What follows belongs to an exercise in optimizing a design on an open flow for small area; a production flow would make more cautious choices.
Only simulation tests tie the RTL to the original design; equivalence was not proved.
The series may have gaps, and a smaller design here may also do less where the tests do not look.

## flow/design.v in outline (module list and top-level ports)
// module fma_fa: 4 lines
// module fma_bpp: 3 lines
// module fma_pipeline: 1698 lines
module fma_pipeline #(
    parameter FP = 32,
    parameter FPexp = 8,
    parameter FPfrac = 23
    )(
    input   wire                    clk,
    input   wire                    rst_n,
    input   wire                    valid_in,
    input   wire    [FP - 1 : 0]    A_in,
    input   wire    [FP - 1 : 0]    B_in,
    input   wire    [FP - 1 : 0]    C_in,
    output  wire                    valid_out,
    output  wire    [FP - 1 : 0]    F_out
    );
  // ...
==> flow/flow/run.sh <==
#!/bin/bash
# Own layout flow: the standard flow, except that the final technology
# mapping in synthesis uses an area-oriented ABC script (area.abc) with a delay
# target. Everything else (synthesis passes, register names, floorplan, power
# grid, placement, CTS, routing) is the standard flow.
set -uo pipefail
HERE=$(pwd)
FLOWDIR=$HERE/flow
ABC_D=$(cat $FLOWDIR/abc_delay_ps)
sed -e "s/{D}/$ABC_D/g" $FLOWDIR/area.abc > $HERE/area_d.abc

# synthesis script: the standard flow's, with yosys' abc command wrapped to use our script
cat > $HERE/my_synth.tcl <<EOT
proc abc {args} {
  set out {}
  set i 0
  while {\$i < [llength \$args]} {
    set a [lindex \$args \$i]
    if {\$a eq "-script"} {
      incr i
      lappend out -script $HERE/area_d.abc
    } elseif {\$a eq "-D"} {
      incr i
      lappend out -D $ABC_D
    } else {
      lappend out \$a
    }
    incr i
  }
  if {[lsearch -exact \$out -D] < 0} { lappend out -D $ABC_D }
  yosys abc {*}\$out
}
source $HERE/synth_recipe.tcl
EOT

sed -e "s#SYNTH_SCRIPT=[^ ]*#SYNTH_SCRIPT=$HERE/my_synth.tcl#" standard.sh > $HERE/my_standard.sh
bash $HERE/my_standard.sh synth > $HERE/synth.log 2>&1 || { echo "synthesis failed"; tail -20 $HERE/synth.log; exit 1; }
export BUFFER_PORTS_ARGS="-buffer_cell sky130_fd_sc_hd__buf_1"
bash standard.sh > $HERE/layout.log 2>&1 || { echo "layout failed"; tail -20 $HERE/layout.log; exit 1; }
==> flow/flow/abc_delay_ps <==
7000
==> flow/flow/area.abc <==
strash
dch
map -D {D}
topo
buffer -c
upsize -c -D {D}
dnsize -c -D {D}
==> flow/standard.sh <==
#!/bin/bash
# synth_recipe.tcl (not shown) runs the flow's synth.tcl, then flattens the netlist and writes it again
# the make line also repeats each setting of config.mk as NAME=value (left out here)
make -C /OpenROAD-flow-scripts/flow DESIGN_CONFIG=/design/flow/config.mk WORK_HOME=/design/flow/orfs CLKGATE_MAP_FILE= SYNTH_SCRIPT=/design/flow/synth_recipe.tcl "${@:-finish}"
==> flow/config.mk <==
export PLATFORM = sky130hd
export DESIGN_NAME = fma_pipeline
export DESIGN_NICKNAME = fma_pipeline
export VERILOG_FILES = /design/flow/design.v
export SDC_FILE = /design/flow/constraint.sdc
export NUM_CORES = 4
export LEC_CHECK = 0
export CAP_MARGIN = 20
export CORE_MARGIN = 2
export CORE_UTILIZATION = 40
export CTS_BUF_LIST = sky130_fd_sc_hd__clkbuf_8
export SLEW_MARGIN = 20
export SYNTH_HIERARCHICAL = 1
==> flow/constraint.sdc <==
create_clock -name core_clock -period 10.5 [get_ports {clk}]
set_input_delay 2.1000 -clock core_clock [delete_from_list [all_inputs] [get_ports {clk}]]
set_output_delay 2.1000 -clock core_clock [all_outputs]
set_load 0.01 [all_outputs]
Run 1, power grid:
Pins as bars on the die edge.
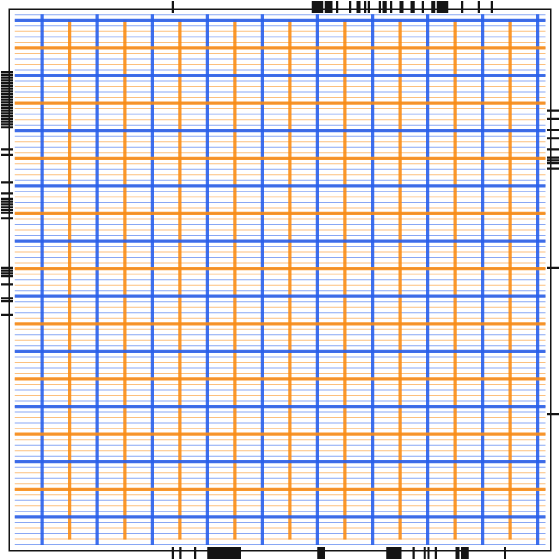
VDD: shown in orange. VSS: shown in blue.
132 signal pins sit on the boundary. 19 straps on met4. 97 met1 rails follow the rows.

Run 1, cell classes on the final placement:
The bar under the picture is 100 µm long.
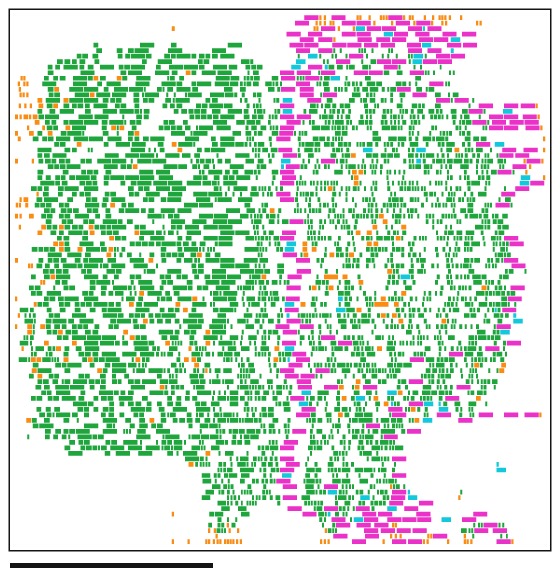
remaining buffers and delay cells: shown in orange, cells 264. remaining logic cells: shown in green, cells 3,180. clock drivers and dummy loads: shown in cyan, cells 57. registers: shown in magenta, cells 217.
core area: 68,300 µm²
Seq/total area: 0.143
final core occ: 0.445
Design Area, Final: 30,400 µm²
Row Count: 96

Run 1, clock wires, drivers and flops:
The bar under the picture is 100 µm long.
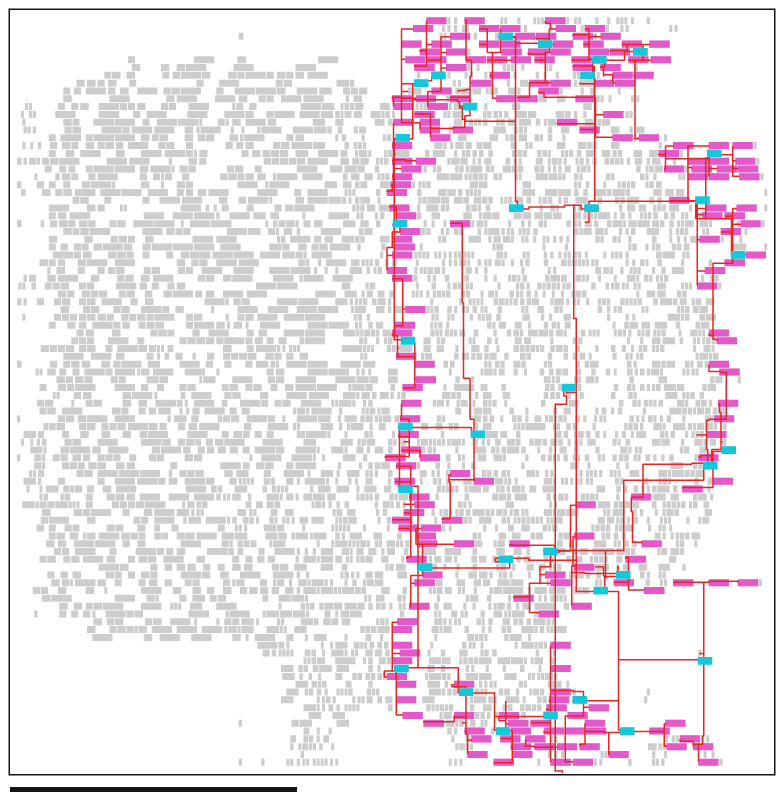
clock-net drivers: shown in cyan, count 34. flip-flops: shown in magenta, count 217. clock wires: shown in red, length 3,140 µm.
There are 35 routed clock nets.

==> results.txt, run 1 <==
* Reg-to-reg setup timing slack at 820 ps
* Startpoint Class: register
* CP Capture Type: register
* Clk latency of the worst-skew pair at 560 ps
* Num CTS Buffers at 34
* CTS Buffer Depth at 3
* Max cap viols at 0
* Tot GR Track Use at 0.261
* Min Clock Period, post-route at slightly below 10,000 ps
* DR vias at approximately 26,000
* Post-DR wirelength/cell at 20.4 µm
* YS warnings at 7
* Crit-path max FO at 75
* Iter 0 DRT Violations at 2,613
* DRC viols at 0
* Seq/Total Area, Yosys at 0.158
* Initial antenna violation count at 2
* Fin cells at 4,602
* Post-Syn Area at 27,500 µm²
* Largest net degree at the start of global routing at 76
* Clk sinks at 217
* CP max stage delay at about 530 ps
* Status: no timing/DRC/antenna violations
* Net count after synthesis at 4,053
* Cells after Synth at about 3,500
* Setup CP Type: register to register
* Post-CTS Setup Repair Bufs at 0
* Unrepaired setup endpoints after global routing: false
* Number of synthesized flops with an enable pin at 0
* Drt total wl at 93,900 µm
* Worst EP arrival at 10,140 ps
* Setup tns final at 0 ps
* Full die area at 70,900 µm²
* IO Count at 132
[run 1: synth_stat cells, types with 37 or more instances]
| cell type | n | area, µm² |
|---|---|---|
| nand2_1 | 524 | 1970 |
| xor2_1 | 415 | 3630 |
| inv_1 | 384 | 1440 |
| a22oi_1 | 280 | 2100 |
| nor2_1 | 272 | 1020 |
| o21ai_0 | 269 | 1350 |
| fa_1 | 267 | 5350 |
| dfxtp_1 | 217 | 4340 |
| a21oi_1 | 214 | 1070 |
| ha_1 | 176 | 2200 |
| clkbuf_1 | 95 | 357 |
| o22ai_1 | 52 | 325 |
| nand3_1 | 43 | 215 |
| nor3_1 | 37 | 185 |
[run 1: cell families after synthesis]
group | count (synthesis) | synth area share
compound gates | 959 | 0.216
simple gates | 928 | 0.135
buf+inv | 502 | 0.0686
fa+ha+maj | 443 | 0.274
xor+xnor | 441 | 0.140
flops | 217 | 0.158
mux | 21 | 0.00764
[run 1: metal layers]
metal / GRT usage / share of wire / vias to the layer above
li1: - / - / 12300
met1: 0.344 / 0.42 / 12100
met2: 0.440 / 0.47 / 1115
met3: 0.0424 / 0.081 / 146
met4: 0.0767 / 0.029 / 0
met5: 0 / 0 / -
[run 1: layout by cell type (no fill, tap or decap), types with 120 or more instances in the layout]
cell / instances
nand2_1: 523
dfxtp_1: 217
a21oi_1: 214
fa_1: 267
inv_1: 390
a22oi_1: 280
o21ai_0: 268
xor2_1: 415
nor2_1: 270
buf_4: 131
buf_1: 120
ha_1: 176
[run 1: layout make-up]
| cell class | count | area, µm² | share of cell area |
|---|---|---|---|
| Antenna cell | 2 | 5.00 | 0.000165 |
| Clock buffer | 42 | 578 | 0.0190 |
| Clock inverter | 15 | 71.3 | 0.00235 |
| Inverter | 388 | 1460 | 0.0479 |
| Multi-Input combinational cell | 2792 | 21300 | 0.701 |
| Sequential cell | 217 | 4340 | 0.143 |
| Tap cell | 882 | 1100 | 0.0363 |
| Timing Repair Buffer | 264 | 1530 | 0.0503 |
[run 1: critical path, delay by kind of cell, from the launching register on]
family	cells	cell delay, ps
simple gates	15	2420
flops	1	350
compound gates	17	4280
fa+ha+maj	3	960
xor+xnor	1	120
buf+inv	10	1390
[run 1: through the flow]
stage	util	worst slack, ps
2_1_floorplan	-	901
3_3_place_gp	0.435	711
4_1_cts	0.445	949
5_1_grt	0.445	29.7
6_report	0.445	818
3_5_place_dp	0.435	680
--- run 2 (diff from run 1) ---
--- a/flow/config.mk
+++ b/flow/config.mk
@@ -8,6 +8,5 @@
 export CAP_MARGIN = 20
 export CORE_MARGIN = 2
 export CORE_UTILIZATION = 40
-export CTS_BUF_LIST = sky130_fd_sc_hd__clkbuf_8
 export SLEW_MARGIN = 20
 export SYNTH_HIERARCHICAL = 1
Run 2, track usage over the die:
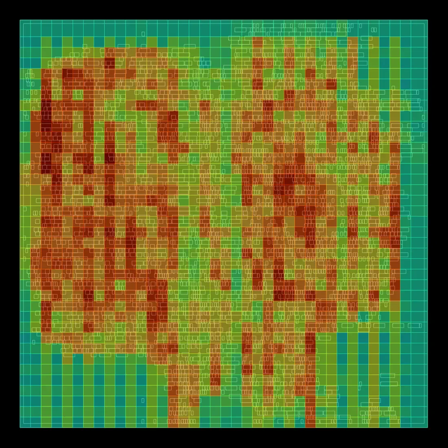
GRT Max-Usage Layer: met2
post-DR wirelength/cell: 20.4 µm
final core occ: 0.445
Global Route met2 Usage: 0.436
met3 Use GR: 0.0422

Run 2, routed metal, one color a layer:
The bar under the picture is 100 µm long.
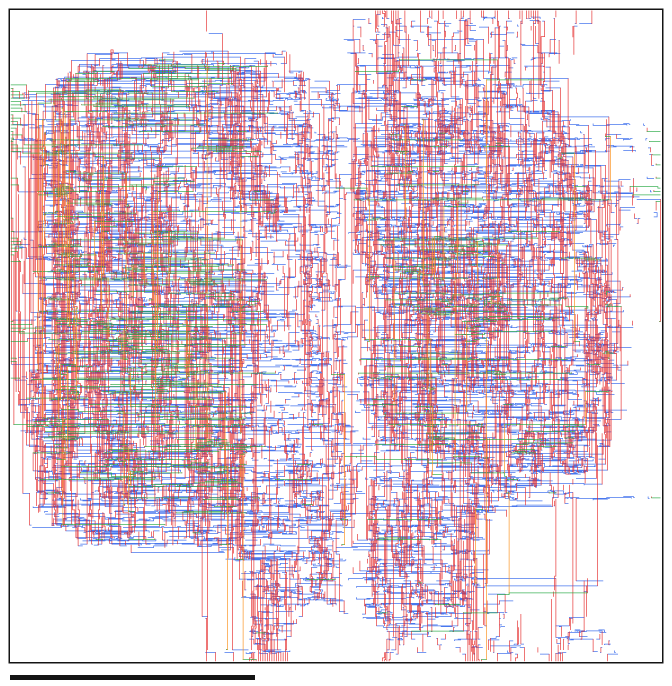
M4: shown in orange, wire length 2,990 µm. M1: shown in blue, wire length 38.9 mm. M2: shown in red, wire length 43.7 mm. M3: shown in green, wire length 7,970 µm.

==> run 2 against run 1 <==
Net effect: via count is 0.14% lower; maximum frequency is essentially flat; critical path depth unchanged; worst setup slack got worse by 1.8 ps; non-clock buffer count is the same; synthesized area did not move; critical path type unchanged.
==> results.txt, run 2 <==
* CP top delay family: compound AO/OA/AOI/OAI gates
* Setup CP Type: register to register
* CTS Buffer Depth at 3
* Num CTS Buffers at 21
* Initial antenna violation count at 1
* Most frequent cell after synthesis: nand2_1
* Reg-to-reg setup timing slack at 820 ps
* Row Count at 96
* Seq/Total Area, Yosys at 0.158
* Post-synth top area cell: fa_1
* YS warnings at 7
* DRC viols at 0
* Post-Syn Area at 27,500 µm²
* Full die area at 70,900 µm²
* Clk sinks at 217
* GR met1 Demand/Resource at 0.342
* Crit-path max FO at 75
* Core area at 68,300 µm²
* Share of the synthesized area in the top cell type at 0.194
* Commonest cells post-synth: nand2_1 (524), xor2_1 (415), inv_1 (384), a22oi_1 (280), nor2_1 (272)
* Max cap viols at 0
* Status: no timing/DRC/antenna violations
* Drt total wl at 93,500 µm
* CP Capture Type: register
* Worst EP arrival at 10,110 ps
* Top post-synthesis cells by area: fa_1 (19%), dfxtp_1 (16%), xor2_1 (13%)
* Min Clock Period, post-route at 9680 ps
* CP max stage delay at ~510 ps
* Post-CTS Setup Repair Bufs at 0
* Net count after synthesis at 4,053
* IO Count at 132
* Leading cell type in the layout, fill and taps excluded: nand2_1
Run 2, clock wires, drivers and flops:
The bar under the picture is 100 µm long.
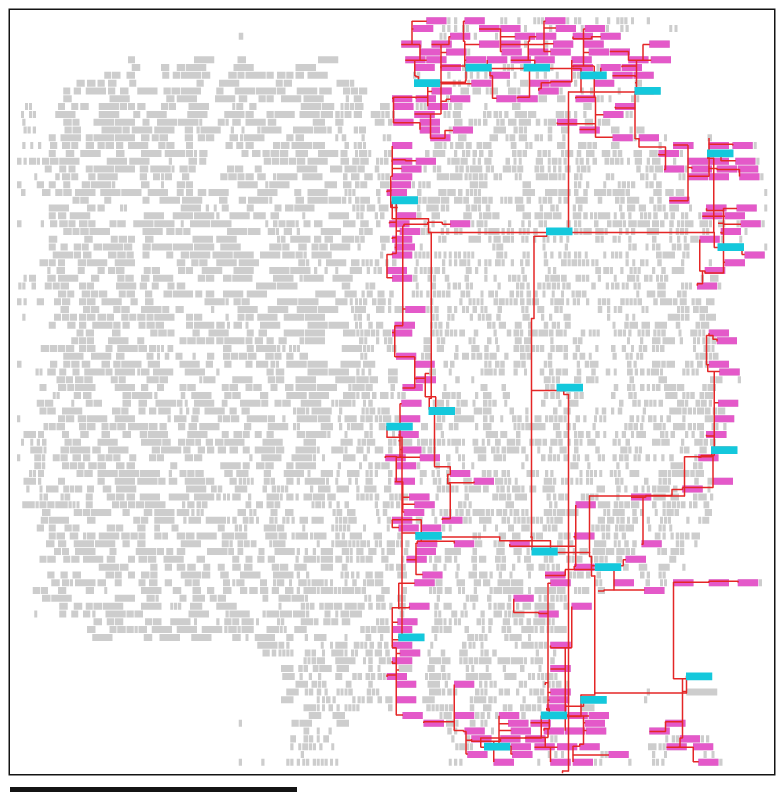
clock-net drivers: shown in cyan, count 21. clock wires: shown in red, length 2,860 µm. flip-flops: shown in magenta, count 217.
There are 22 routed clock nets.
Final Skew: 21.9 ps
clk latency of the worst-skew pair: 530 ps

run 2: kinds of logic (layout without fill, tap and decap cells):
family | count (synthesis) | after routing | synth area share
flops | 217 | 217 | 0.158
other cells | 0 | 2 | 0
fa+ha+maj | 443 | 443 | 0.274
compound gates | 959 | 959 | 0.216
mux | 21 | 21 | 0.00764
xor+xnor | 441 | 441 | 0.140
simple gates | 928 | 928 | 0.135
buf+inv | 502 | 689 | 0.0686
run 2: layout make-up:
cell class,count,area (µm²),share of cell area
Clock inverter,7,72.6,0.00239
Tap cell,882,1100,0.0363
Timing Repair Buffer,264,1530,0.0503
Clock buffer,30,589,0.0194
Antenna cell,2,5.00,0.000165
Multi-Input combinational cell,2792,21300,0.701
Sequential cell,217,4340,0.143
Inverter,388,1460,0.0479
run 2: routing by layer:
| layer | up-vias | part of all wire | routed length (µm) |
|---|---|---|---|
| met5 | - | 0 | 0 |
| met4 | 0 | 0.032 | 2990 |
| met3 | 159 | 0.085 | 7970 |
| met2 | 1131 | 0.47 | 43700 |
| met1 | 12100 | 0.42 | 38900 |
| li1 | 12200 | - | - |
run 2: stage by stage:
step,area (µm²),setup WS [ps],instances,hold slack [ps]
2_1_floorplan,27500,901,3511,310
3_3_place_gp,29700,711,4543,310
3_5_place_dp,29700,680,4543,312
4_1_cts,30400,971,4580,324
5_1_grt,30400,32.7,4581,326
6_report,30400,816,4582,322
--- run 3 (diff from run 2) ---
--- a/flow/config.mk
+++ b/flow/config.mk
@@ -7,6 +7,7 @@
 export LEC_CHECK = 0
 export CAP_MARGIN = 20
 export CORE_MARGIN = 2
-export CORE_UTILIZATION = 40
+export CORE_UTILIZATION = 60
+export PLACE_DENSITY = 0.72
 export SLEW_MARGIN = 20
 export SYNTH_HIERARCHICAL = 1
Run 3, cell classes on the final placement:
The bar under the picture is 50 µm long.
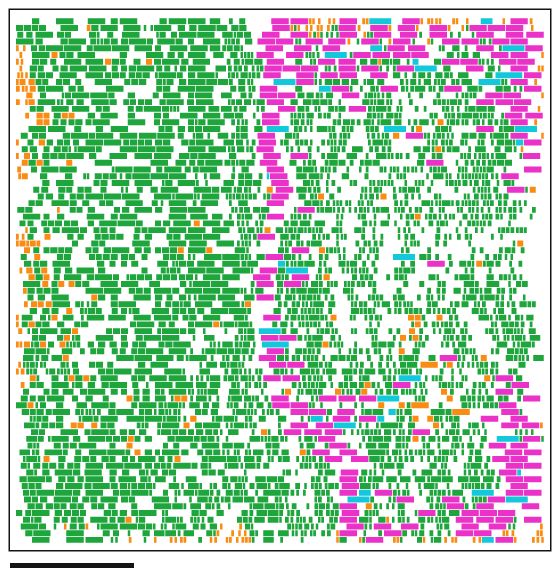
remaining logic cells: shown in green, cells 3,181. remaining buffers and delay cells: shown in orange, cells 244. clock drivers and dummy loads: shown in cyan, cells 34. registers: shown in magenta, cells 217.
Seq/total area: 0.145
Design Area, Final: 30,000 µm²
core area: 45,300 µm²
Row Count: 78
final core occ: 0.661

Run 3, routed metal, one color a layer:
The bar under the picture is 50 µm long.
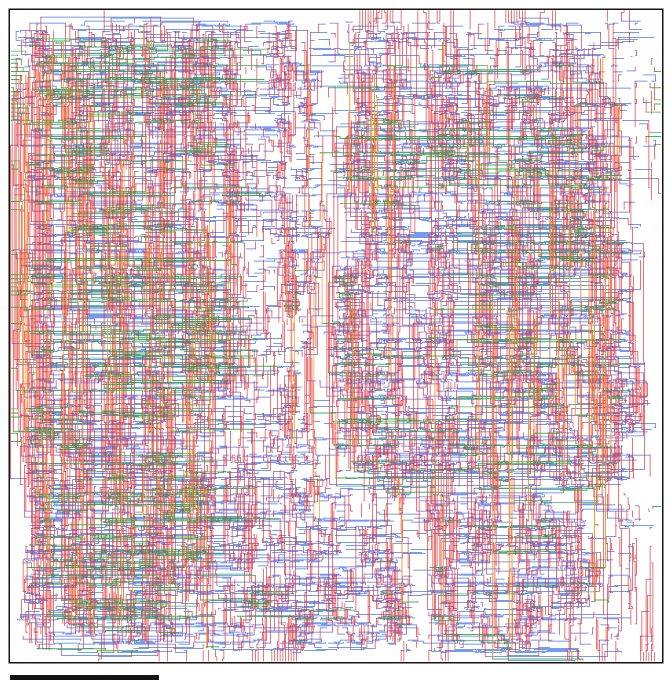
M2: shown in red, wire length 42.3 mm. M4: shown in orange, wire length 5,790 µm. M1: shown in blue, wire length 35.5 mm. M3: shown in green, wire length 9,450 µm.
drt total wl: 93,000 µm
post-DR wirelength/cell: 21.7 µm
Tot GR Track Use: 0.388

==> run 3 against run 2 <==
Net effect: core utilization grew 22 points; final area shrank 1.5%; count of clock-buffer cells in the layout shrank 4; synthesized cell count is the same; synthesized area is the same; register-to-register slack gained 30 ps; via count grew 4.3%; critical path depth shrank 13; worst setup slack lost 300 ps; first-iteration DRC count grew 12%; critical endpoint is now e1[4]; highest routed layer unchanged.
==> results.txt, run 3 <==
* Clk latency of the worst-skew pair at 530 ps
* Initial antenna violation count at 3
* Worst EP arrival at 10,360 ps
* Unrepaired setup endpoints after global routing: false
* Setup CP Type: input pin to register
* Net count after synthesis at approximately 4,100
* Post-Syn Area at between 20,000 and 30,000 µm²
* CP max stage delay at 630 ps
* Startpoint Class: input pin
* CP Capture Type: register
* Top post-synthesis cells by area: fa_1 (19%), dfxtp_1 (16%), xor2_1 (13%)
* YS warnings at 7
* Seq/Total Area, Yosys at 0.158
* Worst slack, placed at -38.9 ps
* Most frequent cells in the layout: nand2_1 (523), xor2_1 (415), inv_1 (382)
* Share of the synthesized area in the top cell type at 0.194
* Storage cell area at 4340 µm²
* Max cap viols at 0
* Multi-input logic area at ~21,000 µm²
* Number of synthesized flops with an enable pin at 0
* Post-synth top area cell: fa_1
* Clk sinks at 217
* DR vias at 26,700
* Reg-to-reg setup timing slack at 850 ps
* Num CTS Buffers at 19
* CTS Buffer Depth at 3
* Full die area at 47,600 µm²
* DRC viols at 0
* Status: no timing/DRC/antenna violations
* Min Clock Period, post-route at approximately 10000 ps
* Leading cell type in the layout, fill and taps excluded: nand2_1
* Final worst slack at about 520 ps
* IO Count at 132
Run 3, power grid:
Pins as bars on the die edge.
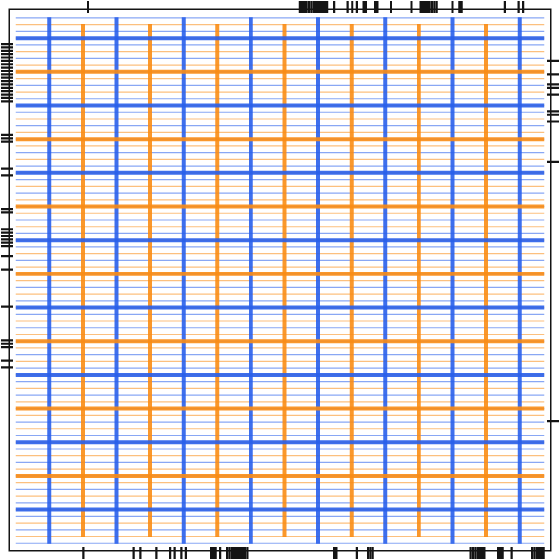
VDD: shown in orange. VSS: shown in blue.
79 met1 rails follow the rows. 15 straps on met5. The core has 78 rows. 132 signal pins sit on the boundary. 15 straps on met4.
Die X: 218 µm

-- run 3: cell families after synthesis --
logic type                 after synthesis  synth area share
muxes                                   21           0.00764
AOI/OAI and AO/OA                      959             0.216
buffers and inverters                  502            0.0686
and+or+nand+nor                        928             0.135
adders and majority gates              443             0.274
xor gates and xnor gates               441             0.140
DFF                                    217             0.158
-- run 3: area by class of cell --
| class | count | share of cell area |
|---|---|---|
| Antenna cell | 3 | 0.000251 |
| Clock buffer | 26 | 0.0188 |
| Clock inverter | 8 | 0.00359 |
| Inverter | 388 | 0.0488 |
| Multi-Input combinational cell | 2792 | 0.712 |
| Sequential cell | 217 | 0.145 |
| Tap cell | 600 | 0.0251 |
| Timing Repair Buffer | 244 | 0.0465 |
| Timing Repair inverter | 1 | 0.000251 |
-- run 3: timing repair --
item	4_1_cts	5_1_grt
hold buffers	0	0
gates resized for setup	0	7
setup endpoints to repair	0	55
buffers inserted	0	5
-- run 3: per-layer routing --
| layer | vias up | GRT usage | wire (µm) |
|---|---|---|---|
| li1 | 12200 | - | - |
| met1 | 12500 | 0.494 | 35500 |
| met2 | 1665 | 0.626 | 42300 |
| met3 | 333 | 0.0643 | 9450 |
| met4 | 0 | 0.225 | 5790 |
| met5 | - | 0 | 0 |
-- run 3: stage by stage --
step           hold WS [ps]  TNS, ps  instances
5_1_grt                 326        0       4279
3_3_place_gp            310        0       4236
4_1_cts                 320        0       4270
3_5_place_dp            312    -44.9       4236
6_report                316        0       4279
2_1_floorplan           310        0       3511
-- run 3: critical path: cells and delay by family --
kind | cells | cell delay, ps
buf+inv | 6 | 890
compound gates | 5 | 1070
xor+xnor | 1 | 220
fa+ha+maj | 6 | 2690
simple gates | 15 | 3350
--- run 4 (diff from run 3) ---
--- a/flow/design.v
+++ b/flow/design.v
@@ -1464,10 +1464,12 @@
     reg         acc_s;
     reg  [9:0]  acc_e;
     reg  [46:0] acc_f;
-    wire [10:0] d_ab  = {e1[9], e1} - {acc_e[9], acc_e};
-    wire [10:0] d_acc = {acc_e[9], acc_e} - {e1[9], e1};
+    wire [10:0] d_ab   = {e1[9], e1} - {acc_e[9], acc_e};
     wire        ab_big = ~d_ab[10] & (|d_ab[9:0]);       
-    wire [9:0]  sh     = ab_big ? d_ab[9:0] : d_acc[9:0];
+    wire [5:0]  d_neg  = ~d_ab[5:0] + 6'd1;
+    wire [5:0]  sh     = ab_big ? d_ab[5:0] : d_neg;
+    wire        sh_big = ab_big ? (|d_ab[9:6])
+                                : (d_ab[10] & ~((&d_ab[9:6]) & (|d_ab[5:0])));    
     wire        s_big   = ab_big ? s1 : acc_s;
     wire [9:0]  e_big   = ab_big ? e1 : acc_e;
     wire [46:0] f_big   = ab_big ? p1 : acc_f;
@@ -1480,7 +1482,7 @@
     wire [46:0] al4 = sh[3] ? {8'b0,  al3[46:8]}  : al3;
     wire [46:0] al5 = sh[4] ? {16'b0, al4[46:16]} : al4;
     wire [46:0] al6 = sh[5] ? {32'b0, al5[46:32]} : al5;
-    wire [46:0] f_al = (|sh[9:6]) ? 47'd0 : al6;
+    wire [46:0] f_al = sh_big ? 47'd0 : al6;
     wire [46:0] ab = f_al ^ {47{sub}};
     wire [46:0] lg = f_big & ab;
     wire [46:0] lp = f_big ^ ab;
--- a/flow/flow/run.sh
+++ b/flow/flow/run.sh
@@ -1,8 +1,10 @@
 #!/bin/bash
-# Own layout flow: the standard flow, except that the final technology
-# mapping in synthesis uses an area-oriented ABC script (area.abc) with a delay
-# target. Everything else (synthesis passes, register names, floorplan, power
-# grid, placement, CTS, routing) is the standard flow.
+# Own layout flow: the standard flow, except that
+#  - the final technology mapping in synthesis uses an area-oriented ABC script
+#    (area.abc) with a delay target, and
+#  - the port buffers that placement inserts are sky130_fd_sc_hd__buf_1.
+# Everything else (synthesis passes, register names, floorplan, power grid,
+# placement, CTS, routing) is the standard flow.
 set -uo pipefail
 HERE=$(pwd)
 FLOWDIR=$HERE/flow
==> flow/flow/area.abc (replaced) <==
strash
&get -n
&dch -f
&nf -R 1000
&put
topo
buffer -c
upsize -c -D {D}
dnsize -c -D {D}
--- a/flow/config.mk
+++ b/flow/config.mk
@@ -7,7 +7,6 @@
 export LEC_CHECK = 0
 export CAP_MARGIN = 20
 export CORE_MARGIN = 2
-export CORE_UTILIZATION = 60
-export PLACE_DENSITY = 0.72
+export CORE_UTILIZATION = 40
 export SLEW_MARGIN = 20
 export SYNTH_HIERARCHICAL = 1
Run 4, track usage over the die:
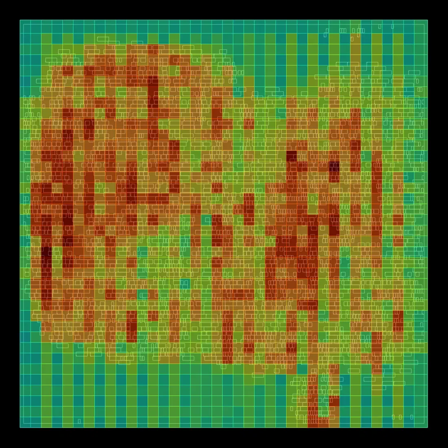
post-DR wirelength/cell: 21.4 µm
final core occ: 0.453
met3 Use GR: 0.0379
Tot GR Track Use: 0.249

Run 4, routed metal, one color a layer:
The bar under the picture is 100 µm long.
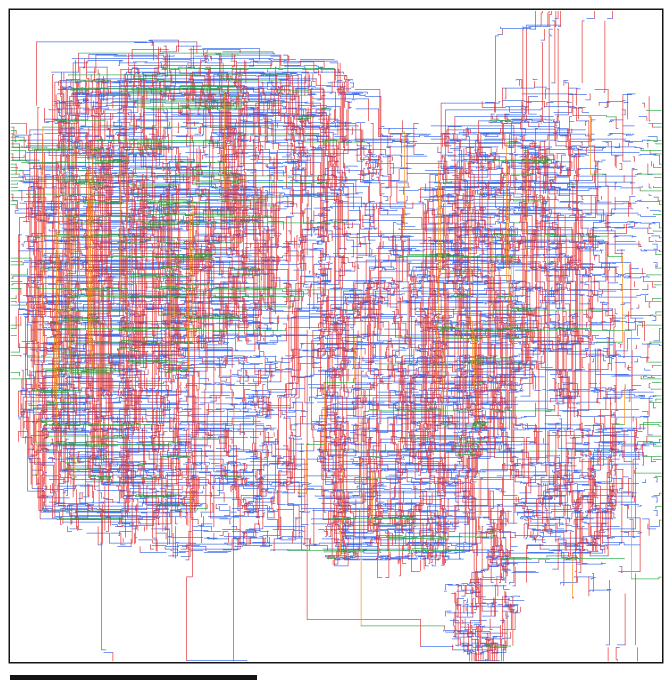
M2: shown in red, wire length 39.4 mm. M3: shown in green, wire length 6,750 µm. M1: shown in blue, wire length 39.3 mm. M4: shown in orange, wire length 2,800 µm.

==> run 4 against run 3 <==
Net effect: highest routed layer unchanged; flip-flop and latch count is the same; largest cell class unchanged; worst setup slack gained 230 ps; critical path depth shrank 3; synthesized area shrank 1.7%; critical path type unchanged; still clean; maximum frequency grew 2.4%; worst hold slack lost 11 ps; die area grew 47%.
==> results.txt, run 4 <==
* Core area at 67,000 µm²
* Crit-path max FO at 23
* Startpoint Class: input pin
* Unrepaired setup endpoints after global routing: false
* Most frequent cells in the layout: xor2_1 (321), a22oi_1 (289), fa_1 (266)
* Clk sinks at 217
* Cell count along the critical path at 30
* YS warnings at 7
* Most frequent cell after synthesis: xor2_1
* Detail Route Antenna Nets at 0
* CP top delay family: adder cells
* Worst slack, placed at 157 ps
* Min Clock Period, post-route at 9750 ps
* Largest net degree at the start of global routing at 77
* Initial antenna violation count at 1
* Post-Syn Area at 27,000 µm²
* Final worst slack at 752 ps
* Worst reg-to-reg path cell count at 43
* CTS Buffer Depth at 3
* Row Count at 95
* DR vias at 23,600
* Post-synth top area cell: fa_1
* Top post-synthesis cells by area: fa_1 (20%), dfxtp_1 (16%), xor2_1 (10%)
* Num CTS Buffers at 22
* Buf+Inv Stages, Crit Path at 3
* Setup CP Type: input pin to register
* Cells after Synth at 3,013
* CP Capture Type: register
* Seq/Total Area, Yosys at 0.161
* Die X at 264 µm
* Status: no timing/DRC/antenna violations
* Worst EP arrival at 10,180 ps
* Setup tns final at 0 ps
* Number of synthesized flops with an enable pin at 0
* Leading cell type in the layout, fill and taps excluded: xor2_1
* Net count after synthesis at 3,546
* DRC viols at 0
* Share of the synthesized area in the top cell type at 0.197
* IO Count at between 100 and 150
* Fmax at between 100 and 150 MHz
* Iter 0 DRT Violations at 2,190
* Full die area at 69,700 µm²
* Drt total wl at 88,200 µm
* Reg-to-reg setup timing slack at just under 1000 ps
* Commonest cells post-synth: xor2_1 (324), a22oi_1 (289), fa_1 (266), nand2_1 (231), dfxtp_1 (217)
* Final hold viol count at 0
* Max cap viols at 0
* CP max stage delay at 500 ps
Run 4, clock wires, drivers and flops:
The bar under the picture is 100 µm long.
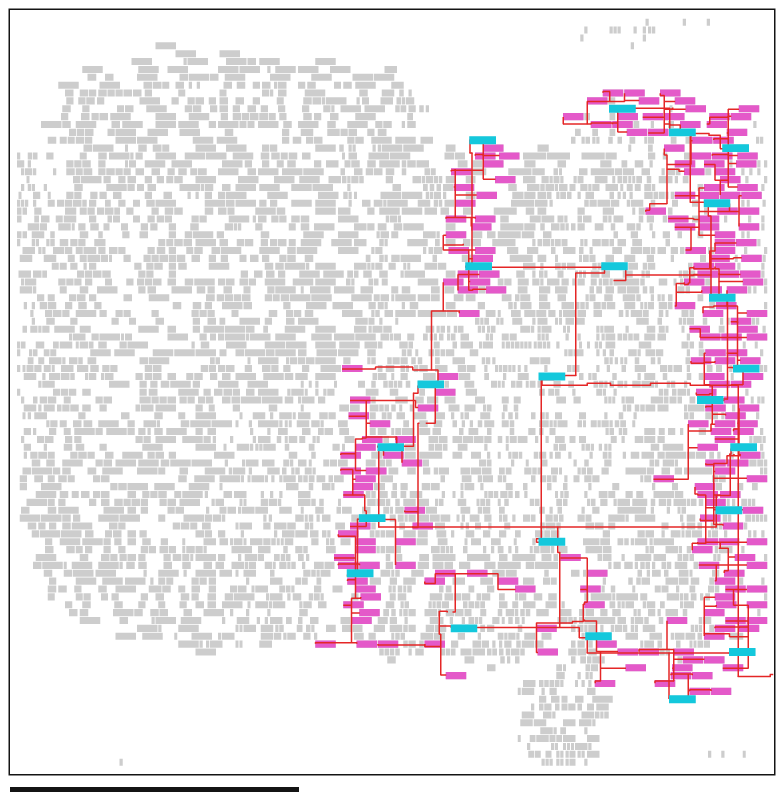
flip-flops: shown in magenta, count 217. clock wires: shown in red, length 2,790 µm. clock-net drivers: shown in cyan, count 22.
There are 23 routed clock nets.
clk latency of the worst-skew pair: 540 ps
Final Skew: 32.2 ps

[run 4: per-layer routing]
metal,GRT usage,vias up,share of wire
li1,-,11100,-
met1,0.345,11300,0.45
met2,0.400,1000,0.45
met3,0.0379,147,0.077
met4,0.0766,0,0.032
met5,0,-,0
[run 4: cell families after synthesis]
family	after synthesis	share of synthesized area
multiplexers	205	0.0869
adder cells (fa/ha/maj)	434	0.275
XOR/XNOR	451	0.146
flip-flops	217	0.161
buffers and inverters	280	0.0389
AND/OR/NAND/NOR	616	0.100
AO/OA/AOI/OAI	810	0.193
[run 4: through the flow]
| stage | instances | cell area [µm²] |
|---|---|---|
| 2_1_floorplan | 3013 | 27000 |
| 3_3_place_gp | 4074 | 29600 |
| 3_5_place_dp | 4074 | 29600 |
| 4_1_cts | 4111 | 30300 |
| 5_1_grt | 4117 | 30400 |
| 6_report | 4118 | 30400 |
[run 4: final cells by class]
type	instances	area, µm²	share of cell area
Multi-Input combinational cell	2516	21800	0.716
Sequential cell	217	4350	0.143
Timing Repair Buffer	295	1810	0.0596
Tap cell	873	1090	0.0359
Inverter	179	672	0.0221
Clock buffer	29	628	0.0207
Clock inverter	8	81.3	0.00268
Antenna cell	1	2.50	0.0000823
[run 4: timing repair]
| action | 4_1_cts | 5_1_grt |
|---|---|---|
| endpoints found under the setup margin | 0 | 53 |
| hold buffers | 0 | 0 |
| buffers inserted | 0 | 6 |
| endpoints found under the hold margin | 0 | 0 |
| resized for setup | 0 | 3 |
--- run 5 (diff from run 4) ---
==> flow/flow/area.abc (replaced) <==
strash
dch
map -D {D}
topo
buffer -c
upsize -c -D {D}
dnsize -c -D {D}
Run 5, cell classes on the final placement:
The bar under the picture is 100 µm long.
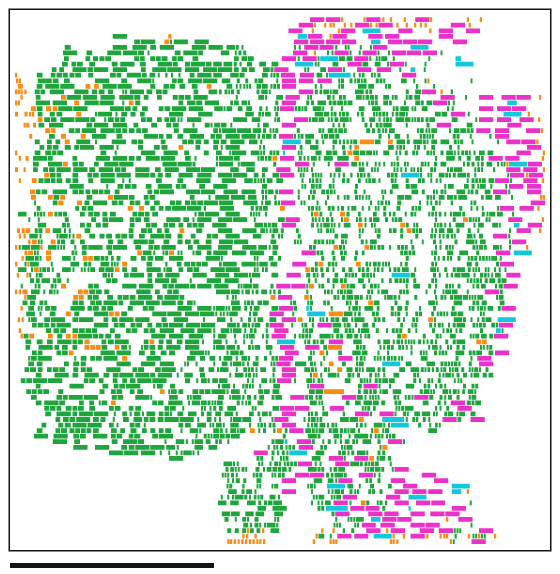
registers: shown in magenta, cells 217. remaining logic cells: shown in green, cells 3,093. remaining buffers and delay cells: shown in orange, cells 245. clock drivers and dummy loads: shown in cyan, cells 37.

Run 5, clock wires, drivers and flops:
The bar under the picture is 100 µm long.
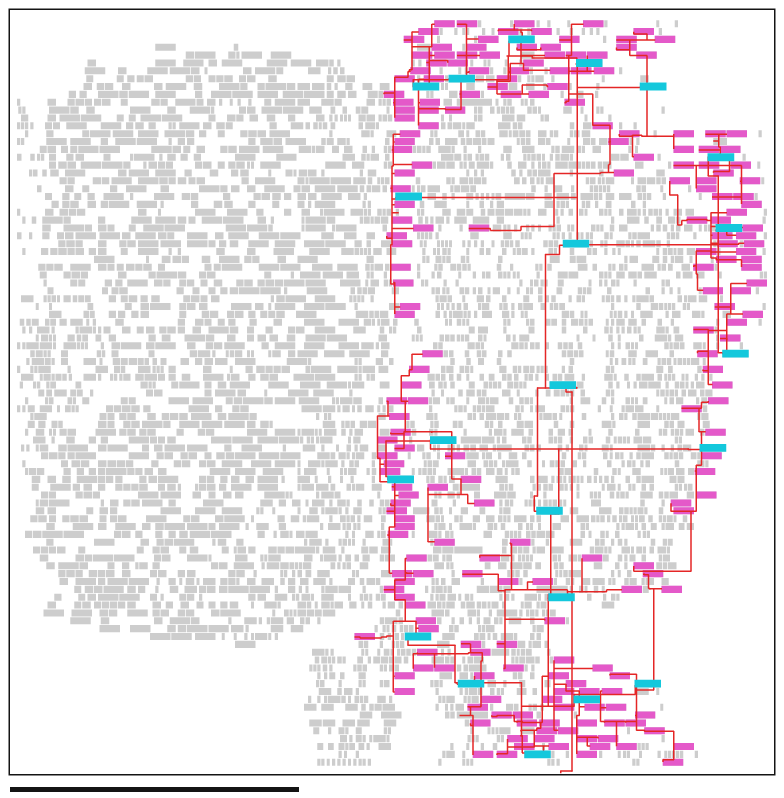
clock-net drivers: shown in cyan, count 21. clock wires: shown in red, length 2,890 µm. flip-flops: shown in magenta, count 217.
There are 22 routed clock nets.

==> run 5 against run 4 <==
Net effect: sequential share of layout area grew 0.19 points; still clean; die area up 0.40%; critical path depth increased by 7; highest routed layer unchanged.
==> results.txt, run 5 <==
* Status: no timing/DRC/antenna violations
* Post-Syn Area at around 27,000 µm²
* Net count after synthesis at 3,961
* Setup CP Type: input pin to register
* CTS Buffer Depth at 3
* Post-synthesis cell type count at 45
* Hold-fix buffers, CTS at 0
* Final Skew at between 15 and 20 ps
* Detail Route Antenna Nets at 0
* Top post-synthesis cells by area: fa_1 (20%), dfxtp_1 (16%), xor2_1 (13%)
* Most frequent cell after synthesis: nand2_1
* Startpoint Class: input pin
* DP Cell Count at 4,428
* Row Count at 95
* YS warnings at 7
* Num CTS Buffers at 21
* Reg-to-reg setup timing slack at 1000 ps
* Setup tns final at 0 ps
* Commonest cells post-synth: nand2_1 (469), xor2_1 (416), inv_1 (359), a22oi_1 (276), fa_1 (266)
* Max cap viols at 0
* DRC viols at 0
* Worst EP arrival at 10,080 ps
* Largest net degree at the start of global routing at 143
* GRT Max-Usage Layer: met2
* Worst reg-to-reg path cell count at 52
* Min Clock Period, post-route at 9670 ps
* GR met1 Demand/Resource at 0.351
* Clk sinks at 217
* Clk latency of the worst-skew pair at around 530 ps
* Cell Area, Placed at approximately 29,000 µm²
* CP Capture Type: register
* Unrepaired setup endpoints after global routing: false
* Initial antenna violation count at 0
* Seq/Total Area, Yosys at 0.160
* Post-synth top area cell: fa_1
* Global Route met2 Usage at 0.409
* Most frequent cells in the layout: nand2_1 (466), xor2_1 (414), inv_1 (358)
* CP max stage delay at 580 ps
* Ant. Diodes at 0
* Die X at 264 µm
* Full die area at 70,000 µm²
* Design Area, Final at 30,000 µm²
* Number of synthesized flops with an enable pin at 0
* Crit-path max FO at 18
* Worst Hold Slack at 319 ps
* Final hold viol count at 0
* Leading cell type in the layout, fill and taps excluded: nand2_1
* Fmax at 103 MHz
Run 5, routed metal, one color a layer:
The bar under the picture is 100 µm long.
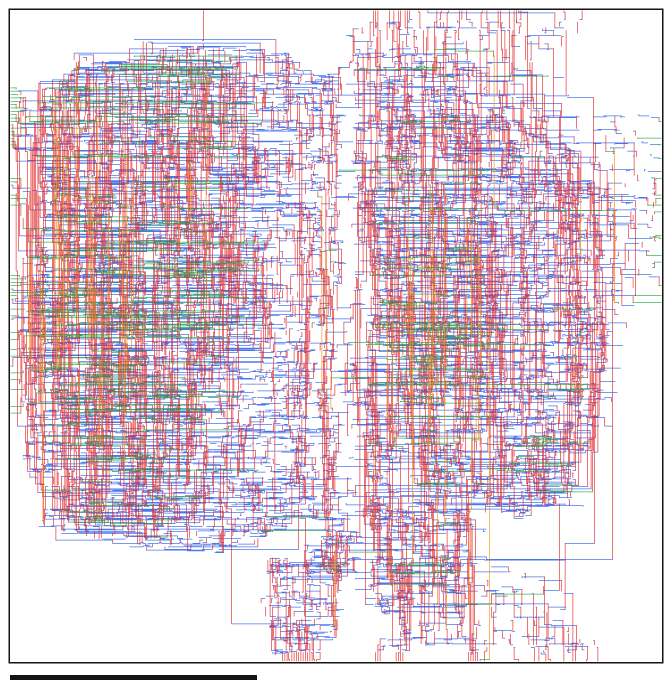
M3: shown in green, wire length 7,270 µm. M1: shown in blue, wire length 39.1 mm. M4: shown in orange, wire length 3,200 µm. M2: shown in red, wire length 40.7 mm.
Tot GR Track Use: 0.255
drt total wl: 90,300 µm
DR vias: 24,800
post-DR wirelength/cell: 20.2 µm

==> run 5: cell types whose count changed after synthesis, moves of 87 or more <==
cell and delta:
o21ai_0 +120, inv_1 +181, mux2i_1 -87, xor2_1 +92, nand2_1 +238, xnor2_1 -98
==> run 5: cells by family (layout without fill, tap and decap cells) <==
family | after synthesis | after routing | share of synthesized area
AOI/OAI and AO/OA | 956 | 956 | 0.216
and+or+nand+nor | 859 | 859 | 0.127
buffers and inverters | 483 | 647 | 0.0668
xor gates and xnor gates | 445 | 445 | 0.144
adders and majority gates | 434 | 434 | 0.274
DFF | 217 | 217 | 0.160
muxes | 34 | 34 | 0.0125
==> run 5: worst max-delay path: cells and delay by family <==
kind / cells / cell delay, ps
buffers and inverters: 10 / 1450
adder cells (fa/ha/maj): 6 / 2830
AO/OA/AOI/OAI: 4 / 870
AND/OR/NAND/NOR: 17 / 2790
==> run 5: repair_timing <==
action                     in CTS  in global routing
setup endpoints to repair       0                 34
hold endpoints to repair        0                  0
gates resized for setup         0                  8
==> run 5: cell type report <==
type	instances	area, µm²	share of cell area
inverter	365	1370	0.0458
clock buffer	28	602	0.0201
clock inverter	9	133	0.00442
sequential	217	4340	0.145
multi-input combinational	2728	21000	0.701
timing repair buffer	245	1420	0.0473
tap	873	1090	0.0364
==> run 5: metal layers <==
| metal | wire, µm | up-vias |
|---|---|---|
| met5 | 0 | - |
| li1 | - | 11900 |
| met4 | 3200 | 0 |
| met1 | 39100 | 11700 |
| met3 | 7270 | 153 |
| met2 | 40700 | 1066 |
==> run 5: stage by stage <==
stage / worst slack [ps] / utilization
finish: 829 / 0.447
global route: 67.8 / 0.447
CTS: 751 / 0.446
detailed placement: 230 / 0.435
global placement: 228 / 0.435
floorplan: 684 / -
--- run 6 (diff from run 5) ---
--- a/flow/config.mk
+++ b/flow/config.mk
@@ -8,5 +8,8 @@
 export CAP_MARGIN = 20
 export CORE_MARGIN = 2
 export CORE_UTILIZATION = 40
+export CTS_CLUSTER_DIAMETER = 100
+export CTS_CLUSTER_SIZE = 28
+export GPL_TIMING_DRIVEN = 0
 export SLEW_MARGIN = 20
 export SYNTH_HIERARCHICAL = 1
Run 6, routed metal, one color a layer:
The bar under the picture is 100 µm long.
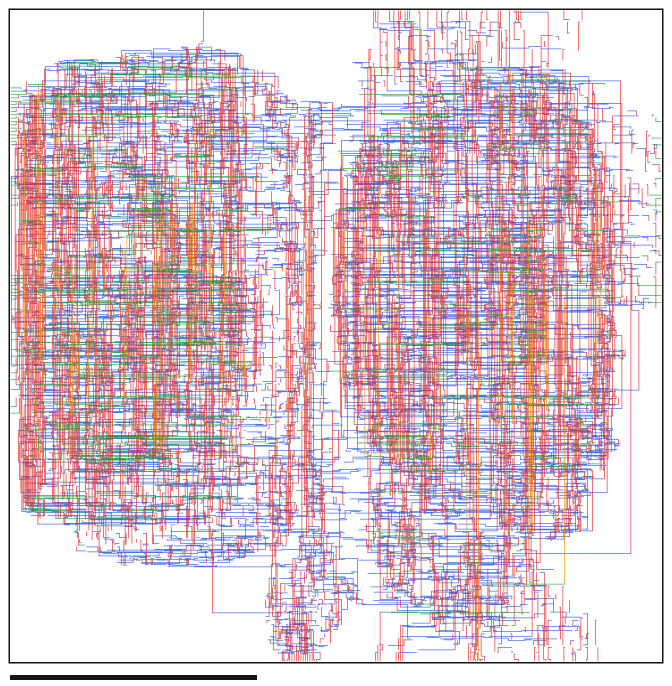
M1: shown in blue, wire length 43.0 mm. M4: shown in orange, wire length 4,700 µm. M3: shown in green, wire length 8,010 µm. M2: shown in red, wire length 46.1 mm.

Run 6, clock wires, drivers and flops:
The bar under the picture is 100 µm long.
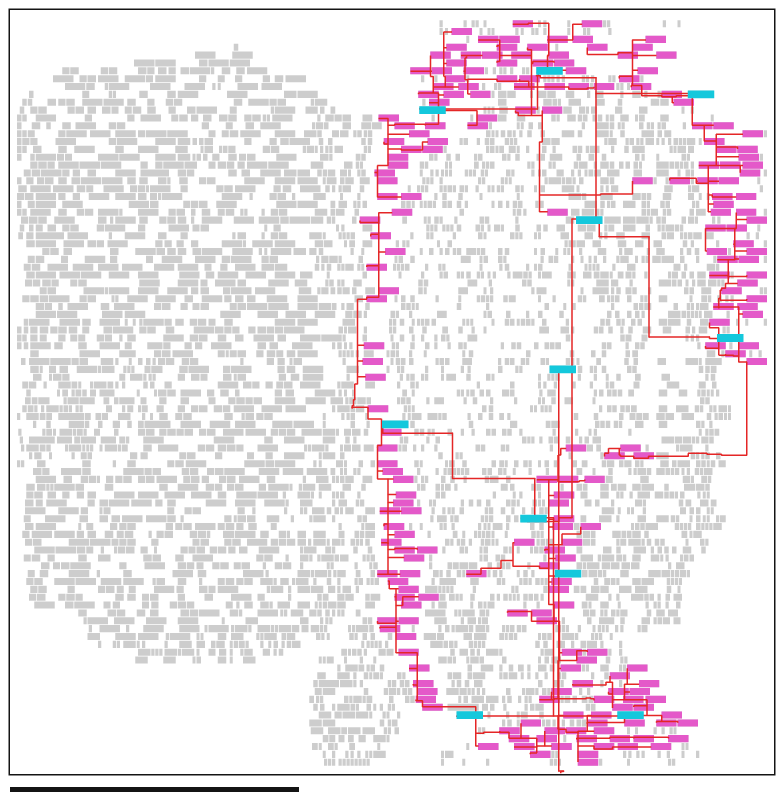
clock-net drivers: shown in cyan, count 11. flip-flops: shown in magenta, count 217. clock wires: shown in red, length 2,520 µm.
There are 12 routed clock nets.

==> run 6 against run 5 <==
Net effect: synthesized area is the same; register-to-register slack got worse by 330 ps; critical endpoint is now p1[3].
==> results.txt, run 6 <==
* Simple-gate area share of the yosys netlist at 0.127
* Most frequent cells in the layout: nand2_1 (459), xor2_1 (413), inv_1 (357)
* Largest family of logic cells by synthesized area: adder cells
* Die X at between 200 and 300 µm
* Reg-to-reg setup timing slack at 670 ps
* Worst slack, placed at -1680 ps
* DRC viols at 0
* Fmax at 99.3 MHz
* Post-synthesis cell type count at 45
* Worst EP arrival at 10,470 ps
* Status: no timing/DRC/antenna violations
* DP Cell Count at 4,447
* Number of synthesized flops with an enable pin at 0
* Final worst slack at 434 ps
* Max cap viols at 0
* Hold-fix buffers, CTS at 0
* Ant. Diodes at 0
* Leading cell type in the layout, fill and taps excluded: nand2_1
* Initial antenna violation count at 0
* Min Clock Period, post-route at 10,070 ps
* Setup CP Type: input pin to register
* YS warnings at 7
* Post-Synth XOR/XNOR Area at 0.144
* Worst reg-to-reg path cell count at 49
* Crit-path max FO at 24
* Iter 0 DRT Violations at 2,198
Run 6, power grid:
Pins as bars on the die edge.
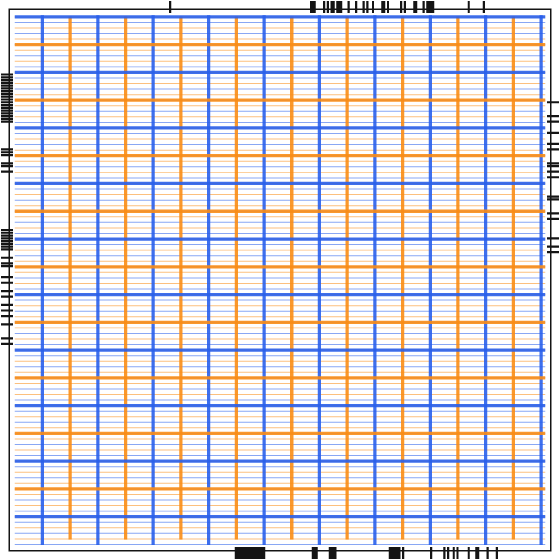
VDD: shown in orange. VSS: shown in blue.
132 signal pins sit on the boundary. 96 met1 rails follow the rows. 19 straps on met4.

-- run 6: cell counts after synthesis --
No cell type changed its count.
-- run 6: layer usage --
layer	vias to the layer above	part of all wire	GRT usage
met2	1293	0.45	0.468
li1	11900	-	-
met3	239	0.079	0.0378
met5	-	0	0
met4	0	0.046	0.126
met1	12100	0.42	0.382
-- run 6: worst max-delay path: cells and delay by family --
family                   cells  cell delay (ps)
AND/OR/NAND/NOR             13             1530
AO/OA/AOI/OAI                4              850
buffers and inverters        9             1800
adder cells (fa/ha/maj)      8             3940
XOR/XNOR                     1              210
-- run 6: cell type report --
cell class,instances,area [µm²],share of cell area
Clock inverter,2,35.0,0.00118
Buffer,116,512,0.0173
Inverter,365,1370,0.0462
Clock buffer,11,275,0.00928
Timing Repair Buffer,147,837,0.0282
Tap cell,873,1090,0.0368
Sequential cell,217,4340,0.146
Multi-Input combinational cell,2728,21200,0.715
-- run 6: repair_timing --
item | in CTS | in global routing
buffers inserted | 0 | 1
setup endpoints to repair | 112 | 114
pin swaps | 0 | 2
resized for setup | 66 | 66
-- run 6: metrics by stage --
| stage | setup TNS (ps) | instance area, µm² |
|---|---|---|
| 2_1_floorplan | 0 | 27100 |
| 3_3_place_gp | -241560 | 28700 |
| 3_5_place_dp | -119430 | 29100 |
| 4_1_cts | 0 | 29500 |
| 5_1_grt | 0 | 29700 |
| 6_report | 0 | 29700 |
-- run 6: logic make-up (layout without fill, tap and decap cells) --
logic type,after synthesis,in the layout
DFF,217,217
xor gates and xnor gates,445,445
and+or+nand+nor,859,859
AOI/OAI and AO/OA,956,956
adders and majority gates,434,434
buffers and inverters,483,641
muxes,34,34
--- run 7 (diff from run 6) ---
==> flow/flow/area.abc (replaced) <==
strash
dch
map -D {D}
topo
upsize -c -D {D}
dnsize -c -D {D}
Run 7, track usage over the die:
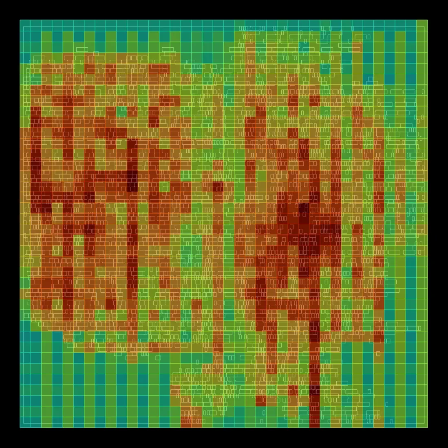
GR met1 Demand/Resource: 0.343
met3 Use GR: 0.0415
final core occ: 0.454

Run 7, clock wires, drivers and flops:
The bar under the picture is 100 µm long.
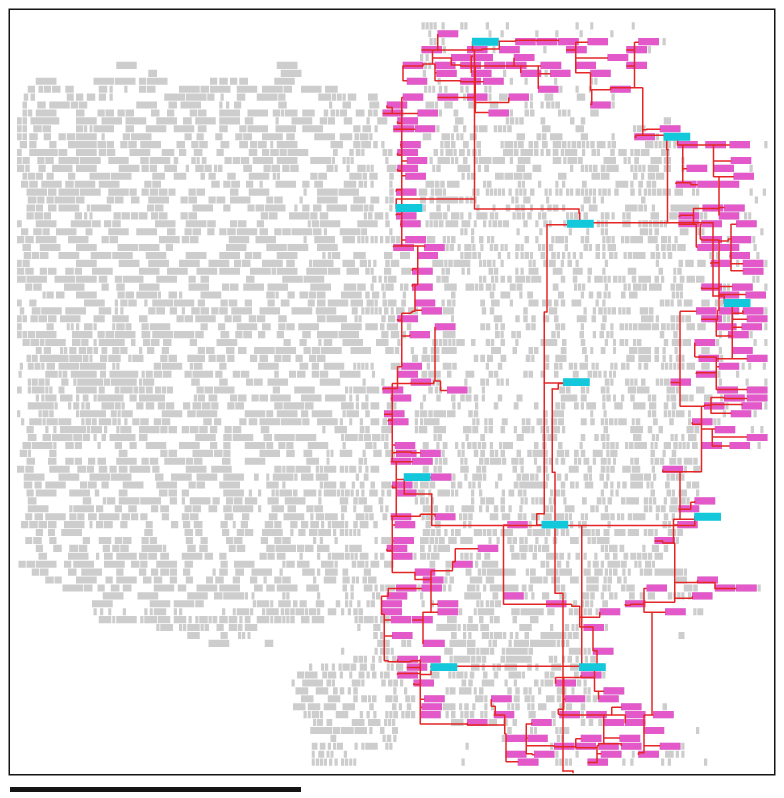
clock wires: shown in red, length 2,590 µm. flip-flops: shown in magenta, count 217. clock-net drivers: shown in cyan, count 11.
There are 12 routed clock nets.
Final Skew: 23.7 ps
clk latency of the worst-skew pair: 500 ps

==> run 7 against run 6 <==
Net effect: still clean on timing, DRC and antenna; clock skew increased by 3.4 ps; synthesized cell count decreased by 3.4%; register-to-register slack got worse by 50 ps; via count decreased by 3.3%; cell count decreased by 2.2%; global-route usage decreased by 3.1 points; maximum frequency increased by 1.8%; flip-flop and latch count unchanged; critical path type unchanged.
==> results.txt, run 7 <==
* CP top delay family: adder cells
* Detail Route Antenna Nets at 0
* Fin cells at 4,362
* Share of the synthesized area in the top cell type at 0.199
* DP Cell Count at 4,321
* YS warnings at 7
* Clk sinks at roughly 220
* Top post-synthesis cells by area: fa_1 (20%), dfxtp_1 (16%), xor2_1 (14%)
* Worst EP required at 10,880 ps
* H-tree Lvls at 1
* Initial antenna violation count at 0
* Post-Syn Area at roughly 27,000 µm²
* IO Count at 132
* Seq/Total Area, Yosys at 0.163
* Multi-input logic area at 21,700 µm²
* CP max stage delay at slightly above 500 ps
* Min Clock Period, post-route at roughly 10000 ps
* Most frequent cell after synthesis: nand2_1
* Status: no timing/DRC/antenna violations
* Startpoint Class: input pin
* FFs w/ async S/R, synth at 0
* Max cap viols at 0
* Row Count at 94
* Largest net degree at the start of global routing at 105
* Post-synthesis cell type count at 45
* Buf+Inv Stages, Crit Path at 9
* Hold-fix buffers, CTS at 0
* Global Route met2 Usage at 0.422
* Worst EP arrival at 10,270 ps
* Worst slack, placed at -1940 ps
* Worst reg-to-reg path cell count at 46
* Fmax at roughly 100 MHz
* Cells after Synth at around 3,300
* Post-DR wirelength/cell at ~21 µm
* Full die area at a little under 70,000 µm²
* Reg-to-reg setup timing slack at 620 ps
* Die X at 262 µm
* Storage cell area at 4350 µm²
* Net count after synthesis at roughly 3,800
* Iter 0 DRT Violations at ~2,500
* Final hold viol count at 0
* Commonest cells post-synth: nand2_1 (468), xor2_1 (416), clkinv_1 (364), a22oi_1 (276), fa_1 (266)
* GRT Max-Usage Layer: met2
* Leading cell type in the layout, fill and taps excluded: nand2_1
* Crit-path max FO at 23
* Final worst slack at between 600 and 700 ps
* Cell count along the critical path at 38
* Most frequent cells in the layout: nand2_1 (452), xor2_1 (413), clkinv_1 (331)
* CTS Buffer Depth at 3
* Num CTS Buffers at 11
* Worst-Margin Slew at 1060 ps
* Number of synthesized flops with an enable pin at 0
* DRC viols at 0
* Nets at 4,032
* Core area at 66,000 µm²
Run 7, routed metal, one color a layer:
The bar under the picture is 100 µm long.
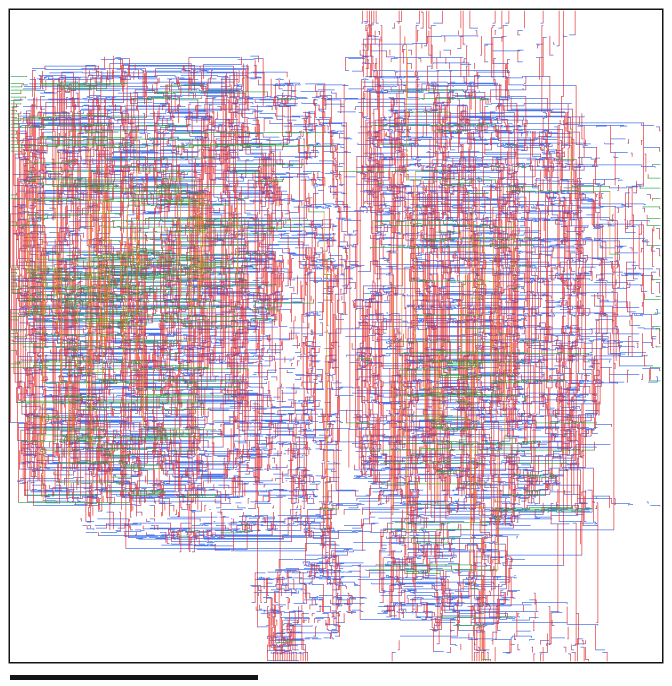
M3: shown in green, wire length 7,610 µm. M2: shown in red, wire length 42.4 mm. M4: shown in orange, wire length 2,980 µm. M1: shown in blue, wire length 39.1 mm.
Tot GR Track Use: 0.256
DR vias: 24,700

[run 7: through the flow]
stage / cell area [µm²] / hold slack (ps)
final: 29900 / 316
after floorplan: 26900 / 310
after global routing: 29900 / 329
after CTS: 29600 / 324
after global placement: 28500 / 310
after detailed placement: 29000 / 312
[run 7: worst reg2reg max path: cells and delay by family (launching register included)]
kind,cells,cell delay [ps]
buf+inv,8,1040
fa+ha+maj,3,930
simple gates,23,4520
flops,1,490
compound gates,9,1500
xor+xnor,3,1310
[run 7: cell families (layout without fill, tap and decap cells)]
kind of cell / count (synthesis) / count (layout) / synth area share
AOI/OAI and AO/OA: 956 / 957 / 0.219
and+or+nand+nor: 859 / 867 / 0.130
xor gates and xnor gates: 445 / 447 / 0.147
adders and majority gates: 434 / 434 / 0.278
buffers and inverters: 365 / 542 / 0.0513
DFF: 217 / 217 / 0.163
muxes: 34 / 34 / 0.0127
[run 7: metal layers]
| metal | up-vias | part of all wire | wire, µm |
|---|---|---|---|
| li1 | 11800 | - | - |
| met1 | 11700 | 0.42 | 39100 |
| met4 | 0 | 0.032 | 2980 |
| met2 | 1057 | 0.46 | 42400 |
| met5 | - | 0 | 0 |
| met3 | 167 | 0.083 | 7610 |
[run 7: layout make-up]
cell class                      instances  area share
Clock buffer                           11     0.00919
Clock inverter                          1    0.000292
Inverter                              365      0.0501
Multi-Input combinational cell       2739       0.724
Sequential cell                       217       0.145
Tap cell                              864      0.0361
Timing Repair Buffer                  165      0.0353
[run 7: repair_timing]
item | 4_1_cts | 5_1_grt
setup buffers | 4 | 14
gates resized for setup | 50 | 56
pin swaps | 4 | 4
setup endpoints to repair | 115 | 85
cloned | 7 | 4
--- run 8 (diff from run 7) ---
==> flow/flow/abc_delay_ps (replaced) <==
5000
==> flow/flow/area.abc (replaced) <==
strash
dch
map -D {D}
topo
buffer -c
upsize -c -D {D}
dnsize -c -D {D}
--- a/flow/config.mk
+++ b/flow/config.mk
@@ -10,6 +10,5 @@
 export CORE_UTILIZATION = 40
 export CTS_CLUSTER_DIAMETER = 100
 export CTS_CLUSTER_SIZE = 28
-export GPL_TIMING_DRIVEN = 0
 export SLEW_MARGIN = 20
 export SYNTH_HIERARCHICAL = 1
Run 8, clock wires, drivers and flops:
The bar under the picture is 100 µm long.
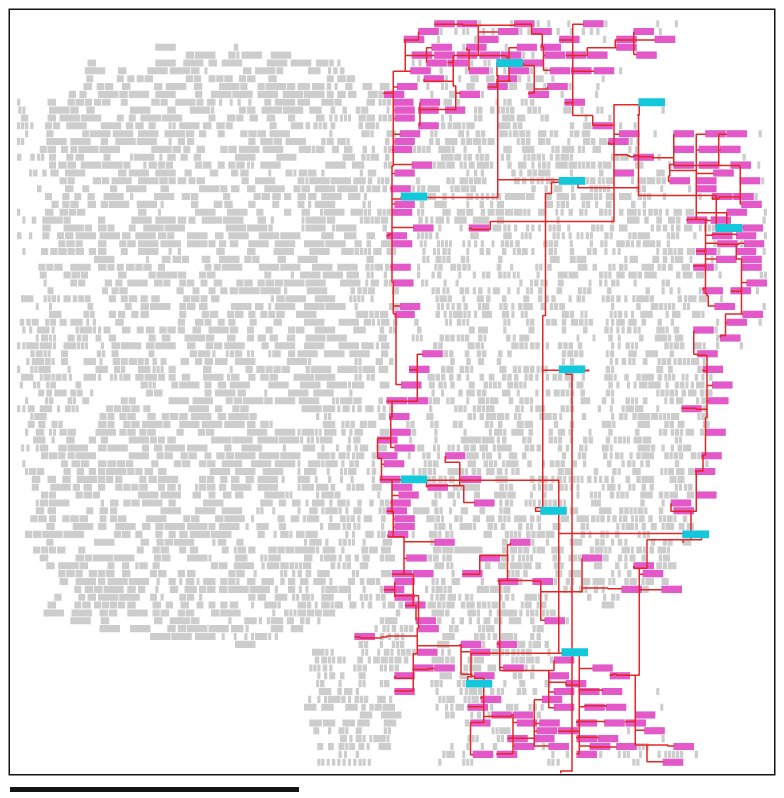
clock wires: shown in red, length 2,620 µm. clock-net drivers: shown in cyan, count 11. flip-flops: shown in magenta, count 217.
There are 12 routed clock nets.

Run 8, routed metal, one color a layer:
The bar under the picture is 100 µm long.
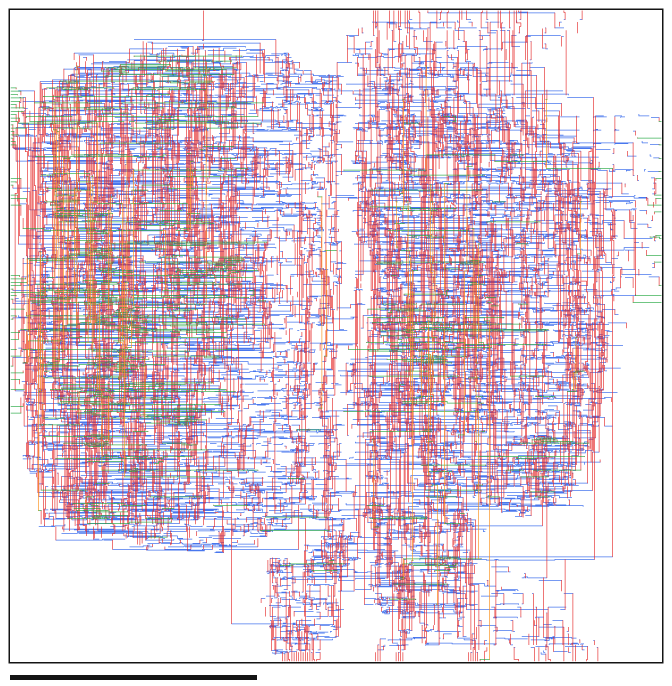
M2: shown in red, wire length 40.3 mm. M1: shown in blue, wire length 39.5 mm. M4: shown in orange, wire length 3,170 µm. M3: shown in green, wire length 6,950 µm.
DR vias: 24,700
post-DR wirelength/cell: 20.3 µm
Tot GR Track Use: 0.255

==> run 8 against run 7 <==
Net effect: still clean on timing, DRC and antenna; synthesized cell count rose by 3.6%; flip-flop and latch count did not move; final area fell by 1.3%; synthesized area rose by 1.6%; count of clock-buffer cells in the layout did not move; non-clock buffer count rose by 80; critical path depth fell by 1; sequential share of layout area rose by 0.19 points; critical endpoint is now e1[3]; via count barely moved; die area rose by 1.5%; clock skew fell by 2.0 ps.
==> results.txt, run 8 <==
* Startpoint Class: input pin
* Multi-input logic area at around 21,000 µm²
* Clk sinks at 217
* Worst reg-to-reg path cell count at 52
* DRC viols at 0
* Hold-fix buffers, CTS at 0
* Detail Route Antenna Nets at 0
* Cells after Synth at 3,428
* Number of synthesized flops with an enable pin at 0
* H-tree Lvls at 1
* Status: no timing/DRC/antenna violations
* Leading cell type in the layout, fill and taps excluded: nand2_1
* Top post-synthesis cells by area: fa_1 (20%), dfxtp_1 (16%), xor2_1 (13%)
* Num CTS Buffers at 11
* Most frequent cells in the layout: nand2_1 (466), xor2_1 (414), inv_1 (358)
* Drt total wl at between 80,000 and 90,000 µm
* Full die area at 70,000 µm²
* Final hold viol count at 0
* Net count after synthesis at approximately 4,000
* CP max stage delay at 580 ps
* Crit-path max FO at 18
* Cell count along the critical path at 37
* Reg-to-reg setup timing slack at 1020 ps
* Final Skew at about 22 ps
* Min Clock Period, post-route at 9680 ps
* Reg clk slew, reported paths at 110 ps
* Nets at 4,101
* Post-synth top area cell: fa_1
* Post-Syn Area at 27,100 µm²
* Most frequent cell after synthesis: nand2_1
* Setup tns final at 0 ps
* Buf+Inv Stages, Crit Path at 10
* YS warnings at 7
* Post-CTS Setup Repair Bufs at 0
* Post_cts resized at 0
* Unrepaired setup endpoints after global routing: false
* Largest net degree at the start of global routing at 143
* Commonest cells post-synth: nand2_1 (469), xor2_1 (416), inv_1 (359), a22oi_1 (276), fa_1 (266)
* Storage cell area at 4340 µm²
* CP top delay family: adder cells
* Global-route wire length before repair at 141,000 µm
* Worst EP arrival at 10,030 ps
* IO Count at 132
* Share of the synthesized area in the top cell type at 0.196
* Iter 0 DRT Violations at 2,070
* Seq/Total Area, Yosys at 0.160
* Initial antenna violation count at 0
* Die X at 264 µm
* Row Count at 95
* Post-synthesis cell type count at 45
* Worst-Margin Slew at 1190 ps
* Max cap viols at 0
* CP Capture Type: register
* Ant. Diodes at 0
* Worst EP required at between 10,000 and 15,000 ps
Run 8, track usage over the die:
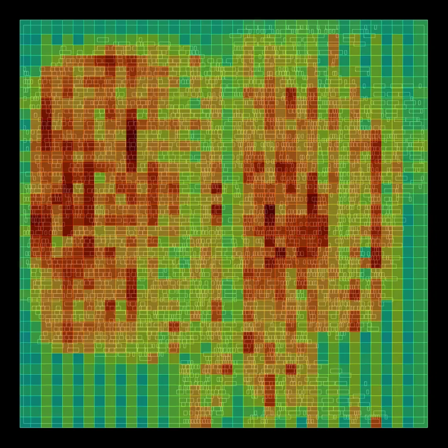
final core occ: 0.440
met3 Use GR: 0.0359
Global Route met2 Usage: 0.408
GR met1 Demand/Resource: 0.352

-- run 8: changes by cell type after synthesis, sizes merged --
cell | before | now
buf | 0 | 10
clkbuf | 0 | 108
clkinv | 364 | 2
inv | 1 | 363
-- run 8: final cells by class --
type	count	share of cell area
Inverter	365	0.0464
Clock buffer	11	0.00931
Timing Repair Buffer	245	0.0480
Multi-Input combinational cell	2728	0.712
Clock inverter	1	0.000296
Tap cell	873	0.0370
Sequential cell	217	0.147
-- run 8: worst reg2reg max path: cells and delay by family (launching register included) --
family	cells	cell delay, ps
flops	1	320
simple gates	23	3550
fa+ha+maj	3	750
xor+xnor	2	390
buf+inv	14	1710
compound gates	10	2680
-- run 8: kinds of logic after synthesis --
logic type	after synthesis	share of synthesized area
buffers and inverters	483	0.0668
AO/OA/AOI/OAI	956	0.216
flip-flops	217	0.160
AND/OR/NAND/NOR	859	0.127
XOR/XNOR	445	0.144
adder cells (fa/ha/maj)	434	0.274
multiplexers	34	0.0125
-- run 8: through the flow --
step / cell area, µm² / setup WS (ps) / utilization / instances / hold slack (ps)
after detailed placement: 29200 / 230 / 0.435 / 4428 / 312
after CTS: 29500 / 734 / 0.440 / 4440 / 316
after global placement: 29200 / 228 / 0.435 / 4428 / 311
final: 29600 / 824 / 0.440 / 4440 / 319
after global routing: 29600 / 57.3 / 0.440 / 4440 / 319
after floorplan: 27100 / 684 / - / 3428 / 310
-- run 8: layer usage --
layer / global-route usage / wire, µm
met1: 0.352 / 39500
met2: 0.408 / 40300
met3: 0.0359 / 6950
met4: 0.0860 / 3170
met5: 0 / 0
--- run 9 (diff from run 8) ---
==> flow/flow/abc_delay_ps (replaced) <==
6000
Run 9, cell classes on the final placement:
The bar under the picture is 100 µm long.
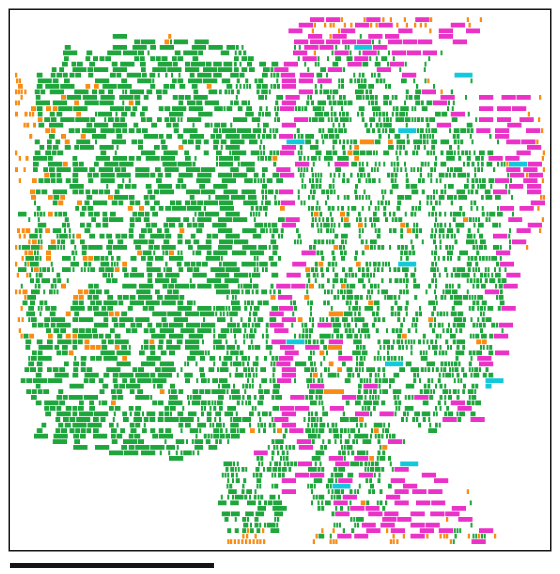
registers: shown in magenta, cells 217. remaining logic cells: shown in green, cells 3,093. remaining buffers and delay cells: shown in orange, cells 245. clock drivers and dummy loads: shown in cyan, cells 12.
core area: 67,200 µm²
Design Area, Final: 29,600 µm²
Row Count: 95
Seq/total area: 0.147

==> run 9 against run 8 <==
Net effect: worst hold slack is the same; first-iteration DRC count stayed put; core utilization unchanged; critical path type unchanged; largest cell class unchanged; via count unchanged; global-route usage unchanged; count of clock-buffer cells in the layout did not move; non-clock buffer count unchanged; synthesized cell count unchanged; cell count stayed put; final area unchanged.
==> results.txt, run 9 <==
* FFs w/ async S/R, synth at 0
* Setup CP Type: input pin to register
* IO Count at roughly 130
* Unrepaired setup endpoints after global routing: false
* Share of the synthesized area in the top cell type at 0.196
* Worst EP arrival at 10,030 ps
* Leading cell type in the layout, fill and taps excluded: nand2_1
* DRC viols at 0
* H-tree Lvls at 1
* Most frequent cell after synthesis: nand2_1
* Worst-Margin Slew at 1190 ps
* Net count after synthesis at approximately 4,000
* Largest net degree at the start of global routing at between 100 and 150
* Post-synthesis cell type count at 45
* Clk sinks at 217
* Max cap viols at 0
* Startpoint Class: input pin
* Status: no timing/DRC/antenna violations
* DP Cell Count at 4,428
* Commonest cells post-synth: nand2_1 (469), xor2_1 (416), inv_1 (359), a22oi_1 (276), fa_1 (266)
* Initial antenna violation count at 0
* Worst EP required at 10,860 ps
* Crit-path max FO at 18
* Ant. Diodes at 0
* Cell count along the critical path at 37
* GRT Max-Usage Layer: met2
* Setup tns final at 0 ps
* CTS Buffer Depth at 3
* Final hold viol count at 0
* Detail Route Antenna Nets at 0
* Fin cells at 4,440
[run 9: area by class of cell]
cell class | count | area [µm²] | share of cell area
Clock buffer | 11 | 275 | 0.00931
Clock inverter | 1 | 8.76 | 0.000296
Inverter | 365 | 1370 | 0.0464
Multi-Input combinational cell | 2728 | 21000 | 0.712
Sequential cell | 217 | 4340 | 0.147
Tap cell | 873 | 1090 | 0.0370
Timing Repair Buffer | 245 | 1420 | 0.0480
[run 9: worst reg2reg max path: cells and delay by family, from the launching register on]
kind	cells	cell delay [ps]
simple gates	23	3550
compound gates	10	2680
buf+inv	14	1710
fa+ha+maj	3	750
xor+xnor	2	390
flops	1	320
[run 9: per-layer routing]
layer | vias to the layer above | routed length [µm]
met5 | - | 0
met4 | 0 | 3170
met3 | 156 | 6950
met2 | 1031 | 40300
met1 | 11700 | 39500
li1 | 11900 | -
[run 9: timing repair]
item                       4_1_cts  5_1_grt
setup endpoints to repair        0       33
setup buffers                    0        0
resized for setup                0        8
[run 9: kinds of logic after synthesis]
family | count (synthesis) | synth area share
XOR/XNOR | 445 | 0.144
buffers and inverters | 483 | 0.0668
adder cells (fa/ha/maj) | 434 | 0.274
AND/OR/NAND/NOR | 859 | 0.127
multiplexers | 34 | 0.0125
AO/OA/AOI/OAI | 956 | 0.216
flip-flops | 217 | 0.160
[run 9: metrics by stage]
step	setup slack [ps]	utilization	cell area, µm²
2_1_floorplan	684	-	27100
3_3_place_gp	228	0.435	29200
3_5_place_dp	230	0.435	29200
4_1_cts	734	0.440	29500
5_1_grt	57.3	0.440	29600
6_report	824	0.440	29600
--- run 10 (diff from run 9) ---
==> flow/flow/abc_delay_ps (replaced) <==
7000
==> flow/flow/area.abc (replaced) <==
strash
dc2
dch
map -D {D}
topo
buffer -c
upsize -c -D {D}
dnsize -c -D {D}
Run 10, power grid:
Pins as bars on the die edge.
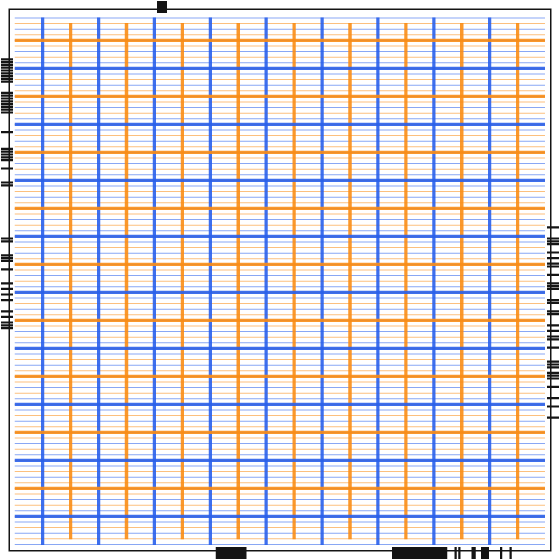
VDD: shown in orange. VSS: shown in blue.
18 straps on met5. The core has 94 rows. 95 met1 rails follow the rows. 132 signal pins sit on the boundary.
core area: 65,900 µm²
Chip Height: 262 µm

Run 10, cell classes on the final placement:
The bar under the picture is 100 µm long.
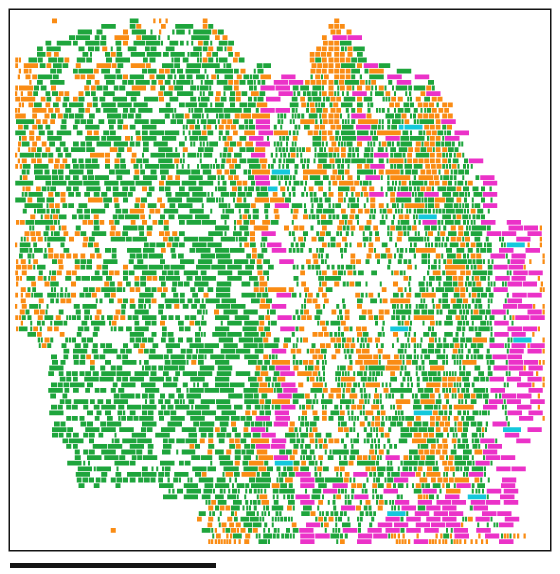
clock drivers and dummy loads: shown in cyan, cells 13. registers: shown in magenta, cells 217. remaining logic cells: shown in green, cells 2,966. remaining buffers and delay cells: shown in orange, cells 1,061.

==> run 10 against run 9 <==
Net effect: the layout now fails its checks (setup timing); global-route usage up 1.6 points; register-to-register slack worse by 2700 ps.
==> results.txt, run 10 <==
* Status: failed layout checks
* Layout check failures: setup timing
* GRT Max-Usage Layer: met2
* Top post-synthesis cells by area: fa_1 (20%), dfxtp_1 (16%), xor2_1 (14%)
* Num CTS Buffers at 11
* DR vias at 27,800
* Fmax at 82.1 MHz
* Number of synthesized flops with an enable pin at 0
* Tot GR Track Use at 0.271
* CP max stage delay at about 340 ps
* H-tree Lvls at 1
* Max cap viols at 0
* Most frequent cells in the layout: buf_4 (835), nand2_1 (468), xor2_1 (396)
* Cells after Synth at 3,292
* Clk latency of the worst-skew pair at 500 ps
* Net count after synthesis at 3,825
* Startpoint Class: register
* Reg-to-reg setup timing slack at -1680 ps
* Most frequent cell after synthesis: nand2_1
* Final setup vio count at 115
* Min Clock Period, post-route at around 12,000 ps
* Storage cell area at 4350 µm²
* Cell Area, Placed at about 33,000 µm²
* Drt total wl at between 100,000 and 150,000 µm
* Iter 0 DRT Violations at between 2,000 and 2,500
* Final worst slack at -1680 ps
* Detail Route Antenna Nets at 0
* Post-DR wirelength/cell at ~20 µm
* Multi-input logic area at 22,600 µm²
* Final hold viol count at 0
* Full die area at 68,800 µm²
* Worst EP required at around 11,000 ps
* Global-route wire length before repair at 150,000 µm
* Reg clk slew, reported paths at 120 ps
* YS warnings at 7
* CTS Buffer Depth at 3
* Initial antenna violation count at 0
* Largest net degree at the start of global routing at 50
* DRC viols at 0
* Design Area, Final at 38,200 µm²
* Worst reg-to-reg path cell count at 91
Run 10, track usage over the die:
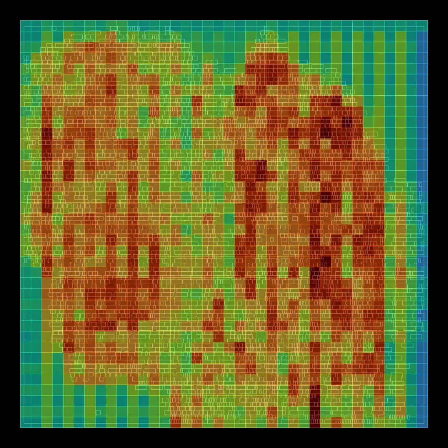
GR met1 Demand/Resource: 0.376
met3 Use GR: 0.0331

## run 10: cell count changes in the layout (fill, tap and decap cells not counted), moves of 21 or more
cell,delta
buf_6,+27
mux2i_1,-21
nor2_1,-97
inv_1,-49
a22oi_2,+25
a21oi_2,+53
buf_12,+40
nand2_2,+33
o21ai_2,+72
o21ai_0,-94
o21ai_1,+60
buf_4,+725
a21oi_1,-184
o221ai_1,-23
## run 10: cell families (layout without fill, tap and decap cells)
logic type                 count (synthesis)  in the layout  synth area share
buffers and inverters                    449           1412            0.0656
AOI/OAI and AO/OA                        913            913             0.216
adders and majority gates                434            434             0.278
muxes                                     18             18           0.00675
xor gates and xnor gates                 443            443             0.145
DFF                                      217            217             0.163
and+or+nand+nor                          818            820             0.125
## run 10: what timing repair did
| action | CTS | global route |
|---|---|---|
| resized for setup | 180 | 365 |
| hold buffers | 0 | 0 |
| buffers inserted | 204 | 60 |
| gates cloned | 11 | 13 |
| pin swaps | 44 | 124 |
| endpoints found under the setup margin | 115 | 115 |
| hold endpoints to repair | 0 | 0 |
## run 10: worst max-delay path: cells and delay by family (launching register included)
family	cells	cell delay, ps
compound gates	38	5570
buf+inv	19	2070
fa+ha+maj	3	630
simple gates	28	2720
xor+xnor	3	730
flops	1	340
## run 10: metrics by stage
stage	hold slack [ps]	cells	setup WS (ps)	utilization
after global placement	310	4823	-1060	0.506
after floorplan	310	3292	-733	-
after CTS	335	5051	-857	0.545
after global routing	336	5121	-2510	0.580
after detailed placement	312	4823	-1420	0.506
final	333	5121	-1680	0.580
## run 10: final cells by class
| type | instances | share of cell area |
|---|---|---|
| clock buffers | 12 | 0.00757 |
| well taps | 864 | 0.0283 |
| inverters | 336 | 0.0342 |
| flip-flops and latches | 217 | 0.114 |
| clock inverters | 1 | 0.000197 |
| repair buffers | 1061 | 0.224 |
| repair inverters | 2 | 0.000819 |
| multi-input cells | 2628 | 0.591 |
## run 10: metal layers
metal | vias up | routed length, µm
li1 | 13100 | -
met1 | 13300 | 43200
met2 | 1204 | 46600
met3 | 198 | 7190
met4 | 0 | 3410
met5 | - | 0
--- run 11 (diff from run 10) ---
==> flow/flow/area.abc (replaced) <==
strash
dch
map -D {D}
topo
buffer -c
upsize -c -D {D}
dnsize -c -D {D}
==> run 11 against run 10 <==
Net effect: the run now finishes clean; via count down 11%; cell count is 13% lower; synthesized cell count rose by 4.1%; clock skew shrank 6.4 ps; flip-flop and latch count did not move.
==> results.txt, run 11 <==
* Status: no timing/DRC/antenna violations
* Max cap viols at 0
* Row Count at 95
* Crit-path max FO at 18
* Clk sinks at about 220
* Top post-synthesis cells by area: fa_1 (20%), dfxtp_1 (16%), xor2_1 (13%)
* Net count after synthesis at 3,961
* Die X at 264 µm
* Most frequent cell after synthesis: nand2_1
* Worst reg-to-reg path cell count at 52
* Commonest cells post-synth: nand2_1 (469), xor2_1 (416), inv_1 (359), a22oi_1 (276), fa_1 (266)
* Post-synth top area cell: fa_1
* Seq/Total Area, Yosys at 0.160
* Post-CTS Setup Repair Bufs at 0
* Share of the synthesized area in the top cell type at 0.196
* Worst EP required at 10,860 ps
* Worst EP arrival at ~10,000 ps
* Fin cells at 4,440
* Largest net degree at the start of global routing at 143
* CP max stage delay at 580 ps
* Final setup vio count at 0
* Detail Route Antenna Nets at 0
* CTS Buffer Depth at 3
* Post-DR wirelength/cell at about 20 µm
* Core area at 67,200 µm²
* CP Capture Type: register
* DP Cell Count at about 4,400
* Iter 0 DRT Violations at 2,070
* Cells after Synth at 3,428
==> run 11: changes by cell type in the layout (fill, tap and decap cells not counted), moves of 25 or more <==
cell and delta:
a22oi_2 -25, buf_6 -27, buf_4 -725, nor2_1 +97, o21ai_1 -60, a21oi_1 +184
o21ai_0 +94, inv_1 +49, nand2_2 -33, a21oi_2 -53, buf_12 -40, o21ai_2 -72
==> run 11: worst max-delay path: cells and delay by family <==
kind,cells,cell delay (ps)
AOI/OAI and AO/OA,6,1090
adders and majority gates,6,2830
buffers and inverters,10,1460
and+or+nand+nor,15,2510
==> run 11: layout make-up <==
cell class	instances	area, µm²	area share
Clock buffer	11	275	0.00931
Tap cell	873	1090	0.0370
Timing Repair Buffer	245	1420	0.0480
Multi-Input combinational cell	2728	21000	0.712
Clock inverter	1	8.76	0.000296
Inverter	365	1370	0.0464
Sequential cell	217	4340	0.147
==> run 11: cells by family (layout without fill, tap and decap cells) <==
logic type | count (synthesis) | in the layout | share of synthesized area
adders and majority gates | 434 | 434 | 0.274
and+or+nand+nor | 859 | 859 | 0.127
muxes | 34 | 34 | 0.0125
buffers and inverters | 483 | 622 | 0.0668
DFF | 217 | 217 | 0.160
AOI/OAI and AO/OA | 956 | 956 | 0.216
xor gates and xnor gates | 445 | 445 | 0.144
==> run 11: stage by stage <==
step	hold WS [ps]	area, µm²
CTS	316	29500
detailed placement	312	29200
floorplan	310	27100
global route	319	29600
global placement	311	29200
finish	319	29600
==> run 11: per-layer routing <==
metal,up-vias,share of wire,GRT usage
met1,11700,0.44,0.352
met4,0,0.035,0.0860
met3,156,0.077,0.0359
li1,11900,-,-
met5,-,0,0
met2,1031,0.45,0.408
--- run 12 (diff from run 11) ---
--- a/flow/config.mk
+++ b/flow/config.mk
@@ -7,8 +7,9 @@
 export LEC_CHECK = 0
 export CAP_MARGIN = 20
 export CORE_MARGIN = 2
-export CORE_UTILIZATION = 40
+export CORE_UTILIZATION = 60
 export CTS_CLUSTER_DIAMETER = 100
 export CTS_CLUSTER_SIZE = 28
+export PLACE_DENSITY = 0.72
 export SLEW_MARGIN = 20
 export SYNTH_HIERARCHICAL = 1
Run 12, track usage over the die:
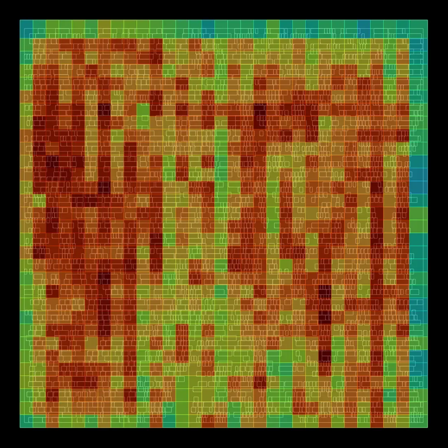
Tot GR Track Use: 0.389
GR met1 Demand/Resource: 0.478
post-DR wirelength/cell: 22.1 µm
met3 Use GR: 0.0692
final core occ: 0.658

Run 12, clock wires, drivers and flops:
The bar under the picture is 50 µm long.
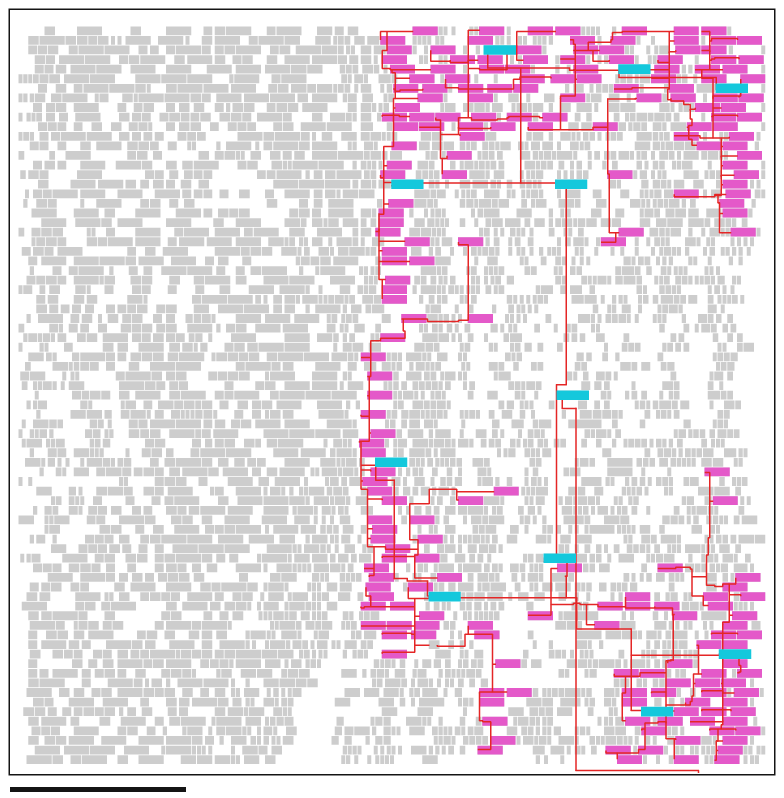
flip-flops: shown in magenta, count 217. clock wires: shown in red, length 2,210 µm. clock-net drivers: shown in cyan, count 11.
There are 12 routed clock nets.
Final Skew: 19.5 ps

==> run 12 against run 11 <==
Net effect: synthesized area unchanged; maximum frequency down 1.9%; worst setup slack worse by 190 ps; global-route usage grew 13 points; largest cell class unchanged.
==> results.txt, run 12 <==
* Cells after Synth at 3,428
* Cell Area, Placed at 28,900 µm²
* CP Capture Type: register
* Core area at 44,400 µm²
* Ant. Diodes at 0
* Synth Area in Compound Gates at 0.216
* Final setup vio count at 0
* Max cap viols at 0
* DRC viols at 0
* Top post-synthesis cells by area: fa_1 (20%), dfxtp_1 (16%), xor2_1 (13%)
* Most frequent cells in the layout: nand2_1 (467), xor2_1 (415), inv_1 (357)
* Design Area, Final at 29,200 µm²
* Post-Synth Adder-Cell Area at 0.274
* Iter 0 DRT Violations at 3,073
* Row Count at 77
* Worst reg-to-reg path cell count at 57
* Largest family of logic cells by synthesized area: adder cells
* Post-Synth XOR/XNOR Area at 0.144
* Crit-path max FO at 39
* YS warnings at 7
* Seq/Total Area, Yosys at 0.160
* Status: no timing/DRC/antenna violations
* Clk latency of the worst-skew pair at roughly 490 ps
* FFs w/ async S/R, synth at 0
* Post-Syn Area at 27,100 µm²
* Most frequent cell after synthesis: nand2_1
* Full die area at 47,000 µm²
* Min Clock Period, post-route at slightly below 10,000 ps
* Share of the synthesized area in the top cell type at 0.196
* Clk sinks at around 220
* Nets at just over 4,000
* Commonest cells post-synth: nand2_1 (469), xor2_1 (416), inv_1 (359), a22oi_1 (276), fa_1 (266)
* Worst EP arrival at 10,260 ps
* Startpoint Class: input pin
Run 12, routed metal, one color a layer:
The bar under the picture is 50 µm long.
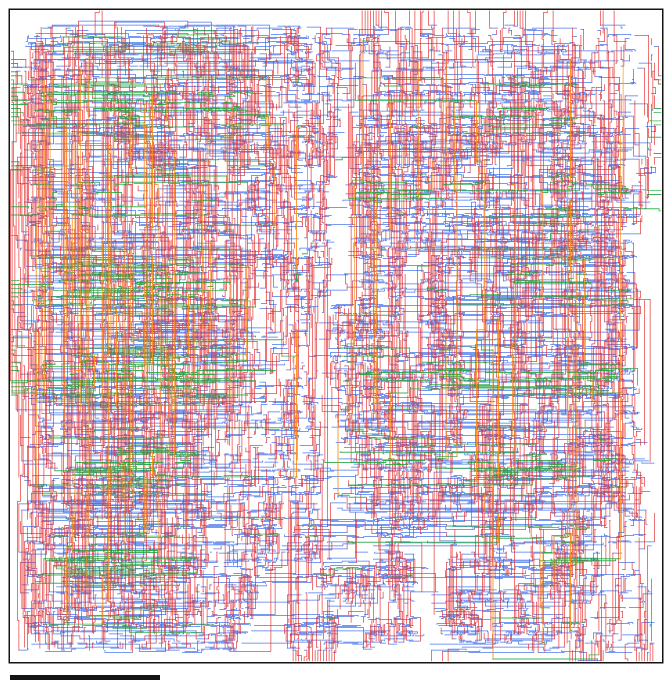
M4: shown in orange, wire length 5,630 µm. M1: shown in blue, wire length 35.1 mm. M3: shown in green, wire length 8,820 µm. M2: shown in red, wire length 42.4 mm.

## run 12: changes by cell type in the layout (fill, tap and decap cells not counted), sizes merged
cell	previous run	this run
inv	364	363
buf	234	231
clkinvlp	0	3
clkinv	2	1
## run 12: stage by stage
stage / util / hold WS (ps) / cells / setup TNS (ps)
after detailed placement: 0.650 / 312 / 4142 / 0
after global placement: 0.650 / 310 / 4142 / 0
after floorplan: - / 310 / 3428 / 0
after CTS: 0.656 / 335 / 4154 / 0
after global routing: 0.658 / 335 / 4157 / -11.9
final: 0.658 / 325 / 4157 / 0
## run 12: final cells by class
cell class	count	area [µm²]
repair inverters	1	7.51
inverters	365	1380
flip-flops and latches	217	4340
well taps	592	741
fillers	3947	15200
clock buffers	11	275
clock inverters	1	8.76
repair buffers	242	1430
multi-input cells	2728	21000
## run 12: timing repair
action | 4_1_cts | 5_1_grt
resized for setup | 0 | 9
setup endpoints to repair | 0 | 49
hold buffers | 0 | 0
buffers inserted | 0 | 1
## run 12: logic make-up (layout without fill, tap and decap cells)
group	count (synthesis)	after routing
flops	217	217
xor+xnor	445	445
simple gates	859	859
mux	34	34
fa+ha+maj	434	434
compound gates	956	956
buf+inv	483	620
## run 12: critical path, delay by kind of cell
kind                     cells  cell delay, ps
AO/OA/AOI/OAI                3             850
AND/OR/NAND/NOR             12            1530
adder cells (fa/ha/maj)      8            3820
buffers and inverters        7            1390
XOR/XNOR                     1             240
multiplexers                 1             290
## run 12: routing by layer
layer | GRT usage | part of all wire | vias to the layer above | routed length (µm)
li1 | - | - | 11900 | -
met1 | 0.478 | 0.38 | 12400 | 35100
met2 | 0.648 | 0.46 | 1538 | 42400
met3 | 0.0692 | 0.096 | 363 | 8820
met4 | 0.213 | 0.061 | 0 | 5630
met5 | 0 | 0 | - | 0
--- run 13 (diff from run 12) ---
==> flow/flow/area.abc (replaced) <==
strash
dc2
balance
rewrite
refactor
balance
rewrite
rewrite -z
balance
refactor -z
rewrite -z
balance
dc2
dch
map -D {D}
topo
buffer -c
upsize -c -D {D}
dnsize -c -D {D}
--- a/flow/config.mk
+++ b/flow/config.mk
@@ -7,9 +7,8 @@
 export LEC_CHECK = 0
 export CAP_MARGIN = 20
 export CORE_MARGIN = 2
-export CORE_UTILIZATION = 60
+export CORE_UTILIZATION = 40
 export CTS_CLUSTER_DIAMETER = 100
 export CTS_CLUSTER_SIZE = 28
-export PLACE_DENSITY = 0.72
 export SLEW_MARGIN = 20
 export SYNTH_HIERARCHICAL = 1
Run 13, track usage over the die:
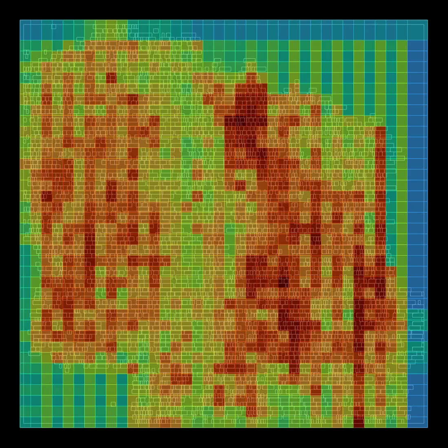
Global Route met2 Usage: 0.454
Tot GR Track Use: 0.269
met3 Use GR: 0.0354
final core occ: 0.562

Run 13, power grid:
Pins as bars on the die edge.
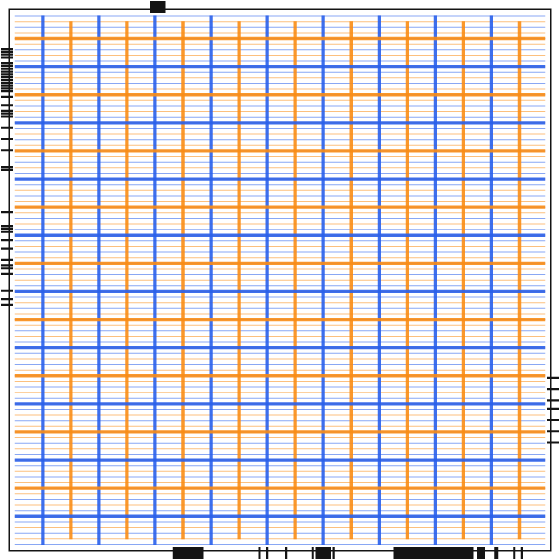
VDD: shown in orange. VSS: shown in blue.
18 straps on met4. 95 met1 rails follow the rows. 132 signal pins sit on the boundary.

==> run 13 against run 12 <==
Net effect: now fails the layout checks on setup timing; non-clock buffer count is 730 higher; final area is 26% higher; cell count is 20% higher; clock skew hardly changed; register-to-register slack worse by 2800 ps; worst hold slack better by 6.4 ps; synthesized area is 2.4% lower; critical endpoint is now acc_f[6]; highest routed layer is now met5.
==> results.txt, run 13 <==
* Status: failed layout checks
* Layout check failures: setup timing
* Chip Height at 261 µm
* Global-route wire length before repair at 145,000 µm
* Nets at 4,658
* Final worst slack at -2000 ps
* FFs w/ async S/R, synth at 0
* Ant. Diodes at 0
* YS warnings at 7
* Clk sinks at 217
* Reg clk slew, reported paths at 110 ps
* Core area at 65,600 µm²
* Worst-Margin Slew at around 1000 ps
* Setup tns final at -125,010 ps
* Net count after synthesis at 3,776
* Die X at 261 µm
* Worst reg-to-reg path cell count at 97
* DP Cell Count at 4,762
* Setup CP Type: register to register
* Fillers at 6,002
* Initial antenna violation count at 1
* Number of synthesized flops with an enable pin at 0
* Worst EP required at 10,910 ps
* Share of the synthesized area in the top cell type at 0.201
* Crit-path max FO at 7
* Final setup vio count at ~120
* Detail Route Antenna Nets at 0
* DRC viols at 0
* Unrepaired setup endpoints after global routing: true
* Cells after Synth at 3,243
* Cell count along the critical path at 97
* Iter 0 DRT Violations at about 2,400
* Final hold viol count at 0
* Seq/Total Area, Yosys at 0.164
* H-tree Lvls at 1
Run 13, clock wires, drivers and flops:
The bar under the picture is 100 µm long.
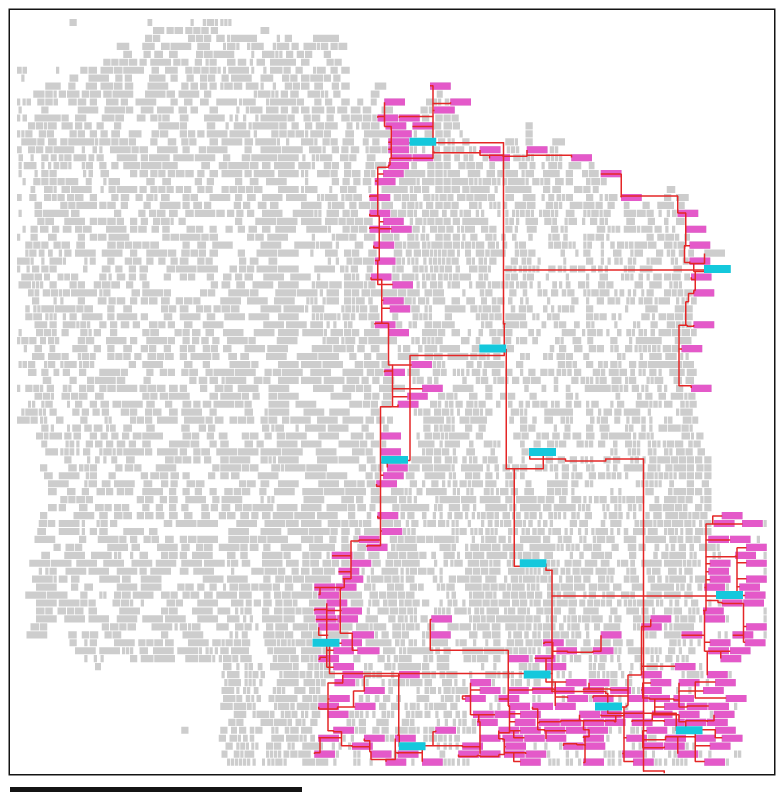
flip-flops: shown in magenta, count 217. clock-net drivers: shown in cyan, count 12. clock wires: shown in red, length 2,440 µm.
There are 13 routed clock nets.

==> run 13: cell count changes after synthesis, moves of 17 or more <==
| cell | previous run | this run |
|---|---|---|
| a21o_1 | 16 | 35 |
| a21oi_1 | 260 | 191 |
| a22oi_1 | 276 | 302 |
| clkbuf_1 | 108 | 79 |
| inv_1 | 359 | 301 |
| mux2i_1 | 34 | 17 |
| nand3_1 | 48 | 27 |
| nor2_1 | 255 | 236 |
| o21ai_0 | 254 | 213 |
| o21ai_1 | 0 | 25 |
| o221ai_1 | 26 | 2 |
==> run 13: metal layers <==
| layer | global-route usage | up-vias |
|---|---|---|
| met4 | 0.0751 | 2 |
| met5 | 0 | - |
| met2 | 0.454 | 1065 |
| li1 | - | 12800 |
| met1 | 0.362 | 13000 |
| met3 | 0.0354 | 186 |
==> run 13: final cells by class <==
| class | count | share of cell area |
|---|---|---|
| Clock buffer | 12 | 0.00814 |
| Timing Repair inverter | 1 | 0.000305 |
| Multi-Input combinational cell | 2614 | 0.602 |
| Inverter | 307 | 0.0325 |
| Tap cell | 864 | 0.0293 |
| Clock inverter | 3 | 0.00153 |
| Timing Repair Buffer | 972 | 0.209 |
| Sequential cell | 217 | 0.118 |
==> run 13: through the flow <==
step            util
2_1_floorplan      -
3_3_place_gp   0.503
3_5_place_dp   0.503
4_1_cts        0.527
5_1_grt        0.562
6_report       0.562
==> run 13: what timing repair did <==
item,in CTS,in global routing
hold endpoints to repair,0,0
gates cloned,4,19
buffers inserted,122,77
endpoints found under the setup margin,115,115
pin swaps,17,113
resized for setup,94,341
==> run 13: logic make-up (layout without fill, tap and decap cells) <==
logic type / after synthesis / in the layout / synth area share
buffers and inverters: 418 / 1295 / 0.0615
adder cells (fa/ha/maj): 434 / 434 / 0.280
AO/OA/AOI/OAI: 916 / 916 / 0.218
multiplexers: 17 / 17 / 0.00642
flip-flops: 217 / 217 / 0.164
AND/OR/NAND/NOR: 796 / 802 / 0.123
XOR/XNOR: 445 / 445 / 0.147
==> run 13: worst reg2reg max path, delay by kind of cell (launching register included) <==
| kind | cells | cell delay [ps] |
|---|---|---|
| buf+inv | 61 | 7360 |
| simple gates | 19 | 2060 |
| compound gates | 11 | 1310 |
| fa+ha+maj | 3 | 800 |
| xor+xnor | 3 | 520 |
| flops | 1 | 330 |
--- run 14 (diff from run 13) ---
--- a/flow/design.v
+++ b/flow/design.v
@@ -20,6 +20,34 @@
     output  wire                    valid_out,
     output  wire    [FP - 1 : 0]    F_out
     );
+    function automatic [9:0] inc10(input [9:0] x);
+        integer i;
+        reg c;
+        begin
+            c = 1'b1;
+            for (i = 0; i < 10; i = i + 1) begin
+                inc10[i] = x[i] ^ c;
+                c = c & x[i];
+            end
+        end
+    endfunction
+    function automatic [9:0] ebias(input [7:0] a, input [7:0] b);
+        integer i;
+        reg c;
+        reg [8:0] s;
+        begin
+            c = 1'b1;
+            for (i = 0; i < 8; i = i + 1) begin
+                s[i] = a[i] ^ b[i] ^ c;
+                c = (a[i] & b[i]) | (a[i] & c) | (b[i] & c);
+            end
+            s[8] = c;
+            ebias[6:0] = s[6:0];
+            ebias[7]   = ~s[7];
+            ebias[8]   = s[8] ^ ~s[7];
+            ebias[9]   = ~s[8] & ~s[7];
+        end
+    endfunction
     wire [7:0]  eA = A_in[30:23];
     wire [7:0]  eB = B_in[30:23];
     wire [23:0] mA = {|eA, A_in[22:0]};
@@ -1452,9 +1480,9 @@
     wire [47:0] prod = ~(mp ^ mcy);
     wire        pzero = ~(|A_in[30:0]) | ~(|B_in[30:0]);
     wire        inf   = (&eA) | (&eB);
-    wire [9:0]  esum  = {2'b0, eA} + {2'b0, eB} - 10'd127;
+    wire [9:0]  esum  = ebias(eA, eB);
     wire [9:0]  e_raw = inf ? 10'd255 : esum;
-    wire [9:0]  e_n   = pzero ? 10'd0 : (prod[47] ? e_raw + 10'd1 : e_raw);
+    wire [9:0]  e_n   = pzero ? 10'd0 : (prod[47] ? inc10(e_raw) : e_raw);
     wire [46:0] p_n   = prod[47] ? prod[47:1] : prod[46:0];
     reg         v1;
     reg         s1;
@@ -1661,7 +1689,7 @@
     wire        neg   = sub & ~ge;
     wire        ovf   = ~sub & cout0;
     wire        s_sum = s_big ^ neg;
-    wire [9:0]  e_sum = ovf ? e_big + 10'd1 : e_big;
+    wire [9:0]  e_sum = ovf ? inc10(e_big) : e_big;
     wire [46:0] f_sum = ovf ? {1'b1, mag[46:1]} : mag;
     wire        o_zero = acc_e[9];
     wire        o_inf  = acc_e[8] | (&acc_e[7:0]);
==> flow/flow/area.abc (replaced) <==
strash
dch
map -D {D}
topo
buffer -c
upsize -c -D {D}
dnsize -c -D {D}
Run 14, routed metal, one color a layer:
The bar under the picture is 100 µm long.
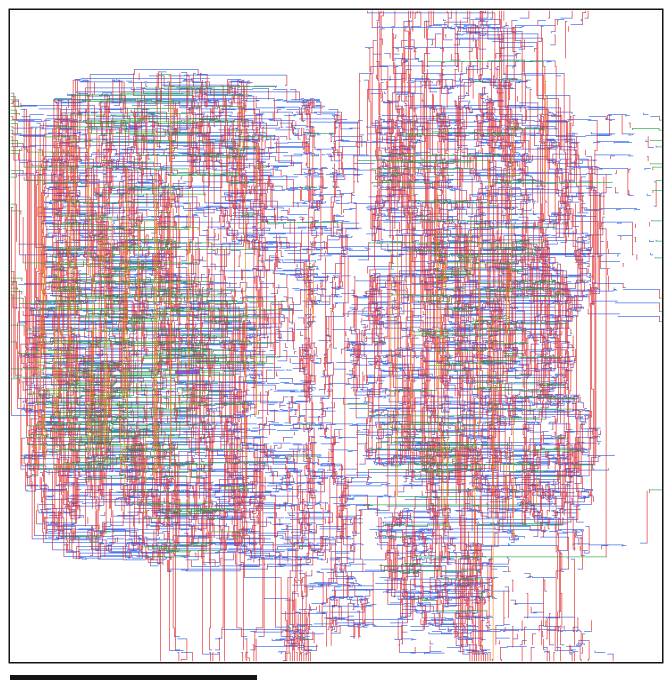
M3: shown in green, wire length 8,560 µm. M2: shown in red, wire length 42.5 mm. M4: shown in orange, wire length 3,270 µm. M5: shown in purple, wire length 8.30 µm. M1: shown in blue, wire length 38.7 mm.

Run 14, cell classes on the final placement:
The bar under the picture is 100 µm long.
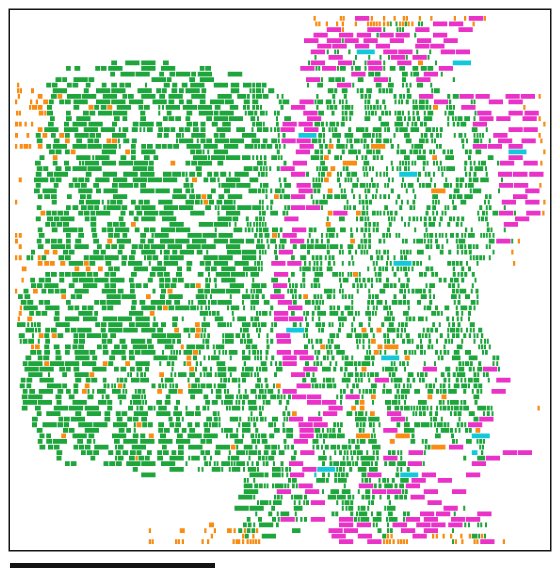
clock drivers and dummy loads: shown in cyan, cells 13. remaining buffers and delay cells: shown in orange, cells 248. registers: shown in magenta, cells 217. remaining logic cells: shown in green, cells 3,067.

==> run 14 against run 13 <==
Net effect: clock skew down 6.4 ps; now clean on timing, DRC and antenna; first-iteration DRC count up 7.0%; wire length down 5.5%; core utilization down 12 points; critical path type unchanged; maximum frequency up 28%; critical endpoint is now acc_f[23]; non-clock buffer count down 724.
==> results.txt, run 14 <==
* Status: no timing/DRC/antenna violations
* Hold-fix buffers, CTS at 0
* Core area at 67,000 µm²
* Most frequent cells in the layout: nand2_1 (495), xor2_1 (408), inv_1 (344)
* Top post-synthesis cells by area: fa_1 (20%), dfxtp_1 (16%), xor2_1 (13%)
* Drt total wl at roughly 93,000 µm
* Clk latency of the worst-skew pair at 490 ps
* Die X at around 260 µm
* Worst reg-to-reg path cell count at 56
* IO Count at 132
* Commonest cells post-synth: nand2_1 (498), xor2_1 (410), inv_1 (347), a22oi_1 (281), fa_1 (272)
* Post-synth top area cell: fa_1
* Nets at 4,085
* Post-Syn Area at between 20,000 and 30,000 µm²
* Fillers at 6,939
* H-tree Lvls at 1
* CP top delay family: compound AO/OA/AOI/OAI gates
* Chip Height at approximately 260 µm
* Reg clk slew, reported paths at 110 ps
* Largest net degree at the start of global routing at 59
* Cells after Synth at 3,401
* Num CTS Buffers at 11
* Worst-Margin Slew at 1190 ps
* Min Clock Period, post-route at 9740 ps
* CP max stage delay at 370 ps
* Detail Route Antenna Nets at 0
* Full die area at 69,600 µm²
* Initial antenna violation count at 1
* Leading cell type in the layout, fill and taps excluded: nand2_1
* Final setup vio count at 0
* Seq/Total Area, Yosys at 0.161
* FFs w/ async S/R, synth at 0
Run 14, power grid:
Pins as bars on the die edge.
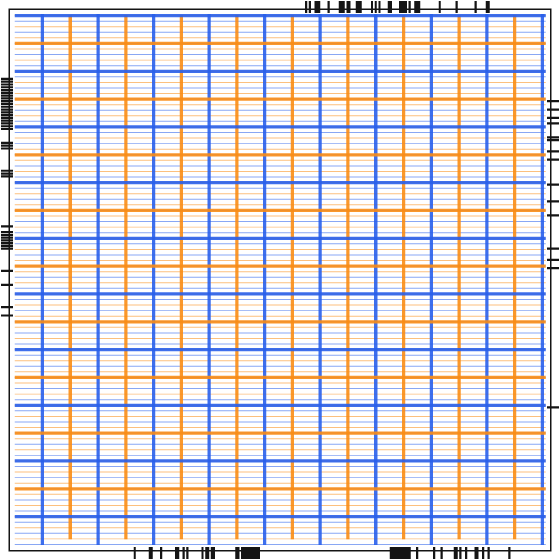
VDD: shown in orange. VSS: shown in blue.
96 met1 rails follow the rows. The core has 95 rows.

run 14: cell types whose count changed after synthesis, sizes merged, moves of 8 or more:
cell,delta
inv,+45
nand2,+41
o221ai,+29
clkbuf,+28
nor2,+26
buf,-22
a22oi,-21
a21oi,+20
a21o,-19
or2,+14
nand3,+11
o21ai,-9
o21bai,-8
xnor2,-8
run 14: final cells by class:
type,instances,area (µm²),area share
tap,873,1090,0.0370
inverter,357,1350,0.0458
multi-input combinational,2710,21000,0.710
timing repair buffer,248,1480,0.0500
clock buffer,12,279,0.00946
sequential,217,4340,0.147
clock inverter,1,8.76,0.000297
run 14: what timing repair did:
| action | 4_1_cts | 5_1_grt |
|---|---|---|
| setup endpoints to repair | 0 | 51 |
| resized for setup | 0 | 11 |
| setup buffers | 0 | 4 |
run 14: per-layer routing:
| layer | GRT usage | part of all wire | vias to the layer above |
|---|---|---|---|
| met5 | 0 | 0.000086 | - |
| met1 | 0.351 | 0.42 | 11800 |
| li1 | - | - | 11800 |
| met4 | 0.0851 | 0.035 | 2 |
| met3 | 0.0433 | 0.092 | 182 |
| met2 | 0.433 | 0.46 | 1205 |
run 14: logic make-up (layout without fill, tap and decap cells):
kind of cell	after synthesis	after routing	share of synthesized area
mux	21	21	0.00778
flops	217	217	0.161
buf+inv	474	618	0.0659
xor+xnor	436	436	0.141
fa+ha+maj	441	441	0.280
compound gates	925	925	0.213
simple gates	887	887	0.131
run 14: metrics by stage:
step,cells,setup WS (ps)
after floorplan,3401,797
after detailed placement,4401,261
after CTS,4414,619
after global placement,4401,412
after global routing,4418,-3.79
final,4418,765
run 14: worst reg2reg max path, delay by kind of cell (launching register included):
kind	cells	cell delay [ps]
and+or+nand+nor	20	2380
DFF	1	350
AOI/OAI and AO/OA	16	3270
buffers and inverters	16	2370
xor gates and xnor gates	2	530
adders and majority gates	2	700

what the ideal ports hide:
In the flow no input, the clock included, has a driving cell. The finished layouts below were timed again as built, in two steps. Step 1 assumes that a clkbuf_16 drives the clock port and a buf_2 every other input. Step 2 adds t to the input delays and takes it off the output delays; t is the mean of the earliest and latest rising clock arrival at the registers after step 1. Input paths then give back, and output paths get back, about the clock's delay inside the block. Slacks: ideal / step 1 / step 2; pairs: ideal / step 1.
run | t (ns) | slack for setup (ns) | hold slack, ns | cell pins on the clock port's net
run 1 | 0.597 | 0.818 / 0.818 / 0.582 | 0.323 / 0.323 / 0.323 | 1
run 2 | 0.572 | 0.816 / 0.816 / 0.575 | 0.322 / 0.322 / 0.322 | 1
run 3 | 0.564 | 0.520 / 0.550 / -0.014 | 0.316 / 0.316 / 0.316 | 1
run 4 | 0.581 | 0.752 / 0.773 / 0.192 | 0.306 / 0.306 / 0.306 | 1
run 5 | 0.569 | 0.829 / 0.852 / 0.283 | 0.319 / 0.319 / 0.319 | 1
run 6 | 0.539 | 0.434 / 0.460 / -0.079 | 0.323 / 0.323 / 0.323 | 1
run 7 | 0.541 | 0.609 / 0.619 / 0.085 | 0.316 / 0.316 / 0.316 | 1
run 8 | 0.539 | 0.824 / 0.849 / 0.310 | 0.319 / 0.319 / 0.319 | 1
run 9 | 0.539 | 0.824 / 0.849 / 0.310 | 0.319 / 0.319 / 0.319 | 1
run 10 | 0.534 | -1.681 / -1.681 / -1.681 | 0.333 / 0.333 / 0.333 | 1
run 11 | 0.539 | 0.824 / 0.849 / 0.310 | 0.319 / 0.319 / 0.319 | 1
run 12 | 0.528 | 0.634 / 0.650 / 0.122 | 0.325 / 0.325 / 0.325 | 1
run 13 | 0.559 | -1.999 / -1.999 / -1.999 | 0.331 / 0.331 / 0.331 | 1
run 14 | 0.536 | 0.765 / 0.765 / 0.305 | 0.326 / 0.326 / 0.326 | 1
Met with ideal ports but missed after step 2: setup timing in run 3 and run 6. For run 4, which loses most, drivers alone change the setup slack by +0.021 ns; drivers and shift together by -0.560 ns.
